Background: an optimization exercise with open tools, aiming at small area and a short achievable clock period. Do not read the settings as production practice. In this exercise RTL edits were held to simulation tests only and were not proved equivalent to the original.

==> flow/config.mk <==
export PLATFORM = sky130hd
export DESIGN_NAME = vit_dec
export DESIGN_NICKNAME = vit_dec
export VERILOG_FILES = /design/flow/design.v
export SDC_FILE = /design/flow/constraint.sdc
export NUM_CORES = 8
export LEC_CHECK = 0
export CAP_MARGIN = 30
export CORE_MARGIN = 2
export CORE_UTILIZATION = 40
export SETUP_SLACK_MARGIN = 0.5
export SLEW_MARGIN = 30
export SYNTH_MEMORY_MAX_BITS = 8192
==> flow/constraint.sdc <==
create_clock -name core_clock -period 14.0 [get_ports {mclk}]
set_input_delay 2.8000 -clock core_clock [delete_from_list [all_inputs] [get_ports {mclk}]]
set_output_delay 2.8000 -clock core_clock [all_outputs]
set_load 0.01 [all_outputs]
==> flow/design.v <==
`timescale 1ns/1ps
`timescale 1ns/1ps
module acs2(
old_sm0, old_sm1, 
old_tf0, old_tf1,
bm00, bm01, bm10, bm11, 
new_sm0, new_sm1, 
new_tf0, new_tf1,
dec0, dec1
);
    parameter  SM_Width=8;
    parameter BM_Width=4;
    input signed [SM_Width-1:0] old_sm0, old_sm1;
	input[5+1+0-1:0] old_tf0, old_tf1;
    input [BM_Width-1:0] bm00, bm01, bm10, bm11;
    output [SM_Width-1:0] new_sm0, new_sm1;
    output[5+1+0-1:0] new_tf0, new_tf1;
	output dec0,dec1;
    reg signed [SM_Width-1:0] sum00, sum01, sum10, sum11;
    reg signed [SM_Width-1:0] new_sm0, new_sm1;
	reg [5+1+0-1:0] new_tf0_temp, new_tf1_temp;
	reg [5+1+0-1:0] new_tf0, new_tf1;
    reg dec0, dec1;
    always @(*)  
	begin 
	    sum00 = old_sm0+bm00;
	    sum10 = old_sm1+bm10;
	    sum01 = old_sm0+bm01;
	    sum11 = old_sm1+bm11;
		new_tf0_temp=old_tf0;
		new_tf1_temp=old_tf1;
		if(sum00[SM_Width-1]^sum10[SM_Width-1]^((sum00[SM_Width-2:0]<sum10[SM_Width-2:0])))
			begin
			new_sm0=sum00;
			dec0=0;
			new_tf0=new_tf0_temp;
			end
	    else
			begin
			new_sm0=sum10;
			dec0=1;
			new_tf0=new_tf1_temp;
			end
		if(sum01[SM_Width-1]^sum11[SM_Width-1]^(sum01[SM_Width-2:0]<sum11[SM_Width-2:0]))	
			begin
			new_sm1=sum01;
			dec1=0;
			new_tf1=new_tf0_temp;
			end
	    else
			begin
			new_sm1=sum11;
			dec1=1;
			new_tf1=new_tf1_temp;
			end		
    end
endmodule   
`timescale 1ns/1ps
module brameter2(state_cluster, symbol0, symbol1, pattern, bm00, bm01, bm10, bm11);
parameter Bit_Width=4;
parameter BM_Width=4;
input[4:0] state_cluster;
input signed [Bit_Width-1:0] symbol0, symbol1;
input[2-1:0] pattern;
output[BM_Width-1:0] bm00, bm01, bm10, bm11;
reg[BM_Width-1:0] bm00, bm01, bm10, bm11;
reg signed [Bit_Width-1:0] bm00_0, bm00_1;
reg signed [Bit_Width-1:0] bm01_0, bm01_1;
reg signed [Bit_Width-1:0] bm10_0, bm10_1;
reg signed [Bit_Width-1:0] bm11_0, bm11_1;
reg signed [Bit_Width-1:0] pn_bm00_0, pn_bm00_1;
reg signed [Bit_Width-1:0] pn_bm01_0, pn_bm01_1;
reg signed [Bit_Width-1:0] pn_bm10_0, pn_bm10_1;
reg signed [Bit_Width-1:0] pn_bm11_0, pn_bm11_1;
wire[1:0] common_part;
wire[6:0] a;
assign a={1'b0,state_cluster,1'b0};
assign common_part[0] = a[4]^a[3]^a[1];
assign common_part[1] = a[5]^a[4]^a[3];
always @(common_part or pattern or symbol0 or symbol1)
begin
	if(common_part[0])
		begin
			bm00_0=symbol0; 
			bm01_0=-symbol0;
			bm10_0=-symbol0;
			bm11_0=symbol0;
		end
	else
		begin
			bm00_0=-symbol0; 
			bm01_0=symbol0;
			bm10_0=symbol0;
			bm11_0=-symbol0;
		end
	if(common_part[1])
		begin
			bm00_1=symbol1; 
			bm01_1=-symbol1;
			bm10_1=-symbol1;
			bm11_1=symbol1;
		end
	else
		begin
			bm00_1=-symbol1; 
			bm01_1=symbol1;
			bm10_1=symbol1;
			bm11_1=-symbol1;
		end
	if(pattern[0]==1)
		begin
			pn_bm00_0=bm00_0;
			pn_bm01_0=bm01_0;
			pn_bm10_0=bm10_0;
			pn_bm11_0=bm11_0;
		end
	else
		begin
			pn_bm00_0=0;
			pn_bm01_0=0;
			pn_bm10_0=0;
			pn_bm11_0=0;
		end
	if(pattern[1]==1)
		begin
			pn_bm00_1=bm00_1;
			pn_bm01_1=bm01_1;
			pn_bm10_1=bm10_1;
			pn_bm11_1=bm11_1;
		end
	else
		begin
			pn_bm00_1=0;
			pn_bm01_1=0;
			pn_bm10_1=0;
			pn_bm11_1=0;
		end
end
always @(pn_bm00_0 or pn_bm00_1 or pn_bm01_0 or pn_bm01_1 or pn_bm10_0 or pn_bm10_1 or pn_bm11_0 or pn_bm11_1)
	begin
		bm00=((pn_bm00_0+pn_bm00_1)>>1)+7;
		bm01=((pn_bm01_0+pn_bm01_1)>>1)+7;
		bm10=((pn_bm10_0+pn_bm10_1)>>1)+7;
		bm11=((pn_bm11_0+pn_bm11_1)>>1)+7;
	end	
endmodule
`timescale 1ns/1ps
module butfly2
(old_sm0, old_sm1,
 old_tf0, old_tf1,
state_cluster, 
symbol0, symbol1, 
pattern, 
new_sm0, new_sm1, 
new_tf0, new_tf1,
dec0, dec1
);
    parameter SM_Width=8;
   	parameter BM_Width=4; 
	parameter Bit_Width=4;
	input[SM_Width-1:0] old_sm0, old_sm1;
	input[5+1+0-1:0] old_tf0, old_tf1;
	input[4:0] state_cluster;
	input[Bit_Width-1:0] symbol0, symbol1;
input[2-1:0] pattern;
output[SM_Width-1:0] new_sm0, new_sm1;
output[5+1+0-1:0] new_tf0, new_tf1;
output dec0, dec1;
wire[BM_Width-1:0] wire_bm00, wire_bm01, wire_bm10, wire_bm11;
acs2 unit_acs2(  .old_sm0(old_sm0), .old_sm1(old_sm1),.old_tf0(old_tf0), .old_tf1(old_tf1), .bm00(wire_bm00), .bm01(wire_bm01), .bm10(wire_bm10), .bm11(wire_bm11), .new_sm0(new_sm0), .new_sm1(new_sm1), .new_tf0(new_tf0), .new_tf1(new_tf1), .dec0(dec0), .dec1(dec1));
brameter2 unit_brameter2( .state_cluster(state_cluster),  .symbol0(symbol0), .symbol1(symbol1), .pattern(pattern), .bm00(wire_bm00), .bm01(wire_bm01), .bm10(wire_bm10), .bm11(wire_bm11));
endmodule
`timescale 1ns/1ps
module smu
(
	mclk, 
	rst,
	rst_tf,	
	valid, 
	wr_sm0, wr_sm1, 
	wr_tf0, wr_tf1,
	rd_sm0, rd_sm1,
	rd_tf0, rd_tf1,
	rd_tf0_output, rd_tf1_output
);
input mclk, rst, rst_tf, valid;
input[8-1:0] wr_sm0, wr_sm1;
input[5+1+0-1:0] wr_tf0, wr_tf1;
output[8-1:0] rd_sm0, rd_sm1;
output[5+1+0-1:0] rd_tf0, rd_tf1;
output [5+1+0-1:0] rd_tf0_output, rd_tf1_output;
reg[8-1:0] rd_sm0, rd_sm1;    
reg[5+1+0-1:0] rd_tf0, rd_tf1;
reg[5+1+0-1:0] rd_tf0_output, rd_tf1_output;
integer i;
parameter PE_ID=0;
always @(posedge mclk or posedge rst)
begin
    if(rst)
    begin
		rd_sm0<='b0;
		rd_sm1<='b0;
		rd_tf0<='b0;
		rd_tf1<='b0;					
	end	
    else if(valid)
		begin
			rd_sm0<=wr_sm0;
			rd_sm1<=wr_sm1;
			if(rst_tf)
				begin
					rd_tf0<=PE_ID;
					rd_tf1<=PE_ID+32;
					rd_tf0_output<=wr_tf0;
					rd_tf1_output<=wr_tf1;					
				end
			else
				begin
					rd_tf0<=wr_tf0;
					rd_tf1<=wr_tf1;			
				end
		end	
end
endmodule
`timescale 1ns/1ps
module pe
(
	mclk, 
	rst,
	rst_tf,
	valid, 
	symbol0, 
	symbol1, 
	pattern, 
	in_sm0, 
	in_sm1,
	in_tf0, 
	in_tf1,	
	out_sm0, 
	out_sm1, 
	out_tf0, 
	out_tf1,
	rd_tf0_output, 
	rd_tf1_output,		
	dec0, 
	dec1
);
parameter PE_ID=0;
input mclk;
input rst, rst_tf, valid;
input[4-1:0] symbol0, symbol1;
input[2-1:0] pattern;            
input[8-1:0] in_sm0, in_sm1;     
input[5+1+0-1:0] in_tf0, in_tf1;
output[8-1:0] out_sm0, out_sm1;    
output[5+1+0-1:0] out_tf0, out_tf1;
output[5+1+0-1:0] rd_tf0_output, rd_tf1_output;
output[1-1:0] dec0, dec1;               
reg[1-1:0] dec0, dec1;                  
wire[5-1:0] pe_id = PE_ID;
wire[1-1:0] wire_dec0, wire_dec1;
wire[8-1:0] wr_sm0, wr_sm1;
wire[5+1+0-1:0] wr_tf0, wr_tf1;
butfly2 butfly2_0(.old_sm0(in_sm0), .old_sm1(in_sm1), .old_tf0(in_tf0), .old_tf1(in_tf1),.state_cluster(pe_id), .symbol0(symbol0), .symbol1(symbol1), .pattern(pattern), .new_sm0(wr_sm0), .new_sm1(wr_sm1), .new_tf0(wr_tf0), .new_tf1(wr_tf1),.dec0(wire_dec0), .dec1(wire_dec1));
smu #(PE_ID) smu_i
(
	.mclk(mclk), 
	.rst(rst), 
	.rst_tf(rst_tf),
	.valid(valid),  
	.wr_sm0(wr_sm0), .wr_sm1(wr_sm1), 
	.wr_tf0(wr_tf0), .wr_tf1(wr_tf1),
	.rd_sm0(out_sm0), .rd_sm1(out_sm1),
	.rd_tf0(out_tf0), .rd_tf1(out_tf1),
	.rd_tf0_output(rd_tf0_output), .rd_tf1_output(rd_tf1_output)	
);
always @(posedge mclk or posedge rst)
begin
    if(rst)
		begin
		dec0<=0;         
		dec1<=0;         
		end
    else if(valid)
		begin
		dec0<=wire_dec0;
		dec1<=wire_dec1;		
		end
end
endmodule
`timescale 1ns/1ps
module PMComparator (
	input wire en_comp_in,
    input wire [7:0] X1,
    input wire [5:0] indexX1,
    input wire [7:0] X2,
    input wire [5:0] indexX2,
    output reg [7:0] Y,
    output reg [5:0] indexY
    );
    always @(*) begin
			if ((X1[7]^X2[7]^(X1[6:0]<X2[6:0]))) begin
				Y = X1;
				indexY = indexX1;
			end
			else begin
				Y = X2;
				indexY = indexX2;
			end
	end
endmodule
module SelectMiniPM (
    input wire [511:0] array,    
	input wire [0-1:0] slice,
	input wire en_comp_in,
    output wire [5:0] indexG,
    output wire [7:0] valueG
    );
			wire [5:0] index_list[63:0]; 
			genvar i;
			generate
			for (i=0;i<64;i=i+1) begin :gen_comps_l00
				assign index_list[i]=63-i;
			end
			endgenerate
			wire [7:0] value_l0[31:0];
			wire [5:0] index_l0[31:0];
			generate
			for (i=0;i<64;i=i+2) begin :gen_comps_l0
				PMComparator cl0 (.en_comp_in(en_comp_in),
				.X1(array[(i<<3)+:8]),
						 .indexX1(index_list[i]),
						 .X2(array[((i+1)<<3)+:8]),
						 .indexX2(index_list[i+1]),
						 .Y(value_l0[i>>1]),
						 .indexY(index_l0[i>>1])
						);
			end
			endgenerate
			wire [7:0] value_l1[15:0];
			wire [5:0] index_l1[15:0];
			generate
			for (i=0;i<32;i=i+2) begin :gen_comps_l1
				PMComparator cl1 (.en_comp_in(en_comp_in),
				.X1(value_l0[i]),
						 .indexX1(index_l0[i]),
						 .X2(value_l0[i+1]),
						 .indexX2(index_l0[i+1]),
						 .Y(value_l1[i>>1]),
						 .indexY(index_l1[i>>1])
						);
			end
			endgenerate
			wire [7:0] value_l2[7:0];
			wire [5:0] index_l2[7:0];
			generate
			for (i=0;i<16;i=i+2) begin :gen_comps_l2
				PMComparator cl2 (.en_comp_in(en_comp_in),
				.X1(value_l1[i]),
						 .indexX1(index_l1[i]),
						 .X2(value_l1[i+1]),
						 .indexX2(index_l1[i+1]),
						 .Y(value_l2[i>>1]),
						 .indexY(index_l2[i>>1])
						);
			end
			endgenerate
			wire [7:0] value_l3[3:0];
			wire [5:0] index_l3[3:0];
			generate
			for (i=0;i<8;i=i+2) begin :gen_comps_l3
				PMComparator cl3 (.en_comp_in(en_comp_in),
				.X1(value_l2[i]),
						 .indexX1(index_l2[i]),
						 .X2(value_l2[i+1]),
						 .indexX2(index_l2[i+1]),
						 .Y(value_l3[i>>1]),
						 .indexY(index_l3[i>>1])
						);
			end
			endgenerate
			wire [7:0] value_l4[1:0];
			wire [5:0] index_l4[1:0];
			generate
			for (i=0;i<4;i=i+2) begin :gen_comps_l4
				PMComparator cl4 (.en_comp_in(en_comp_in),
				.X1(value_l3[i]),
						 .indexX1(index_l3[i]),
						 .X2(value_l3[i+1]),
						 .indexX2(index_l3[i+1]),
						 .Y(value_l4[i>>1]),
						 .indexY(index_l4[i>>1])
						);
			end
			endgenerate
			wire [7:0] value_l5[0:0];
			wire [5:0] index_l5[0:0];
			generate
			for (i=0;i<2;i=i+2) begin :gen_comps_l5
				PMComparator cl5 (.en_comp_in(en_comp_in),
				.X1(value_l4[i]),
						 .indexX1(index_l4[i]),
						 .X2(value_l4[i+1]),
						 .indexX2(index_l4[i+1]),
						 .Y(value_l5[i>>1]),
						 .indexY(index_l5[i>>1])
						);
			end
			endgenerate	
			assign indexG = index_l5[0];
			assign valueG = value_l5[0];
endmodule
`timescale 1ns/1ps
module vit
(
    mclk, 
    rst, 
    valid, 
    symbol0, 
    symbol1, 
    pattern, 
	dec_list,
	dec_start_state,
    valid_decs
);
input mclk, rst, valid;
input[4-1:0] symbol0, symbol1;
input[2-1:0] pattern;
wire[8*64-1:0] sm_list;
output [63:0] dec_list;
output [5+1+0-1:0] dec_start_state;
output valid_decs;
reg valid_decs;
wire[1-1:0] pe0_dec0, pe0_dec1;
wire[1-1:0] pe1_dec0, pe1_dec1;
wire[1-1:0] pe2_dec0, pe2_dec1;
wire[1-1:0] pe3_dec0, pe3_dec1;
wire[1-1:0] pe4_dec0, pe4_dec1;
wire[1-1:0] pe5_dec0, pe5_dec1;
wire[1-1:0] pe6_dec0, pe6_dec1;
wire[1-1:0] pe7_dec0, pe7_dec1;
wire[1-1:0] pe8_dec0, pe8_dec1;
wire[1-1:0] pe9_dec0, pe9_dec1;
wire[1-1:0] pe10_dec0, pe10_dec1;
wire[1-1:0] pe11_dec0, pe11_dec1;
wire[1-1:0] pe12_dec0, pe12_dec1;
wire[1-1:0] pe13_dec0, pe13_dec1;
wire[1-1:0] pe14_dec0, pe14_dec1;
wire[1-1:0] pe15_dec0, pe15_dec1;
wire[1-1:0] pe16_dec0, pe16_dec1;
wire[1-1:0] pe17_dec0, pe17_dec1;
wire[1-1:0] pe18_dec0, pe18_dec1;
wire[1-1:0] pe19_dec0, pe19_dec1;
wire[1-1:0] pe20_dec0, pe20_dec1;
wire[1-1:0] pe21_dec0, pe21_dec1;
wire[1-1:0] pe22_dec0, pe22_dec1;
wire[1-1:0] pe23_dec0, pe23_dec1;
wire[1-1:0] pe24_dec0, pe24_dec1;
wire[1-1:0] pe25_dec0, pe25_dec1;
wire[1-1:0] pe26_dec0, pe26_dec1;
wire[1-1:0] pe27_dec0, pe27_dec1;
wire[1-1:0] pe28_dec0, pe28_dec1;
wire[1-1:0] pe29_dec0, pe29_dec1;
wire[1-1:0] pe30_dec0, pe30_dec1;
wire[1-1:0] pe31_dec0, pe31_dec1;                    
wire[8-1:0] pe0_in_sm0, pe0_in_sm1, pe0_out_sm0, pe0_out_sm1;  
wire[8-1:0] pe1_in_sm0, pe1_in_sm1, pe1_out_sm0, pe1_out_sm1;  
wire[8-1:0] pe2_in_sm0, pe2_in_sm1, pe2_out_sm0, pe2_out_sm1;  
wire[8-1:0] pe3_in_sm0, pe3_in_sm1, pe3_out_sm0, pe3_out_sm1;  
wire[8-1:0] pe4_in_sm0, pe4_in_sm1, pe4_out_sm0, pe4_out_sm1;  
wire[8-1:0] pe5_in_sm0, pe5_in_sm1, pe5_out_sm0, pe5_out_sm1;  
wire[8-1:0] pe6_in_sm0, pe6_in_sm1, pe6_out_sm0, pe6_out_sm1;  
wire[8-1:0] pe7_in_sm0, pe7_in_sm1, pe7_out_sm0, pe7_out_sm1;  
wire[8-1:0] pe8_in_sm0, pe8_in_sm1, pe8_out_sm0, pe8_out_sm1;  
wire[8-1:0] pe9_in_sm0, pe9_in_sm1, pe9_out_sm0, pe9_out_sm1;  
wire[8-1:0] pe10_in_sm0, pe10_in_sm1, pe10_out_sm0, pe10_out_sm1;  
wire[8-1:0] pe11_in_sm0, pe11_in_sm1, pe11_out_sm0, pe11_out_sm1;  
wire[8-1:0] pe12_in_sm0, pe12_in_sm1, pe12_out_sm0, pe12_out_sm1;  
wire[8-1:0] pe13_in_sm0, pe13_in_sm1, pe13_out_sm0, pe13_out_sm1;  
wire[8-1:0] pe14_in_sm0, pe14_in_sm1, pe14_out_sm0, pe14_out_sm1;  
wire[8-1:0] pe15_in_sm0, pe15_in_sm1, pe15_out_sm0, pe15_out_sm1;  
wire[8-1:0] pe16_in_sm0, pe16_in_sm1, pe16_out_sm0, pe16_out_sm1;
wire[8-1:0] pe17_in_sm0, pe17_in_sm1, pe17_out_sm0, pe17_out_sm1;
wire[8-1:0] pe18_in_sm0, pe18_in_sm1, pe18_out_sm0, pe18_out_sm1;
wire[8-1:0] pe19_in_sm0, pe19_in_sm1, pe19_out_sm0, pe19_out_sm1;
wire[8-1:0] pe20_in_sm0, pe20_in_sm1, pe20_out_sm0, pe20_out_sm1;
wire[8-1:0] pe21_in_sm0, pe21_in_sm1, pe21_out_sm0, pe21_out_sm1;
wire[8-1:0] pe22_in_sm0, pe22_in_sm1, pe22_out_sm0, pe22_out_sm1;
wire[8-1:0] pe23_in_sm0, pe23_in_sm1, pe23_out_sm0, pe23_out_sm1;
wire[8-1:0] pe24_in_sm0, pe24_in_sm1, pe24_out_sm0, pe24_out_sm1;
wire[8-1:0] pe25_in_sm0, pe25_in_sm1, pe25_out_sm0, pe25_out_sm1;
wire[8-1:0] pe26_in_sm0, pe26_in_sm1, pe26_out_sm0, pe26_out_sm1;
wire[8-1:0] pe27_in_sm0, pe27_in_sm1, pe27_out_sm0, pe27_out_sm1;
wire[8-1:0] pe28_in_sm0, pe28_in_sm1, pe28_out_sm0, pe28_out_sm1;
wire[8-1:0] pe29_in_sm0, pe29_in_sm1, pe29_out_sm0, pe29_out_sm1;
wire[8-1:0] pe30_in_sm0, pe30_in_sm1, pe30_out_sm0, pe30_out_sm1;
wire[8-1:0] pe31_in_sm0, pe31_in_sm1, pe31_out_sm0, pe31_out_sm1;
wire[5+1+0-1:0] pe0_in_tf0, pe0_in_tf1, pe0_out_tf0, pe0_out_tf1, pe0_output_tf0, pe0_output_tf1;
wire[5+1+0-1:0] pe1_in_tf0, pe1_in_tf1, pe1_out_tf0, pe1_out_tf1, pe1_output_tf0, pe1_output_tf1;
wire[5+1+0-1:0] pe2_in_tf0, pe2_in_tf1, pe2_out_tf0, pe2_out_tf1, pe2_output_tf0, pe2_output_tf1;
wire[5+1+0-1:0] pe3_in_tf0, pe3_in_tf1, pe3_out_tf0, pe3_out_tf1, pe3_output_tf0, pe3_output_tf1;
wire[5+1+0-1:0] pe4_in_tf0, pe4_in_tf1, pe4_out_tf0, pe4_out_tf1, pe4_output_tf0, pe4_output_tf1;
wire[5+1+0-1:0] pe5_in_tf0, pe5_in_tf1, pe5_out_tf0, pe5_out_tf1, pe5_output_tf0, pe5_output_tf1;
wire[5+1+0-1:0] pe6_in_tf0, pe6_in_tf1, pe6_out_tf0, pe6_out_tf1, pe6_output_tf0, pe6_output_tf1;
wire[5+1+0-1:0] pe7_in_tf0, pe7_in_tf1, pe7_out_tf0, pe7_out_tf1, pe7_output_tf0, pe7_output_tf1;
wire[5+1+0-1:0] pe8_in_tf0, pe8_in_tf1, pe8_out_tf0, pe8_out_tf1, pe8_output_tf0, pe8_output_tf1;
wire[5+1+0-1:0] pe9_in_tf0, pe9_in_tf1, pe9_out_tf0, pe9_out_tf1, pe9_output_tf0, pe9_output_tf1;
wire[5+1+0-1:0] pe10_in_tf0, pe10_in_tf1, pe10_out_tf0, pe10_out_tf1, pe10_output_tf0, pe10_output_tf1;
wire[5+1+0-1:0] pe11_in_tf0, pe11_in_tf1, pe11_out_tf0, pe11_out_tf1, pe11_output_tf0, pe11_output_tf1;
wire[5+1+0-1:0] pe12_in_tf0, pe12_in_tf1, pe12_out_tf0, pe12_out_tf1, pe12_output_tf0, pe12_output_tf1;
wire[5+1+0-1:0] pe13_in_tf0, pe13_in_tf1, pe13_out_tf0, pe13_out_tf1, pe13_output_tf0, pe13_output_tf1;
wire[5+1+0-1:0] pe14_in_tf0, pe14_in_tf1, pe14_out_tf0, pe14_out_tf1, pe14_output_tf0, pe14_output_tf1;
wire[5+1+0-1:0] pe15_in_tf0, pe15_in_tf1, pe15_out_tf0, pe15_out_tf1, pe15_output_tf0, pe15_output_tf1;
wire[5+1+0-1:0] pe16_in_tf0, pe16_in_tf1, pe16_out_tf0, pe16_out_tf1, pe16_output_tf0, pe16_output_tf1;
wire[5+1+0-1:0] pe17_in_tf0, pe17_in_tf1, pe17_out_tf0, pe17_out_tf1, pe17_output_tf0, pe17_output_tf1;
wire[5+1+0-1:0] pe18_in_tf0, pe18_in_tf1, pe18_out_tf0, pe18_out_tf1, pe18_output_tf0, pe18_output_tf1;
wire[5+1+0-1:0] pe19_in_tf0, pe19_in_tf1, pe19_out_tf0, pe19_out_tf1, pe19_output_tf0, pe19_output_tf1;
wire[5+1+0-1:0] pe20_in_tf0, pe20_in_tf1, pe20_out_tf0, pe20_out_tf1, pe20_output_tf0, pe20_output_tf1;
wire[5+1+0-1:0] pe21_in_tf0, pe21_in_tf1, pe21_out_tf0, pe21_out_tf1, pe21_output_tf0, pe21_output_tf1;
wire[5+1+0-1:0] pe22_in_tf0, pe22_in_tf1, pe22_out_tf0, pe22_out_tf1, pe22_output_tf0, pe22_output_tf1;
wire[5+1+0-1:0] pe23_in_tf0, pe23_in_tf1, pe23_out_tf0, pe23_out_tf1, pe23_output_tf0, pe23_output_tf1;
wire[5+1+0-1:0] pe24_in_tf0, pe24_in_tf1, pe24_out_tf0, pe24_out_tf1, pe24_output_tf0, pe24_output_tf1;
wire[5+1+0-1:0] pe25_in_tf0, pe25_in_tf1, pe25_out_tf0, pe25_out_tf1, pe25_output_tf0, pe25_output_tf1;
wire[5+1+0-1:0] pe26_in_tf0, pe26_in_tf1, pe26_out_tf0, pe26_out_tf1, pe26_output_tf0, pe26_output_tf1;
wire[5+1+0-1:0] pe27_in_tf0, pe27_in_tf1, pe27_out_tf0, pe27_out_tf1, pe27_output_tf0, pe27_output_tf1;
wire[5+1+0-1:0] pe28_in_tf0, pe28_in_tf1, pe28_out_tf0, pe28_out_tf1, pe28_output_tf0, pe28_output_tf1;
wire[5+1+0-1:0] pe29_in_tf0, pe29_in_tf1, pe29_out_tf0, pe29_out_tf1, pe29_output_tf0, pe29_output_tf1;
wire[5+1+0-1:0] pe30_in_tf0, pe30_in_tf1, pe30_out_tf0, pe30_out_tf1, pe30_output_tf0, pe30_output_tf1;
wire[5+1+0-1:0] pe31_in_tf0, pe31_in_tf1, pe31_out_tf0, pe31_out_tf1, pe31_output_tf0, pe31_output_tf1;
assign pe0_in_sm0=pe0_out_sm0;             
assign pe0_in_sm1=pe1_out_sm0;             
assign pe1_in_sm0=pe2_out_sm0;             
assign pe1_in_sm1=pe3_out_sm0;             
assign pe2_in_sm0=pe4_out_sm0;             
assign pe2_in_sm1=pe5_out_sm0;             
assign pe3_in_sm0=pe6_out_sm0;             
assign pe3_in_sm1=pe7_out_sm0;             
assign pe4_in_sm0=pe8_out_sm0;             
assign pe4_in_sm1=pe9_out_sm0;             
assign pe5_in_sm0=pe10_out_sm0;             
assign pe5_in_sm1=pe11_out_sm0;             
assign pe6_in_sm0=pe12_out_sm0;             
assign pe6_in_sm1=pe13_out_sm0;             
assign pe7_in_sm0=pe14_out_sm0;             
assign pe7_in_sm1=pe15_out_sm0;             
assign pe8_in_sm0=pe16_out_sm0;             
assign pe8_in_sm1=pe17_out_sm0;             
assign pe9_in_sm0=pe18_out_sm0;             
assign pe9_in_sm1=pe19_out_sm0;             
assign pe10_in_sm0=pe20_out_sm0;             
assign pe10_in_sm1=pe21_out_sm0;             
assign pe11_in_sm0=pe22_out_sm0;             
assign pe11_in_sm1=pe23_out_sm0;             
assign pe12_in_sm0=pe24_out_sm0;             
assign pe12_in_sm1=pe25_out_sm0;             
assign pe13_in_sm0=pe26_out_sm0;             
assign pe13_in_sm1=pe27_out_sm0;             
assign pe14_in_sm0=pe28_out_sm0;             
assign pe14_in_sm1=pe29_out_sm0;             
assign pe15_in_sm0=pe30_out_sm0;             
assign pe15_in_sm1=pe31_out_sm0;  
assign pe16_in_sm0=pe0_out_sm1;             
assign pe16_in_sm1=pe1_out_sm1;             
assign pe17_in_sm0=pe2_out_sm1;             
assign pe17_in_sm1=pe3_out_sm1;             
assign pe18_in_sm0=pe4_out_sm1;             
assign pe18_in_sm1=pe5_out_sm1;             
assign pe19_in_sm0=pe6_out_sm1;             
assign pe19_in_sm1=pe7_out_sm1;             
assign pe20_in_sm0=pe8_out_sm1;             
assign pe20_in_sm1=pe9_out_sm1;             
assign pe21_in_sm0=pe10_out_sm1;             
assign pe21_in_sm1=pe11_out_sm1;             
assign pe22_in_sm0=pe12_out_sm1;             
assign pe22_in_sm1=pe13_out_sm1;             
assign pe23_in_sm0=pe14_out_sm1;             
assign pe23_in_sm1=pe15_out_sm1;             
assign pe24_in_sm0=pe16_out_sm1;             
assign pe24_in_sm1=pe17_out_sm1;             
assign pe25_in_sm0=pe18_out_sm1;             
assign pe25_in_sm1=pe19_out_sm1;             
assign pe26_in_sm0=pe20_out_sm1;             
assign pe26_in_sm1=pe21_out_sm1;             
assign pe27_in_sm0=pe22_out_sm1;             
assign pe27_in_sm1=pe23_out_sm1;             
assign pe28_in_sm0=pe24_out_sm1;             
assign pe28_in_sm1=pe25_out_sm1;             
assign pe29_in_sm0=pe26_out_sm1;             
assign pe29_in_sm1=pe27_out_sm1;             
assign pe30_in_sm0=pe28_out_sm1;             
assign pe30_in_sm1=pe29_out_sm1;             
assign pe31_in_sm0=pe30_out_sm1;             
assign pe31_in_sm1=pe31_out_sm1;             
assign pe0_in_tf0=pe0_out_tf0;             
assign pe0_in_tf1=pe1_out_tf0;             
assign pe1_in_tf0=pe2_out_tf0;             
assign pe1_in_tf1=pe3_out_tf0;             
assign pe2_in_tf0=pe4_out_tf0;             
assign pe2_in_tf1=pe5_out_tf0;             
assign pe3_in_tf0=pe6_out_tf0;             
assign pe3_in_tf1=pe7_out_tf0;             
assign pe4_in_tf0=pe8_out_tf0;             
assign pe4_in_tf1=pe9_out_tf0;             
assign pe5_in_tf0=pe10_out_tf0;             
assign pe5_in_tf1=pe11_out_tf0;             
assign pe6_in_tf0=pe12_out_tf0;             
assign pe6_in_tf1=pe13_out_tf0;             
assign pe7_in_tf0=pe14_out_tf0;             
assign pe7_in_tf1=pe15_out_tf0;             
assign pe8_in_tf0=pe16_out_tf0;             
assign pe8_in_tf1=pe17_out_tf0;             
assign pe9_in_tf0=pe18_out_tf0;             
assign pe9_in_tf1=pe19_out_tf0;             
assign pe10_in_tf0=pe20_out_tf0;             
assign pe10_in_tf1=pe21_out_tf0;             
assign pe11_in_tf0=pe22_out_tf0;             
assign pe11_in_tf1=pe23_out_tf0;             
assign pe12_in_tf0=pe24_out_tf0;             
assign pe12_in_tf1=pe25_out_tf0;             
assign pe13_in_tf0=pe26_out_tf0;             
assign pe13_in_tf1=pe27_out_tf0;             
assign pe14_in_tf0=pe28_out_tf0;             
assign pe14_in_tf1=pe29_out_tf0;             
assign pe15_in_tf0=pe30_out_tf0;             
assign pe15_in_tf1=pe31_out_tf0;  
assign pe16_in_tf0=pe0_out_tf1;             
assign pe16_in_tf1=pe1_out_tf1;             
assign pe17_in_tf0=pe2_out_tf1;             
assign pe17_in_tf1=pe3_out_tf1;             
assign pe18_in_tf0=pe4_out_tf1;             
assign pe18_in_tf1=pe5_out_tf1;             
assign pe19_in_tf0=pe6_out_tf1;             
assign pe19_in_tf1=pe7_out_tf1;             
assign pe20_in_tf0=pe8_out_tf1;             
assign pe20_in_tf1=pe9_out_tf1;             
assign pe21_in_tf0=pe10_out_tf1;             
assign pe21_in_tf1=pe11_out_tf1;             
assign pe22_in_tf0=pe12_out_tf1;             
assign pe22_in_tf1=pe13_out_tf1;             
assign pe23_in_tf0=pe14_out_tf1;             
assign pe23_in_tf1=pe15_out_tf1;             
assign pe24_in_tf0=pe16_out_tf1;             
assign pe24_in_tf1=pe17_out_tf1;             
assign pe25_in_tf0=pe18_out_tf1;             
assign pe25_in_tf1=pe19_out_tf1;             
assign pe26_in_tf0=pe20_out_tf1;             
assign pe26_in_tf1=pe21_out_tf1;             
assign pe27_in_tf0=pe22_out_tf1;             
assign pe27_in_tf1=pe23_out_tf1;             
assign pe28_in_tf0=pe24_out_tf1;             
assign pe28_in_tf1=pe25_out_tf1;             
assign pe29_in_tf0=pe26_out_tf1;             
assign pe29_in_tf1=pe27_out_tf1;             
assign pe30_in_tf0=pe28_out_tf1;             
assign pe30_in_tf1=pe29_out_tf1;             
assign pe31_in_tf0=pe30_out_tf1;             
assign pe31_in_tf1=pe31_out_tf1;  
assign sm_list={pe0_out_sm0,pe1_out_sm0,pe2_out_sm0,pe3_out_sm0,pe4_out_sm0,pe5_out_sm0,pe6_out_sm0,pe7_out_sm0,pe8_out_sm0,pe9_out_sm0,pe10_out_sm0,pe11_out_sm0,pe12_out_sm0,pe13_out_sm0,pe14_out_sm0,pe15_out_sm0,pe16_out_sm0,pe17_out_sm0,pe18_out_sm0,pe19_out_sm0,pe20_out_sm0,pe21_out_sm0,pe22_out_sm0,pe23_out_sm0,pe24_out_sm0,pe25_out_sm0,pe26_out_sm0,pe27_out_sm0,pe28_out_sm0,pe29_out_sm0,pe30_out_sm0,pe31_out_sm0,pe0_out_sm1,pe1_out_sm1,pe2_out_sm1,pe3_out_sm1,pe4_out_sm1,pe5_out_sm1,pe6_out_sm1,pe7_out_sm1,pe8_out_sm1,pe9_out_sm1,pe10_out_sm1,pe11_out_sm1,pe12_out_sm1,pe13_out_sm1,pe14_out_sm1,pe15_out_sm1,pe16_out_sm1,pe17_out_sm1,pe18_out_sm1,pe19_out_sm1,pe20_out_sm1,pe21_out_sm1,pe22_out_sm1,pe23_out_sm1,pe24_out_sm1,pe25_out_sm1,pe26_out_sm1,pe27_out_sm1,pe28_out_sm1,pe29_out_sm1,pe30_out_sm1,pe31_out_sm1};
assign dec_list={pe0_dec0, pe1_dec0, pe2_dec0, pe3_dec0, pe4_dec0, pe5_dec0, pe6_dec0, pe7_dec0, pe8_dec0, pe9_dec0, pe10_dec0, pe11_dec0, pe12_dec0, pe13_dec0, pe14_dec0, pe15_dec0, pe16_dec0, pe17_dec0, pe18_dec0, pe19_dec0, pe20_dec0, pe21_dec0, pe22_dec0, pe23_dec0, pe24_dec0, pe25_dec0, pe26_dec0, pe27_dec0, pe28_dec0, pe29_dec0, pe30_dec0, pe31_dec0, pe0_dec1, pe1_dec1, pe2_dec1, pe3_dec1, pe4_dec1, pe5_dec1, pe6_dec1, pe7_dec1, pe8_dec1, pe9_dec1, pe10_dec1, pe11_dec1, pe12_dec1, pe13_dec1, pe14_dec1, pe15_dec1, pe16_dec1, pe17_dec1, pe18_dec1, pe19_dec1, pe20_dec1, pe21_dec1, pe22_dec1, pe23_dec1, pe24_dec1, pe25_dec1, pe26_dec1, pe27_dec1, pe28_dec1, pe29_dec1, pe30_dec1, pe31_dec1  
};
reg rst_tf;
reg[4:0] counter; 
wire [8-1:0]  min_sm_slice;
wire [5+1+0-1:0]  min_sm_index;
reg selectmini_flag;
SelectMiniPM selectminiPM
(
	.array(sm_list),
	.slice(0),
	.en_comp_in(selectmini_flag),
	.indexG(min_sm_index),
	.valueG(min_sm_slice)
);
reg [5+1+0-1:0] dec_start_state;
always @(posedge mclk or posedge rst)
begin
    if(rst)
		begin
			valid_decs<=0;
			counter<=2;
			rst_tf<=0;
			selectmini_flag<=0;
		end
    else if(valid)
		begin
			valid_decs<=1;				
			counter<=counter+1;
			if(counter==0)
				begin
					rst_tf<=1;
				end
			else
				begin
					rst_tf<=0;
				end
			if(counter==1)
				begin
					selectmini_flag<=1;
				end
			else
				begin
					selectmini_flag<=0;
				end
			if(selectmini_flag==1)
			begin
				case(min_sm_index)
					6'd0: dec_start_state<=pe0_output_tf0;
					6'd1: dec_start_state<=pe1_output_tf0;
					6'd2: dec_start_state<=pe2_output_tf0;
					6'd3: dec_start_state<=pe3_output_tf0;
					6'd4: dec_start_state<=pe4_output_tf0;
					6'd5: dec_start_state<=pe5_output_tf0;
					6'd6: dec_start_state<=pe6_output_tf0;
					6'd7: dec_start_state<=pe7_output_tf0;
					6'd8: dec_start_state<=pe8_output_tf0;
					6'd9: dec_start_state<=pe9_output_tf0;
					6'd10: dec_start_state<=pe10_output_tf0;
					6'd11: dec_start_state<=pe11_output_tf0;
					6'd12: dec_start_state<=pe12_output_tf0;
					6'd13: dec_start_state<=pe13_output_tf0;
					6'd14: dec_start_state<=pe14_output_tf0;
					6'd15: dec_start_state<=pe15_output_tf0;
					6'd16: dec_start_state<=pe16_output_tf0;
					6'd17: dec_start_state<=pe17_output_tf0;
					6'd18: dec_start_state<=pe18_output_tf0;
					6'd19: dec_start_state<=pe19_output_tf0;
					6'd20: dec_start_state<=pe20_output_tf0;
					6'd21: dec_start_state<=pe21_output_tf0;
					6'd22: dec_start_state<=pe22_output_tf0;
					6'd23: dec_start_state<=pe23_output_tf0;
					6'd24: dec_start_state<=pe24_output_tf0;
					6'd25: dec_start_state<=pe25_output_tf0;
					6'd26: dec_start_state<=pe26_output_tf0;
					6'd27: dec_start_state<=pe27_output_tf0;
					6'd28: dec_start_state<=pe28_output_tf0;
					6'd29: dec_start_state<=pe29_output_tf0;
					6'd30: dec_start_state<=pe30_output_tf0;
					6'd31: dec_start_state<=pe31_output_tf0;
					6'd32: dec_start_state<=pe0_output_tf1;
					6'd33: dec_start_state<=pe1_output_tf1;
					6'd34: dec_start_state<=pe2_output_tf1;
					6'd35: dec_start_state<=pe3_output_tf1;
					6'd36: dec_start_state<=pe4_output_tf1;
					6'd37: dec_start_state<=pe5_output_tf1;
					6'd38: dec_start_state<=pe6_output_tf1;
					6'd39: dec_start_state<=pe7_output_tf1;
					6'd40: dec_start_state<=pe8_output_tf1;
					6'd41: dec_start_state<=pe9_output_tf1;
					6'd42: dec_start_state<=pe10_output_tf1;
					6'd43: dec_start_state<=pe11_output_tf1;
					6'd44: dec_start_state<=pe12_output_tf1;
					6'd45: dec_start_state<=pe13_output_tf1;
					6'd46: dec_start_state<=pe14_output_tf1;
					6'd47: dec_start_state<=pe15_output_tf1;
					6'd48: dec_start_state<=pe16_output_tf1;
					6'd49: dec_start_state<=pe17_output_tf1;
					6'd50: dec_start_state<=pe18_output_tf1;
					6'd51: dec_start_state<=pe19_output_tf1;
					6'd52: dec_start_state<=pe20_output_tf1;
					6'd53: dec_start_state<=pe21_output_tf1;
					6'd54: dec_start_state<=pe22_output_tf1;
					6'd55: dec_start_state<=pe23_output_tf1;
					6'd56: dec_start_state<=pe24_output_tf1;
					6'd57: dec_start_state<=pe25_output_tf1;
					6'd58: dec_start_state<=pe26_output_tf1;
					6'd59: dec_start_state<=pe27_output_tf1;
					6'd60: dec_start_state<=pe28_output_tf1;
					6'd61: dec_start_state<=pe29_output_tf1;
					6'd62: dec_start_state<=pe30_output_tf1;
					6'd63: dec_start_state<=pe31_output_tf1;	
				endcase
			end			
		end
	else
		begin
			valid_decs<=0;
		end
end
pe #(0) pe_0(.mclk(mclk), .rst(rst), .rst_tf(rst_tf), .valid(valid), .symbol0(symbol0), .symbol1(symbol1), .pattern(pattern), .in_sm0(pe0_in_sm0), .in_sm1(pe0_in_sm1),.in_tf0(pe0_in_tf0), .in_tf1(pe0_in_tf1), .out_sm0(pe0_out_sm0), .out_sm1(pe0_out_sm1),.out_tf0(pe0_out_tf0), .out_tf1(pe0_out_tf1), .rd_tf0_output(pe0_output_tf0), .rd_tf1_output(pe0_output_tf1), .dec0(pe0_dec0), .dec1(pe0_dec1));
pe #(1) pe_1(.mclk(mclk), .rst(rst), .rst_tf(rst_tf), .valid(valid), .symbol0(symbol0), .symbol1(symbol1), .pattern(pattern), .in_sm0(pe1_in_sm0), .in_sm1(pe1_in_sm1),.in_tf0(pe1_in_tf0), .in_tf1(pe1_in_tf1), .out_sm0(pe1_out_sm0), .out_sm1(pe1_out_sm1),.out_tf0(pe1_out_tf0), .out_tf1(pe1_out_tf1), .rd_tf0_output(pe1_output_tf0), .rd_tf1_output(pe1_output_tf1), .dec0(pe1_dec0), .dec1(pe1_dec1));
pe #(2) pe_2(.mclk(mclk), .rst(rst), .rst_tf(rst_tf), .valid(valid), .symbol0(symbol0), .symbol1(symbol1), .pattern(pattern), .in_sm0(pe2_in_sm0), .in_sm1(pe2_in_sm1),.in_tf0(pe2_in_tf0), .in_tf1(pe2_in_tf1), .out_sm0(pe2_out_sm0), .out_sm1(pe2_out_sm1),.out_tf0(pe2_out_tf0), .out_tf1(pe2_out_tf1), .rd_tf0_output(pe2_output_tf0), .rd_tf1_output(pe2_output_tf1), .dec0(pe2_dec0), .dec1(pe2_dec1));
pe #(3) pe_3(.mclk(mclk), .rst(rst), .rst_tf(rst_tf), .valid(valid), .symbol0(symbol0), .symbol1(symbol1), .pattern(pattern), .in_sm0(pe3_in_sm0), .in_sm1(pe3_in_sm1),.in_tf0(pe3_in_tf0), .in_tf1(pe3_in_tf1), .out_sm0(pe3_out_sm0), .out_sm1(pe3_out_sm1),.out_tf0(pe3_out_tf0), .out_tf1(pe3_out_tf1), .rd_tf0_output(pe3_output_tf0), .rd_tf1_output(pe3_output_tf1), .dec0(pe3_dec0), .dec1(pe3_dec1));
pe #(4) pe_4(.mclk(mclk), .rst(rst), .rst_tf(rst_tf), .valid(valid), .symbol0(symbol0), .symbol1(symbol1), .pattern(pattern), .in_sm0(pe4_in_sm0), .in_sm1(pe4_in_sm1),.in_tf0(pe4_in_tf0), .in_tf1(pe4_in_tf1), .out_sm0(pe4_out_sm0), .out_sm1(pe4_out_sm1),.out_tf0(pe4_out_tf0), .out_tf1(pe4_out_tf1), .rd_tf0_output(pe4_output_tf0), .rd_tf1_output(pe4_output_tf1), .dec0(pe4_dec0), .dec1(pe4_dec1));
pe #(5) pe_5(.mclk(mclk), .rst(rst), .rst_tf(rst_tf), .valid(valid), .symbol0(symbol0), .symbol1(symbol1), .pattern(pattern), .in_sm0(pe5_in_sm0), .in_sm1(pe5_in_sm1),.in_tf0(pe5_in_tf0), .in_tf1(pe5_in_tf1), .out_sm0(pe5_out_sm0), .out_sm1(pe5_out_sm1),.out_tf0(pe5_out_tf0), .out_tf1(pe5_out_tf1), .rd_tf0_output(pe5_output_tf0), .rd_tf1_output(pe5_output_tf1), .dec0(pe5_dec0), .dec1(pe5_dec1));
pe #(6) pe_6(.mclk(mclk), .rst(rst), .rst_tf(rst_tf), .valid(valid), .symbol0(symbol0), .symbol1(symbol1), .pattern(pattern), .in_sm0(pe6_in_sm0), .in_sm1(pe6_in_sm1),.in_tf0(pe6_in_tf0), .in_tf1(pe6_in_tf1), .out_sm0(pe6_out_sm0), .out_sm1(pe6_out_sm1),.out_tf0(pe6_out_tf0), .out_tf1(pe6_out_tf1), .rd_tf0_output(pe6_output_tf0), .rd_tf1_output(pe6_output_tf1), .dec0(pe6_dec0), .dec1(pe6_dec1));
pe #(7) pe_7(.mclk(mclk), .rst(rst), .rst_tf(rst_tf), .valid(valid), .symbol0(symbol0), .symbol1(symbol1), .pattern(pattern), .in_sm0(pe7_in_sm0), .in_sm1(pe7_in_sm1),.in_tf0(pe7_in_tf0), .in_tf1(pe7_in_tf1), .out_sm0(pe7_out_sm0), .out_sm1(pe7_out_sm1),.out_tf0(pe7_out_tf0), .out_tf1(pe7_out_tf1), .rd_tf0_output(pe7_output_tf0), .rd_tf1_output(pe7_output_tf1), .dec0(pe7_dec0), .dec1(pe7_dec1));
pe #(8) pe_8(.mclk(mclk), .rst(rst), .rst_tf(rst_tf), .valid(valid), .symbol0(symbol0), .symbol1(symbol1), .pattern(pattern), .in_sm0(pe8_in_sm0), .in_sm1(pe8_in_sm1),.in_tf0(pe8_in_tf0), .in_tf1(pe8_in_tf1), .out_sm0(pe8_out_sm0), .out_sm1(pe8_out_sm1),.out_tf0(pe8_out_tf0), .out_tf1(pe8_out_tf1), .rd_tf0_output(pe8_output_tf0), .rd_tf1_output(pe8_output_tf1), .dec0(pe8_dec0), .dec1(pe8_dec1));
pe #(9) pe_9(.mclk(mclk), .rst(rst), .rst_tf(rst_tf), .valid(valid), .symbol0(symbol0), .symbol1(symbol1), .pattern(pattern), .in_sm0(pe9_in_sm0), .in_sm1(pe9_in_sm1),.in_tf0(pe9_in_tf0), .in_tf1(pe9_in_tf1), .out_sm0(pe9_out_sm0), .out_sm1(pe9_out_sm1),.out_tf0(pe9_out_tf0), .out_tf1(pe9_out_tf1), .rd_tf0_output(pe9_output_tf0), .rd_tf1_output(pe9_output_tf1), .dec0(pe9_dec0), .dec1(pe9_dec1));
pe #(10) pe_10(.mclk(mclk), .rst(rst), .rst_tf(rst_tf), .valid(valid), .symbol0(symbol0), .symbol1(symbol1), .pattern(pattern), .in_sm0(pe10_in_sm0), .in_sm1(pe10_in_sm1),.in_tf0(pe10_in_tf0), .in_tf1(pe10_in_tf1), .out_sm0(pe10_out_sm0), .out_sm1(pe10_out_sm1),.out_tf0(pe10_out_tf0), .out_tf1(pe10_out_tf1), .rd_tf0_output(pe10_output_tf0), .rd_tf1_output(pe10_output_tf1), .dec0(pe10_dec0), .dec1(pe10_dec1));
pe #(11) pe_11(.mclk(mclk), .rst(rst), .rst_tf(rst_tf), .valid(valid), .symbol0(symbol0), .symbol1(symbol1), .pattern(pattern), .in_sm0(pe11_in_sm0), .in_sm1(pe11_in_sm1),.in_tf0(pe11_in_tf0), .in_tf1(pe11_in_tf1), .out_sm0(pe11_out_sm0), .out_sm1(pe11_out_sm1),.out_tf0(pe11_out_tf0), .out_tf1(pe11_out_tf1), .rd_tf0_output(pe11_output_tf0), .rd_tf1_output(pe11_output_tf1), .dec0(pe11_dec0), .dec1(pe11_dec1));
pe #(12) pe_12(.mclk(mclk), .rst(rst), .rst_tf(rst_tf), .valid(valid), .symbol0(symbol0), .symbol1(symbol1), .pattern(pattern), .in_sm0(pe12_in_sm0), .in_sm1(pe12_in_sm1),.in_tf0(pe12_in_tf0), .in_tf1(pe12_in_tf1), .out_sm0(pe12_out_sm0), .out_sm1(pe12_out_sm1),.out_tf0(pe12_out_tf0), .out_tf1(pe12_out_tf1), .rd_tf0_output(pe12_output_tf0), .rd_tf1_output(pe12_output_tf1), .dec0(pe12_dec0), .dec1(pe12_dec1));
pe #(13) pe_13(.mclk(mclk), .rst(rst), .rst_tf(rst_tf), .valid(valid), .symbol0(symbol0), .symbol1(symbol1), .pattern(pattern), .in_sm0(pe13_in_sm0), .in_sm1(pe13_in_sm1),.in_tf0(pe13_in_tf0), .in_tf1(pe13_in_tf1), .out_sm0(pe13_out_sm0), .out_sm1(pe13_out_sm1),.out_tf0(pe13_out_tf0), .out_tf1(pe13_out_tf1), .rd_tf0_output(pe13_output_tf0), .rd_tf1_output(pe13_output_tf1), .dec0(pe13_dec0), .dec1(pe13_dec1));
pe #(14) pe_14(.mclk(mclk), .rst(rst), .rst_tf(rst_tf), .valid(valid), .symbol0(symbol0), .symbol1(symbol1), .pattern(pattern), .in_sm0(pe14_in_sm0), .in_sm1(pe14_in_sm1),.in_tf0(pe14_in_tf0), .in_tf1(pe14_in_tf1), .out_sm0(pe14_out_sm0), .out_sm1(pe14_out_sm1),.out_tf0(pe14_out_tf0), .out_tf1(pe14_out_tf1), .rd_tf0_output(pe14_output_tf0), .rd_tf1_output(pe14_output_tf1), .dec0(pe14_dec0), .dec1(pe14_dec1));
pe #(15) pe_15(.mclk(mclk), .rst(rst), .rst_tf(rst_tf), .valid(valid), .symbol0(symbol0), .symbol1(symbol1), .pattern(pattern), .in_sm0(pe15_in_sm0), .in_sm1(pe15_in_sm1),.in_tf0(pe15_in_tf0), .in_tf1(pe15_in_tf1), .out_sm0(pe15_out_sm0), .out_sm1(pe15_out_sm1),.out_tf0(pe15_out_tf0), .out_tf1(pe15_out_tf1), .rd_tf0_output(pe15_output_tf0), .rd_tf1_output(pe15_output_tf1), .dec0(pe15_dec0), .dec1(pe15_dec1));
pe #(16) pe_16(.mclk(mclk), .rst(rst), .rst_tf(rst_tf), .valid(valid), .symbol0(symbol0), .symbol1(symbol1), .pattern(pattern), .in_sm0(pe16_in_sm0), .in_sm1(pe16_in_sm1),.in_tf0(pe16_in_tf0), .in_tf1(pe16_in_tf1), .out_sm0(pe16_out_sm0), .out_sm1(pe16_out_sm1),.out_tf0(pe16_out_tf0), .out_tf1(pe16_out_tf1), .rd_tf0_output(pe16_output_tf0), .rd_tf1_output(pe16_output_tf1), .dec0(pe16_dec0), .dec1(pe16_dec1));
pe #(17) pe_17(.mclk(mclk), .rst(rst), .rst_tf(rst_tf), .valid(valid), .symbol0(symbol0), .symbol1(symbol1), .pattern(pattern), .in_sm0(pe17_in_sm0), .in_sm1(pe17_in_sm1),.in_tf0(pe17_in_tf0), .in_tf1(pe17_in_tf1), .out_sm0(pe17_out_sm0), .out_sm1(pe17_out_sm1),.out_tf0(pe17_out_tf0), .out_tf1(pe17_out_tf1), .rd_tf0_output(pe17_output_tf0), .rd_tf1_output(pe17_output_tf1), .dec0(pe17_dec0), .dec1(pe17_dec1));
pe #(18) pe_18(.mclk(mclk), .rst(rst), .rst_tf(rst_tf), .valid(valid), .symbol0(symbol0), .symbol1(symbol1), .pattern(pattern), .in_sm0(pe18_in_sm0), .in_sm1(pe18_in_sm1),.in_tf0(pe18_in_tf0), .in_tf1(pe18_in_tf1), .out_sm0(pe18_out_sm0), .out_sm1(pe18_out_sm1),.out_tf0(pe18_out_tf0), .out_tf1(pe18_out_tf1), .rd_tf0_output(pe18_output_tf0), .rd_tf1_output(pe18_output_tf1), .dec0(pe18_dec0), .dec1(pe18_dec1));
pe #(19) pe_19(.mclk(mclk), .rst(rst), .rst_tf(rst_tf), .valid(valid), .symbol0(symbol0), .symbol1(symbol1), .pattern(pattern), .in_sm0(pe19_in_sm0), .in_sm1(pe19_in_sm1),.in_tf0(pe19_in_tf0), .in_tf1(pe19_in_tf1), .out_sm0(pe19_out_sm0), .out_sm1(pe19_out_sm1),.out_tf0(pe19_out_tf0), .out_tf1(pe19_out_tf1), .rd_tf0_output(pe19_output_tf0), .rd_tf1_output(pe19_output_tf1), .dec0(pe19_dec0), .dec1(pe19_dec1));
pe #(20) pe_20(.mclk(mclk), .rst(rst), .rst_tf(rst_tf), .valid(valid), .symbol0(symbol0), .symbol1(symbol1), .pattern(pattern), .in_sm0(pe20_in_sm0), .in_sm1(pe20_in_sm1),.in_tf0(pe20_in_tf0), .in_tf1(pe20_in_tf1), .out_sm0(pe20_out_sm0), .out_sm1(pe20_out_sm1),.out_tf0(pe20_out_tf0), .out_tf1(pe20_out_tf1), .rd_tf0_output(pe20_output_tf0), .rd_tf1_output(pe20_output_tf1), .dec0(pe20_dec0), .dec1(pe20_dec1));
pe #(21) pe_21(.mclk(mclk), .rst(rst), .rst_tf(rst_tf), .valid(valid), .symbol0(symbol0), .symbol1(symbol1), .pattern(pattern), .in_sm0(pe21_in_sm0), .in_sm1(pe21_in_sm1),.in_tf0(pe21_in_tf0), .in_tf1(pe21_in_tf1), .out_sm0(pe21_out_sm0), .out_sm1(pe21_out_sm1),.out_tf0(pe21_out_tf0), .out_tf1(pe21_out_tf1), .rd_tf0_output(pe21_output_tf0), .rd_tf1_output(pe21_output_tf1), .dec0(pe21_dec0), .dec1(pe21_dec1));
pe #(22) pe_22(.mclk(mclk), .rst(rst), .rst_tf(rst_tf), .valid(valid), .symbol0(symbol0), .symbol1(symbol1), .pattern(pattern), .in_sm0(pe22_in_sm0), .in_sm1(pe22_in_sm1),.in_tf0(pe22_in_tf0), .in_tf1(pe22_in_tf1), .out_sm0(pe22_out_sm0), .out_sm1(pe22_out_sm1),.out_tf0(pe22_out_tf0), .out_tf1(pe22_out_tf1), .rd_tf0_output(pe22_output_tf0), .rd_tf1_output(pe22_output_tf1), .dec0(pe22_dec0), .dec1(pe22_dec1));
pe #(23) pe_23(.mclk(mclk), .rst(rst), .rst_tf(rst_tf), .valid(valid), .symbol0(symbol0), .symbol1(symbol1), .pattern(pattern), .in_sm0(pe23_in_sm0), .in_sm1(pe23_in_sm1),.in_tf0(pe23_in_tf0), .in_tf1(pe23_in_tf1), .out_sm0(pe23_out_sm0), .out_sm1(pe23_out_sm1),.out_tf0(pe23_out_tf0), .out_tf1(pe23_out_tf1), .rd_tf0_output(pe23_output_tf0), .rd_tf1_output(pe23_output_tf1), .dec0(pe23_dec0), .dec1(pe23_dec1));
pe #(24) pe_24(.mclk(mclk), .rst(rst), .rst_tf(rst_tf), .valid(valid), .symbol0(symbol0), .symbol1(symbol1), .pattern(pattern), .in_sm0(pe24_in_sm0), .in_sm1(pe24_in_sm1),.in_tf0(pe24_in_tf0), .in_tf1(pe24_in_tf1), .out_sm0(pe24_out_sm0), .out_sm1(pe24_out_sm1),.out_tf0(pe24_out_tf0), .out_tf1(pe24_out_tf1), .rd_tf0_output(pe24_output_tf0), .rd_tf1_output(pe24_output_tf1), .dec0(pe24_dec0), .dec1(pe24_dec1));
pe #(25) pe_25(.mclk(mclk), .rst(rst), .rst_tf(rst_tf), .valid(valid), .symbol0(symbol0), .symbol1(symbol1), .pattern(pattern), .in_sm0(pe25_in_sm0), .in_sm1(pe25_in_sm1),.in_tf0(pe25_in_tf0), .in_tf1(pe25_in_tf1), .out_sm0(pe25_out_sm0), .out_sm1(pe25_out_sm1),.out_tf0(pe25_out_tf0), .out_tf1(pe25_out_tf1), .rd_tf0_output(pe25_output_tf0), .rd_tf1_output(pe25_output_tf1), .dec0(pe25_dec0), .dec1(pe25_dec1));
pe #(26) pe_26(.mclk(mclk), .rst(rst), .rst_tf(rst_tf), .valid(valid), .symbol0(symbol0), .symbol1(symbol1), .pattern(pattern), .in_sm0(pe26_in_sm0), .in_sm1(pe26_in_sm1),.in_tf0(pe26_in_tf0), .in_tf1(pe26_in_tf1), .out_sm0(pe26_out_sm0), .out_sm1(pe26_out_sm1),.out_tf0(pe26_out_tf0), .out_tf1(pe26_out_tf1), .rd_tf0_output(pe26_output_tf0), .rd_tf1_output(pe26_output_tf1), .dec0(pe26_dec0), .dec1(pe26_dec1));
pe #(27) pe_27(.mclk(mclk), .rst(rst), .rst_tf(rst_tf), .valid(valid), .symbol0(symbol0), .symbol1(symbol1), .pattern(pattern), .in_sm0(pe27_in_sm0), .in_sm1(pe27_in_sm1),.in_tf0(pe27_in_tf0), .in_tf1(pe27_in_tf1), .out_sm0(pe27_out_sm0), .out_sm1(pe27_out_sm1),.out_tf0(pe27_out_tf0), .out_tf1(pe27_out_tf1), .rd_tf0_output(pe27_output_tf0), .rd_tf1_output(pe27_output_tf1), .dec0(pe27_dec0), .dec1(pe27_dec1));
pe #(28) pe_28(.mclk(mclk), .rst(rst), .rst_tf(rst_tf), .valid(valid), .symbol0(symbol0), .symbol1(symbol1), .pattern(pattern), .in_sm0(pe28_in_sm0), .in_sm1(pe28_in_sm1),.in_tf0(pe28_in_tf0), .in_tf1(pe28_in_tf1), .out_sm0(pe28_out_sm0), .out_sm1(pe28_out_sm1),.out_tf0(pe28_out_tf0), .out_tf1(pe28_out_tf1), .rd_tf0_output(pe28_output_tf0), .rd_tf1_output(pe28_output_tf1), .dec0(pe28_dec0), .dec1(pe28_dec1));
pe #(29) pe_29(.mclk(mclk), .rst(rst), .rst_tf(rst_tf), .valid(valid), .symbol0(symbol0), .symbol1(symbol1), .pattern(pattern), .in_sm0(pe29_in_sm0), .in_sm1(pe29_in_sm1),.in_tf0(pe29_in_tf0), .in_tf1(pe29_in_tf1), .out_sm0(pe29_out_sm0), .out_sm1(pe29_out_sm1),.out_tf0(pe29_out_tf0), .out_tf1(pe29_out_tf1), .rd_tf0_output(pe29_output_tf0), .rd_tf1_output(pe29_output_tf1), .dec0(pe29_dec0), .dec1(pe29_dec1));
pe #(30) pe_30(.mclk(mclk), .rst(rst), .rst_tf(rst_tf), .valid(valid), .symbol0(symbol0), .symbol1(symbol1), .pattern(pattern), .in_sm0(pe30_in_sm0), .in_sm1(pe30_in_sm1),.in_tf0(pe30_in_tf0), .in_tf1(pe30_in_tf1), .out_sm0(pe30_out_sm0), .out_sm1(pe30_out_sm1),.out_tf0(pe30_out_tf0), .out_tf1(pe30_out_tf1), .rd_tf0_output(pe30_output_tf0), .rd_tf1_output(pe30_output_tf1), .dec0(pe30_dec0), .dec1(pe30_dec1));
pe #(31) pe_31(.mclk(mclk), .rst(rst), .rst_tf(rst_tf), .valid(valid), .symbol0(symbol0), .symbol1(symbol1), .pattern(pattern), .in_sm0(pe31_in_sm0), .in_sm1(pe31_in_sm1),.in_tf0(pe31_in_tf0), .in_tf1(pe31_in_tf1), .out_sm0(pe31_out_sm0), .out_sm1(pe31_out_sm1),.out_tf0(pe31_out_tf0), .out_tf1(pe31_out_tf1), .rd_tf0_output(pe31_output_tf0), .rd_tf1_output(pe31_output_tf1), .dec0(pe31_dec0), .dec1(pe31_dec1));
endmodule
`timescale 1ns/1ps
module sync_mem(clk, wr_data, wr_adr, wr_en, rd_adr, rd_en, rd_data);
    parameter DATA_WIDTH=64;
    parameter ADDRESS_WIDTH=7;
    input clk;
    input [DATA_WIDTH - 1:0] wr_data;
    input [ADDRESS_WIDTH - 1:0] wr_adr;
    input [ADDRESS_WIDTH - 1:0] rd_adr;
    input wr_en;
    input rd_en; 
    output [DATA_WIDTH - 1:0] rd_data;
    reg [DATA_WIDTH - 1:0] rd_data;
    reg [DATA_WIDTH - 1:0] mem0[95:0];
    always @(posedge clk)
    begin  
    	if (rd_en)
			begin
				rd_data<=mem0[rd_adr];
			end
	    if(wr_en)
			begin
				mem0[wr_adr]<=wr_data;	
			end
    end
endmodule
`timescale 1ns/1ps
module traceback
(
    clk, 
    rst, 
    srst,
    valid_in,
	dec_list,
	dec_start_state,	
    wr_en, 
    wr_data, 
    wr_adr, 
    rd_en, 
    rd_data, 
    rd_adr, 
    en_filo_in, 
    filo_in
); 
input clk, rst, srst, valid_in;
input [63:0] dec_list;
input [5+1+0-1:0] dec_start_state;
input[64-1:0] rd_data;
output[7-1:0] rd_adr;
output rd_en, wr_en;
output[64-1:0] wr_data;
output[7-1:0] wr_adr;
output en_filo_in;
output[1-1:0] filo_in;
reg[64-1:0] wr_data;
reg[64-1:0] wr_data_buf;
reg[7-1:0] wr_adr;
reg en_filo_in;
reg[1-1:0] filo_in;			 
reg wr_en;
reg[7-0-1:0] rd_adr_col;
reg[2-1:0] dummy_cnt;
reg Is_not_first_3blocks, During_traback, During_send_data;
reg[5+1+0-1:0] state;
wire[7-0-1:0] dec_rd_adr;
wire[1-1:0] rd_dec0, rd_dec1, rd_dec2, rd_dec3, rd_dec4, rd_dec5, rd_dec6, rd_dec7, rd_dec8, rd_dec9, rd_dec10, rd_dec11, rd_dec12, rd_dec13, rd_dec14, rd_dec15, rd_dec16, rd_dec17, rd_dec18, rd_dec19, rd_dec20, rd_dec21, rd_dec22, rd_dec23, rd_dec24, rd_dec25, rd_dec26, rd_dec27, rd_dec28, rd_dec29, rd_dec30, rd_dec31, rd_dec32, rd_dec33, rd_dec34, rd_dec35, rd_dec36, rd_dec37, rd_dec38, rd_dec39, rd_dec40, rd_dec41, rd_dec42, rd_dec43, rd_dec44, rd_dec45, rd_dec46, rd_dec47, rd_dec48, rd_dec49, rd_dec50, rd_dec51, rd_dec52, rd_dec53, rd_dec54, rd_dec55, rd_dec56, rd_dec57, rd_dec58, rd_dec59, rd_dec60, rd_dec61, rd_dec62, rd_dec63;            
wire[5+1+0-1:0] next_state;
reg[1-1:0] dec;
wire[5+1-1:0] rd_bit;
wire[7-0-1:0] wire_rd_adr;
wire[7-1:0] rd_adr_temp;	
assign rd_adr=wire_rd_adr;
wire traceback_start, selectmini_flag, selectmini_flag_temp;
assign selectmini_flag=(dummy_cnt==2&&wr_adr[5-1:0]==(64-32-2));
assign traceback_start=(dummy_cnt==2&&wr_adr[5-1:0]==(64-32-1));
assign rd_en= traceback_start || During_traback;
assign wire_rd_adr = dec_rd_adr;
assign {rd_dec0, rd_dec1, rd_dec2, rd_dec3, rd_dec4, rd_dec5, rd_dec6, rd_dec7, rd_dec8, rd_dec9, rd_dec10, rd_dec11, rd_dec12, rd_dec13, rd_dec14, rd_dec15, rd_dec16, rd_dec17, rd_dec18, rd_dec19, rd_dec20, rd_dec21, rd_dec22, rd_dec23, rd_dec24, rd_dec25, rd_dec26, rd_dec27, rd_dec28, rd_dec29, rd_dec30, rd_dec31, rd_dec32, rd_dec33, rd_dec34, rd_dec35, rd_dec36, rd_dec37, rd_dec38, rd_dec39, rd_dec40, rd_dec41, rd_dec42, rd_dec43, rd_dec44, rd_dec45, rd_dec46, rd_dec47, rd_dec48, rd_dec49, rd_dec50, rd_dec51, rd_dec52, rd_dec53, rd_dec54, rd_dec55, rd_dec56, rd_dec57, rd_dec58, rd_dec59, rd_dec60, rd_dec61, rd_dec62, rd_dec63} = rd_data;        
assign dec_rd_adr=(traceback_start?(wr_adr==31?95:(wr_adr-32)):rd_adr_col-1);
assign rd_bit=state;
integer min_sm_num, i;
wire [8-1:0]  min_sm_slice;
wire [5+1+0-1:0]  min_sm_index;
assign next_state=(traceback_start)?dec_start_state:{state[5-1:0], dec};
always @(rd_bit or rd_dec0 or  rd_dec1 or  rd_dec2 or  rd_dec3 or  rd_dec4 or  rd_dec5 or  rd_dec6 or  rd_dec7 or  rd_dec8 or  rd_dec9 or  rd_dec10 or  rd_dec11 or  rd_dec12 or  rd_dec13 or  rd_dec14 or  rd_dec15 or  rd_dec16 or  rd_dec17 or  rd_dec18 or  rd_dec19 or  rd_dec20 or  rd_dec21 or  rd_dec22 or  rd_dec23 or  rd_dec24 or  rd_dec25 or  rd_dec26 or  rd_dec27 or  rd_dec28 or  rd_dec29 or  rd_dec30 or  rd_dec31 or  rd_dec32 or  rd_dec33 or  rd_dec34 or  rd_dec35 or  rd_dec36 or  rd_dec37 or  rd_dec38 or  rd_dec39 or  rd_dec40 or  rd_dec41 or  rd_dec42 or  rd_dec43 or  rd_dec44 or  rd_dec45 or  rd_dec46 or  rd_dec47 or  rd_dec48 or  rd_dec49 or  rd_dec50 or  rd_dec51 or  rd_dec52 or  rd_dec53 or  rd_dec54 or  rd_dec55 or  rd_dec56 or  rd_dec57 or  rd_dec58 or  rd_dec59 or  rd_dec60 or  rd_dec61 or  rd_dec62 or  rd_dec63)
begin
    case(rd_bit)
	6'd0: dec=rd_dec0; 
	6'd1: dec=rd_dec1; 
	6'd2: dec=rd_dec2; 
	6'd3: dec=rd_dec3; 
	6'd4: dec=rd_dec4; 
	6'd5: dec=rd_dec5; 
	6'd6: dec=rd_dec6; 
	6'd7: dec=rd_dec7; 
	6'd8: dec=rd_dec8; 
	6'd9: dec=rd_dec9; 
	6'd10: dec=rd_dec10; 
	6'd11: dec=rd_dec11; 
	6'd12: dec=rd_dec12; 
	6'd13: dec=rd_dec13; 
	6'd14: dec=rd_dec14; 
	6'd15: dec=rd_dec15; 
	6'd16: dec=rd_dec16; 
	6'd17: dec=rd_dec17; 
	6'd18: dec=rd_dec18; 
	6'd19: dec=rd_dec19; 
	6'd20: dec=rd_dec20; 
	6'd21: dec=rd_dec21; 
	6'd22: dec=rd_dec22; 
	6'd23: dec=rd_dec23; 
	6'd24: dec=rd_dec24; 
	6'd25: dec=rd_dec25; 
	6'd26: dec=rd_dec26; 
	6'd27: dec=rd_dec27; 
	6'd28: dec=rd_dec28; 
	6'd29: dec=rd_dec29; 
	6'd30: dec=rd_dec30; 
	6'd31: dec=rd_dec31; 
	6'd32: dec=rd_dec32;
	6'd33: dec=rd_dec33;
	6'd34: dec=rd_dec34;
	6'd35: dec=rd_dec35;
	6'd36: dec=rd_dec36;
	6'd37: dec=rd_dec37;
	6'd38: dec=rd_dec38;
	6'd39: dec=rd_dec39;
	6'd40: dec=rd_dec40;
	6'd41: dec=rd_dec41;
	6'd42: dec=rd_dec42;
	6'd43: dec=rd_dec43;
	6'd44: dec=rd_dec44;
	6'd45: dec=rd_dec45;
	6'd46: dec=rd_dec46;
	6'd47: dec=rd_dec47;
	6'd48: dec=rd_dec48;
	6'd49: dec=rd_dec49;
	6'd50: dec=rd_dec50;
	6'd51: dec=rd_dec51;
	6'd52: dec=rd_dec52;
	6'd53: dec=rd_dec53;
	6'd54: dec=rd_dec54;
	6'd55: dec=rd_dec55;
	6'd56: dec=rd_dec56;
	6'd57: dec=rd_dec57;
	6'd58: dec=rd_dec58;
	6'd59: dec=rd_dec59;
	6'd60: dec=rd_dec60;
	6'd61: dec=rd_dec61;
	6'd62: dec=rd_dec62;
	6'd63: dec=rd_dec63;	
    endcase
end
always @(posedge clk or posedge rst)
begin
    if(rst)
		begin
			dummy_cnt<=0;
			wr_data<=0;
			wr_adr<=-1;
			wr_en<=0;
			rd_adr_col<=0;
			state<=0;
			en_filo_in<=0;
			filo_in<=0;
			Is_not_first_3blocks<=0;
			During_traback<=0;
			During_send_data<=0;
		end
    else if (srst)
		begin
			dummy_cnt <= 0;
			wr_data <= 0;
			wr_adr<=-1;
			wr_en <= 0;
			rd_adr_col <= 0;
			state <= 0;
			en_filo_in <= 0;
			filo_in <= 0;
			Is_not_first_3blocks <= 0;
			During_traback <= 0;
			During_send_data <= 0;
		end
    else if(valid_in)
		begin
			wr_en<=1;
			wr_data<=dec_list;	
			if(wr_adr==95)
				wr_adr<=0;
			else
				wr_adr<=wr_adr+1; 
			if(During_traback&&Is_not_first_3blocks)   
				begin
					en_filo_in<=1;
					filo_in<=rd_bit[5:5];
					rd_adr_col<=dec_rd_adr;
					state<=next_state;
				end
			else if(wr_adr[5-1:0]==64-32-1)
				begin
					if(dummy_cnt==2)    
						begin
							Is_not_first_3blocks<=1;
							During_traback<=1;
							rd_adr_col<=dec_rd_adr;
							state<=next_state;     
							During_send_data<=1;
						end
					else
						dummy_cnt<=dummy_cnt+1;
				end
		end
    else     
		begin
			wr_en<=0;
			en_filo_in<=0;
		end
end
endmodule
`timescale 1ns/1ps
module filo
(
	clk, rst, 
	en_filo_in, filo_in, 
	en_filo_out, filo_out, 
	valid_out
);
input clk, rst, en_filo_in, en_filo_out;
input[1-1:0] filo_in;
output filo_out;
output valid_out;
reg valid_out;
reg filo_out;
reg[1-1:0] regfile[64-1:0];
reg[6-1:0] index;
reg[6-1:0] output_index;
reg[1-1:0] index_bit;		 
reg push_or_pop;
wire[1-1:0] regbyte;
wire[6-1:0]  inc_index;
wire[6-1:0]  dec_index;
integer i;
assign inc_index=index+1;
assign dec_index=output_index-1;
assign regbyte=regfile[output_index];
always @(posedge clk or posedge rst)
begin
    if(rst)
		begin
			for(i=0;i<64;i=i+1)
				begin
					regfile[i]<=0;
				end
			filo_out<=0;
			index<=0;
			output_index<=0;
			index_bit<=1'b1;		
			valid_out<=0;
			push_or_pop<=0;          
		end
    else
		begin
			valid_out<=push_or_pop;
			if(en_filo_in)
			begin
				regfile[index]<=filo_in;
				index<=inc_index;
				if(inc_index[4:0]==5'b00000)		
					begin
						push_or_pop<=1;
						if(push_or_pop==0)
						begin
							output_index<=index;
						end
					end
			end
			if (push_or_pop == 1)
			begin 
				if(en_filo_out)
				begin
					case(index_bit)
					1'd1: filo_out<=regbyte[0];
						default:filo_out<=0;
					endcase
					index_bit<=1'b1;	
					if(index_bit==1'b1)
						begin
								begin
									output_index<=dec_index;
								end
						end
					else
						begin
							index<=index;
							push_or_pop<=push_or_pop;
						end
				end
			end
		end    
end
endmodule
`timescale 1ns/1ps
module vit_dec
(
	mclk, 
	rst, 
	srst, 
	valid_in, 
	symbol0, 
	symbol1, 
	pattern, 
	bit_out, 
	valid_out
);
input mclk, rst, srst, valid_in;
input[4-1:0] symbol0, symbol1;
input[2-1:0] pattern;            
output bit_out, valid_out;
wire valid_decs;
wire [63:0] dec_list;
wire [5+1+0-1:0] dec_start_state;
wire wr_en, rd_en, en_filo_in;
wire[1-1:0] filo_in;
wire[64 - 1:0] wr_data, rd_data;
wire[7 - 1:0] wr_adr, rd_adr;
wire en_sm_in;
vit vit_i
(
	.mclk(mclk), 
	.rst(rst), 
	.valid(valid_in), 
	.symbol0(symbol0), 
	.symbol1(symbol1), 
	.pattern(pattern), 
	.dec_list(dec_list),
	.dec_start_state(dec_start_state),
	.valid_decs(valid_decs)
);
traceback traback_i
(
	.clk(mclk), 
	.rst(rst), 
	.srst(srst), 
	.valid_in(valid_decs), 
	.dec_list(dec_list),
	.dec_start_state(dec_start_state),
	.wr_en(wr_en), 
	.wr_data(wr_data), 
	.wr_adr(wr_adr), 
	.rd_en(rd_en), 
	.rd_data(rd_data), 
	.rd_adr(rd_adr), 
	.en_filo_in(en_filo_in), 
	.filo_in(filo_in)
);
sync_mem #(64, 7) sync_mem0
(
	.clk(mclk), 
	.wr_data(wr_data), 
	.wr_adr(wr_adr), 
	.wr_en(wr_en), 
	.rd_adr(rd_adr), 
	.rd_en(rd_en), 
	.rd_data(rd_data)
);
filo filo_i
(
	.clk(mclk), 
	.rst(rst), 
	.en_filo_in(en_filo_in), 
	.filo_in(filo_in), 
	.en_filo_out(1'b1), 
	.filo_out(bit_out), 
	.valid_out(valid_out)
);
endmodule
==> flow/run.sh <==
#!/bin/bash
# synth_recipe.tcl (not shown) runs the flow's synth.tcl, then flattens the netlist and writes it again
# the make line also repeats each setting of config.mk as NAME=value (left out here)
make -C /OpenROAD-flow-scripts/flow DESIGN_CONFIG=/design/flow/config.mk WORK_HOME=/design/flow/orfs CLKGATE_MAP_FILE= SYNTH_SCRIPT=/design/flow/synth_recipe.tcl finish
Fig. 1: the clock tree on the layout
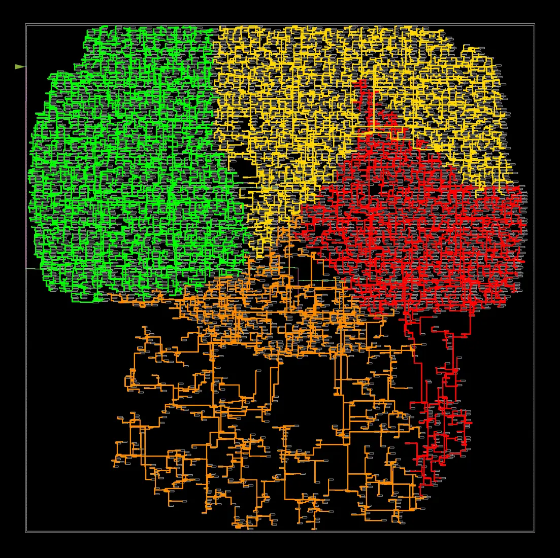
number of sinks handled by clock tree synthesis: 7735
number of flip-flops and latches: 7735
H-tree levels: 6
TritonCTS buffer count: 796
library cell used as clock root buffer: clkbuf_16

Fig. 2: placement by cell class
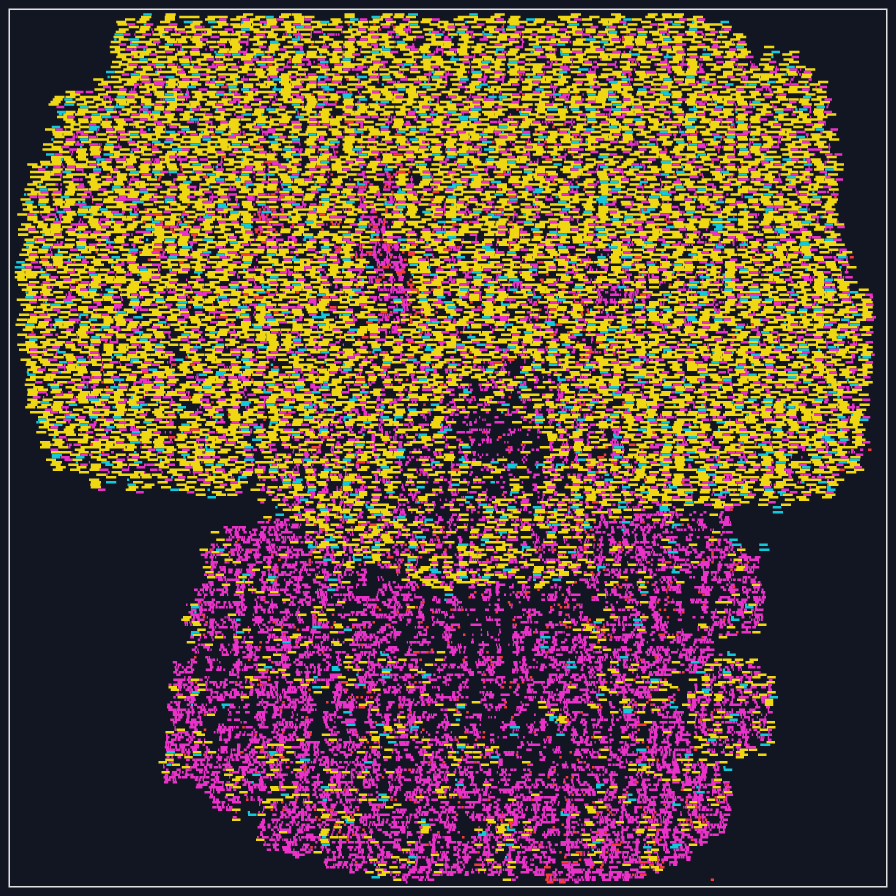
- magenta: all other logic (cells 15333; share of their area 34%)
- cyan: clock drivers and dummy loads (cells 1479; share of their area 6.7%)
- yellow: flip-flops (cells 7735; share of their area 58%)
- red: other buffers and delay cells (cells 966; share of their area 2.2%)
Core Rows: 348
Floorplan Core Area: 898000 µm²
fraction of area in registers: 55.4%
final design area excluding fillers: 409000 µm²

==> metrics list <==
- In the final layout, flip-flops and latches occupy 227000 µm².
- Global-route met1 utilization: 38.9%
* Post-place setup slack: 0.322 ns
- Buffers inserted by post-CTS timing repair: 6
- Data on the critical path is required at its endpoint by 14.85 ns.
* Number of instances resized during post-cts repair: 12
- The placed instances occupy a cell area of 381000 µm².
* Number of cells produced by synthesis: 24303
- Relative slew slack: 10.2%
* Fin cells: 37435
* Synthesized area: 360000 µm²
- Via Count: 224805
* Result of the run: no timing/DRC/antenna violations
* Pins over their slew limit: 0
* WHS: 0.438 ns
* Classification of the worst-slack hold path: reg2reg
* Post-route met1 wirelength: 525000 µm
- Yosys warnings: 74
* Post-placement cell count: 35871
- Port buffer count: 15
- Crit path max-delay cell type: dfrtp_1
- The setup path with the least slack is of type reg2reg.
- #FFs+latches synth: 7735
* CP max stage delay: 0.53 ns
- Count of unresolved DRC violations after routing: 0
* Transition time at the pin with the least slew margin: 1.33 ns
- GRT Max-Usage Layer: met1
- Global routing met2 resource utilization: 38.7%
- TritonCTS clock tree: done
* Top layer in use: met5
- The floorplan step defined a die boundary enclosing 908000 µm².
* Total track usage: 26.1%
- Final core occ: 45.6%
* Leading cell types in the layout, fill and taps excluded: edfxtp_1 (6598), nand2_1 (2321), mux4_2 (1537), ha_1 (1280), dfrtp_1 (1053)
* Count of flip-flops with a built-in enable after synthesis: 6598
- In this run the deepest clock path goes through 4 buffers.
- In this run the mean area of a mapped cell was 14.8 µm².
- For this block, the routed nets add up to 1230000 µm of wire.
- For this design, the CTS-stage hold fixing added 0 buffers.
- Cells on worst reg2reg path: 57
* Antenna violations before repair: 107
- For this block, the initial DRC count from the detailed router was 32605.
* Delay-heaviest family, CP: compound AO/OA/AOI/OAI gates
- Min cycle time layout: 12.89 ns
* Area of the multi-input gates: 129000 µm²
## cells in the mapped netlist (all sizes together), types with 272 or more instances
| library cell | n | share of area, % |
|---|---|---|
| and3 | 272 | 0.47 |
| mux2 | 529 | 1.7 |
| mux4 | 1537 | 9.6 |
| clkbuf | 968 | 1.0 |
| nor2 | 1078 | 1.1 |
| nand2 | 2327 | 2.4 |
| dfrtp | 1129 | 7.8 |
| edfxtp | 6598 | 55 |
| nand3 | 546 | 0.76 |
| o21ai | 1027 | 1.4 |
| xor2 | 373 | 0.92 |
| inv | 852 | 0.89 |
| ha | 1284 | 4.5 |
| nand2b | 354 | 0.61 |
| nor2b | 456 | 0.79 |
| a21oi | 1026 | 1.5 |
| xnor2 | 693 | 1.7 |
| mux2i | 720 | 2.0 |
## logic make-up (layout without fill, tap and decap cells)
group	count (synthesis)	after routing	share of synthesized area, %
buffers and inverters	2088	3297	2.18
AOI/OAI and AO/OA	3782	3782	6.84
adders and majority gates	1422	1422	5.21
xor gates and xnor gates	1066	1067	2.66
muxes	2786	2786	13.3
other	0	22	0
DFF	7735	7735	62.9
and+or+nand+nor	5424	5424	6.89
## layout make-up
type | instances | area share, %
flip-flops and latches | 7735 | 55.4
clock buffers | 1015 | 5.22
clock inverters | 464 | 1.27
inverters | 852 | 0.784
diodes | 22 | 0.0134
repair buffers | 966 | 2.12
well taps | 11900 | 3.64
multi-input cells | 14481 | 31.6
## final timing paths
| kind | from | end | slack (ns) |
|---|---|---|---|
| max | vit_i.pe_10.smu_i.rd_sm1[5] | vit_i.dec_start_state[2] | 1.11 |
| min | vit_i.pe_27.dec0 | traback_i.wr_data[36] | 0.44 |
| max reg2reg | vit_i.pe_10.smu_i.rd_sm1[5] | vit_i.dec_start_state[2] | 1.11 |
| min reg2reg | vit_i.pe_27.dec0 | traback_i.wr_data[36] | 0.44 |
| max in group asynchronous | rst | vit_i.pe_31.smu_i.rd_sm1[3] | 9.09 |
| min in group asynchronous | rst | vit_i.pe_30.smu_i.rd_tf0[3] | 2.56 |
## registers in the layout (all words and copies together) (netlist names), 64 cells and up
signal and flops:
filo_i.regfile 64, sync_mem0.rd_data 64, sync_mem0.mem0 6144, traback_i.wr_data 64

[port drivers added, routing unchanged]
The results above use ideal ports. As a check the final layout listed here was re-extracted and re-timed, cells and wires unchanged.
Step 1: set_driving_cell puts a clkbuf_16 on mclk and a buf_2 on each other input, an assumption about the parent block.
Step 2 times the ports against the registers' clock, not the clock port: input delays grow and output delays shrink by t, the midpoint of the rising clock arrivals with the driver on.
Slacks: ideal ports / drivers / drivers and shift; pairs: ideal ports / drivers.
shift t [ns]: 1.291
slack for setup (ns): 1.106 / 1.106 / 1.106
slew at the worst register clock pin (ns): 0.07 / 0.07
After both steps this run still meets setup and hold. For this run, drivers alone change the setup slack by 0.000 ns; drivers and shift together by 0.000 ns.
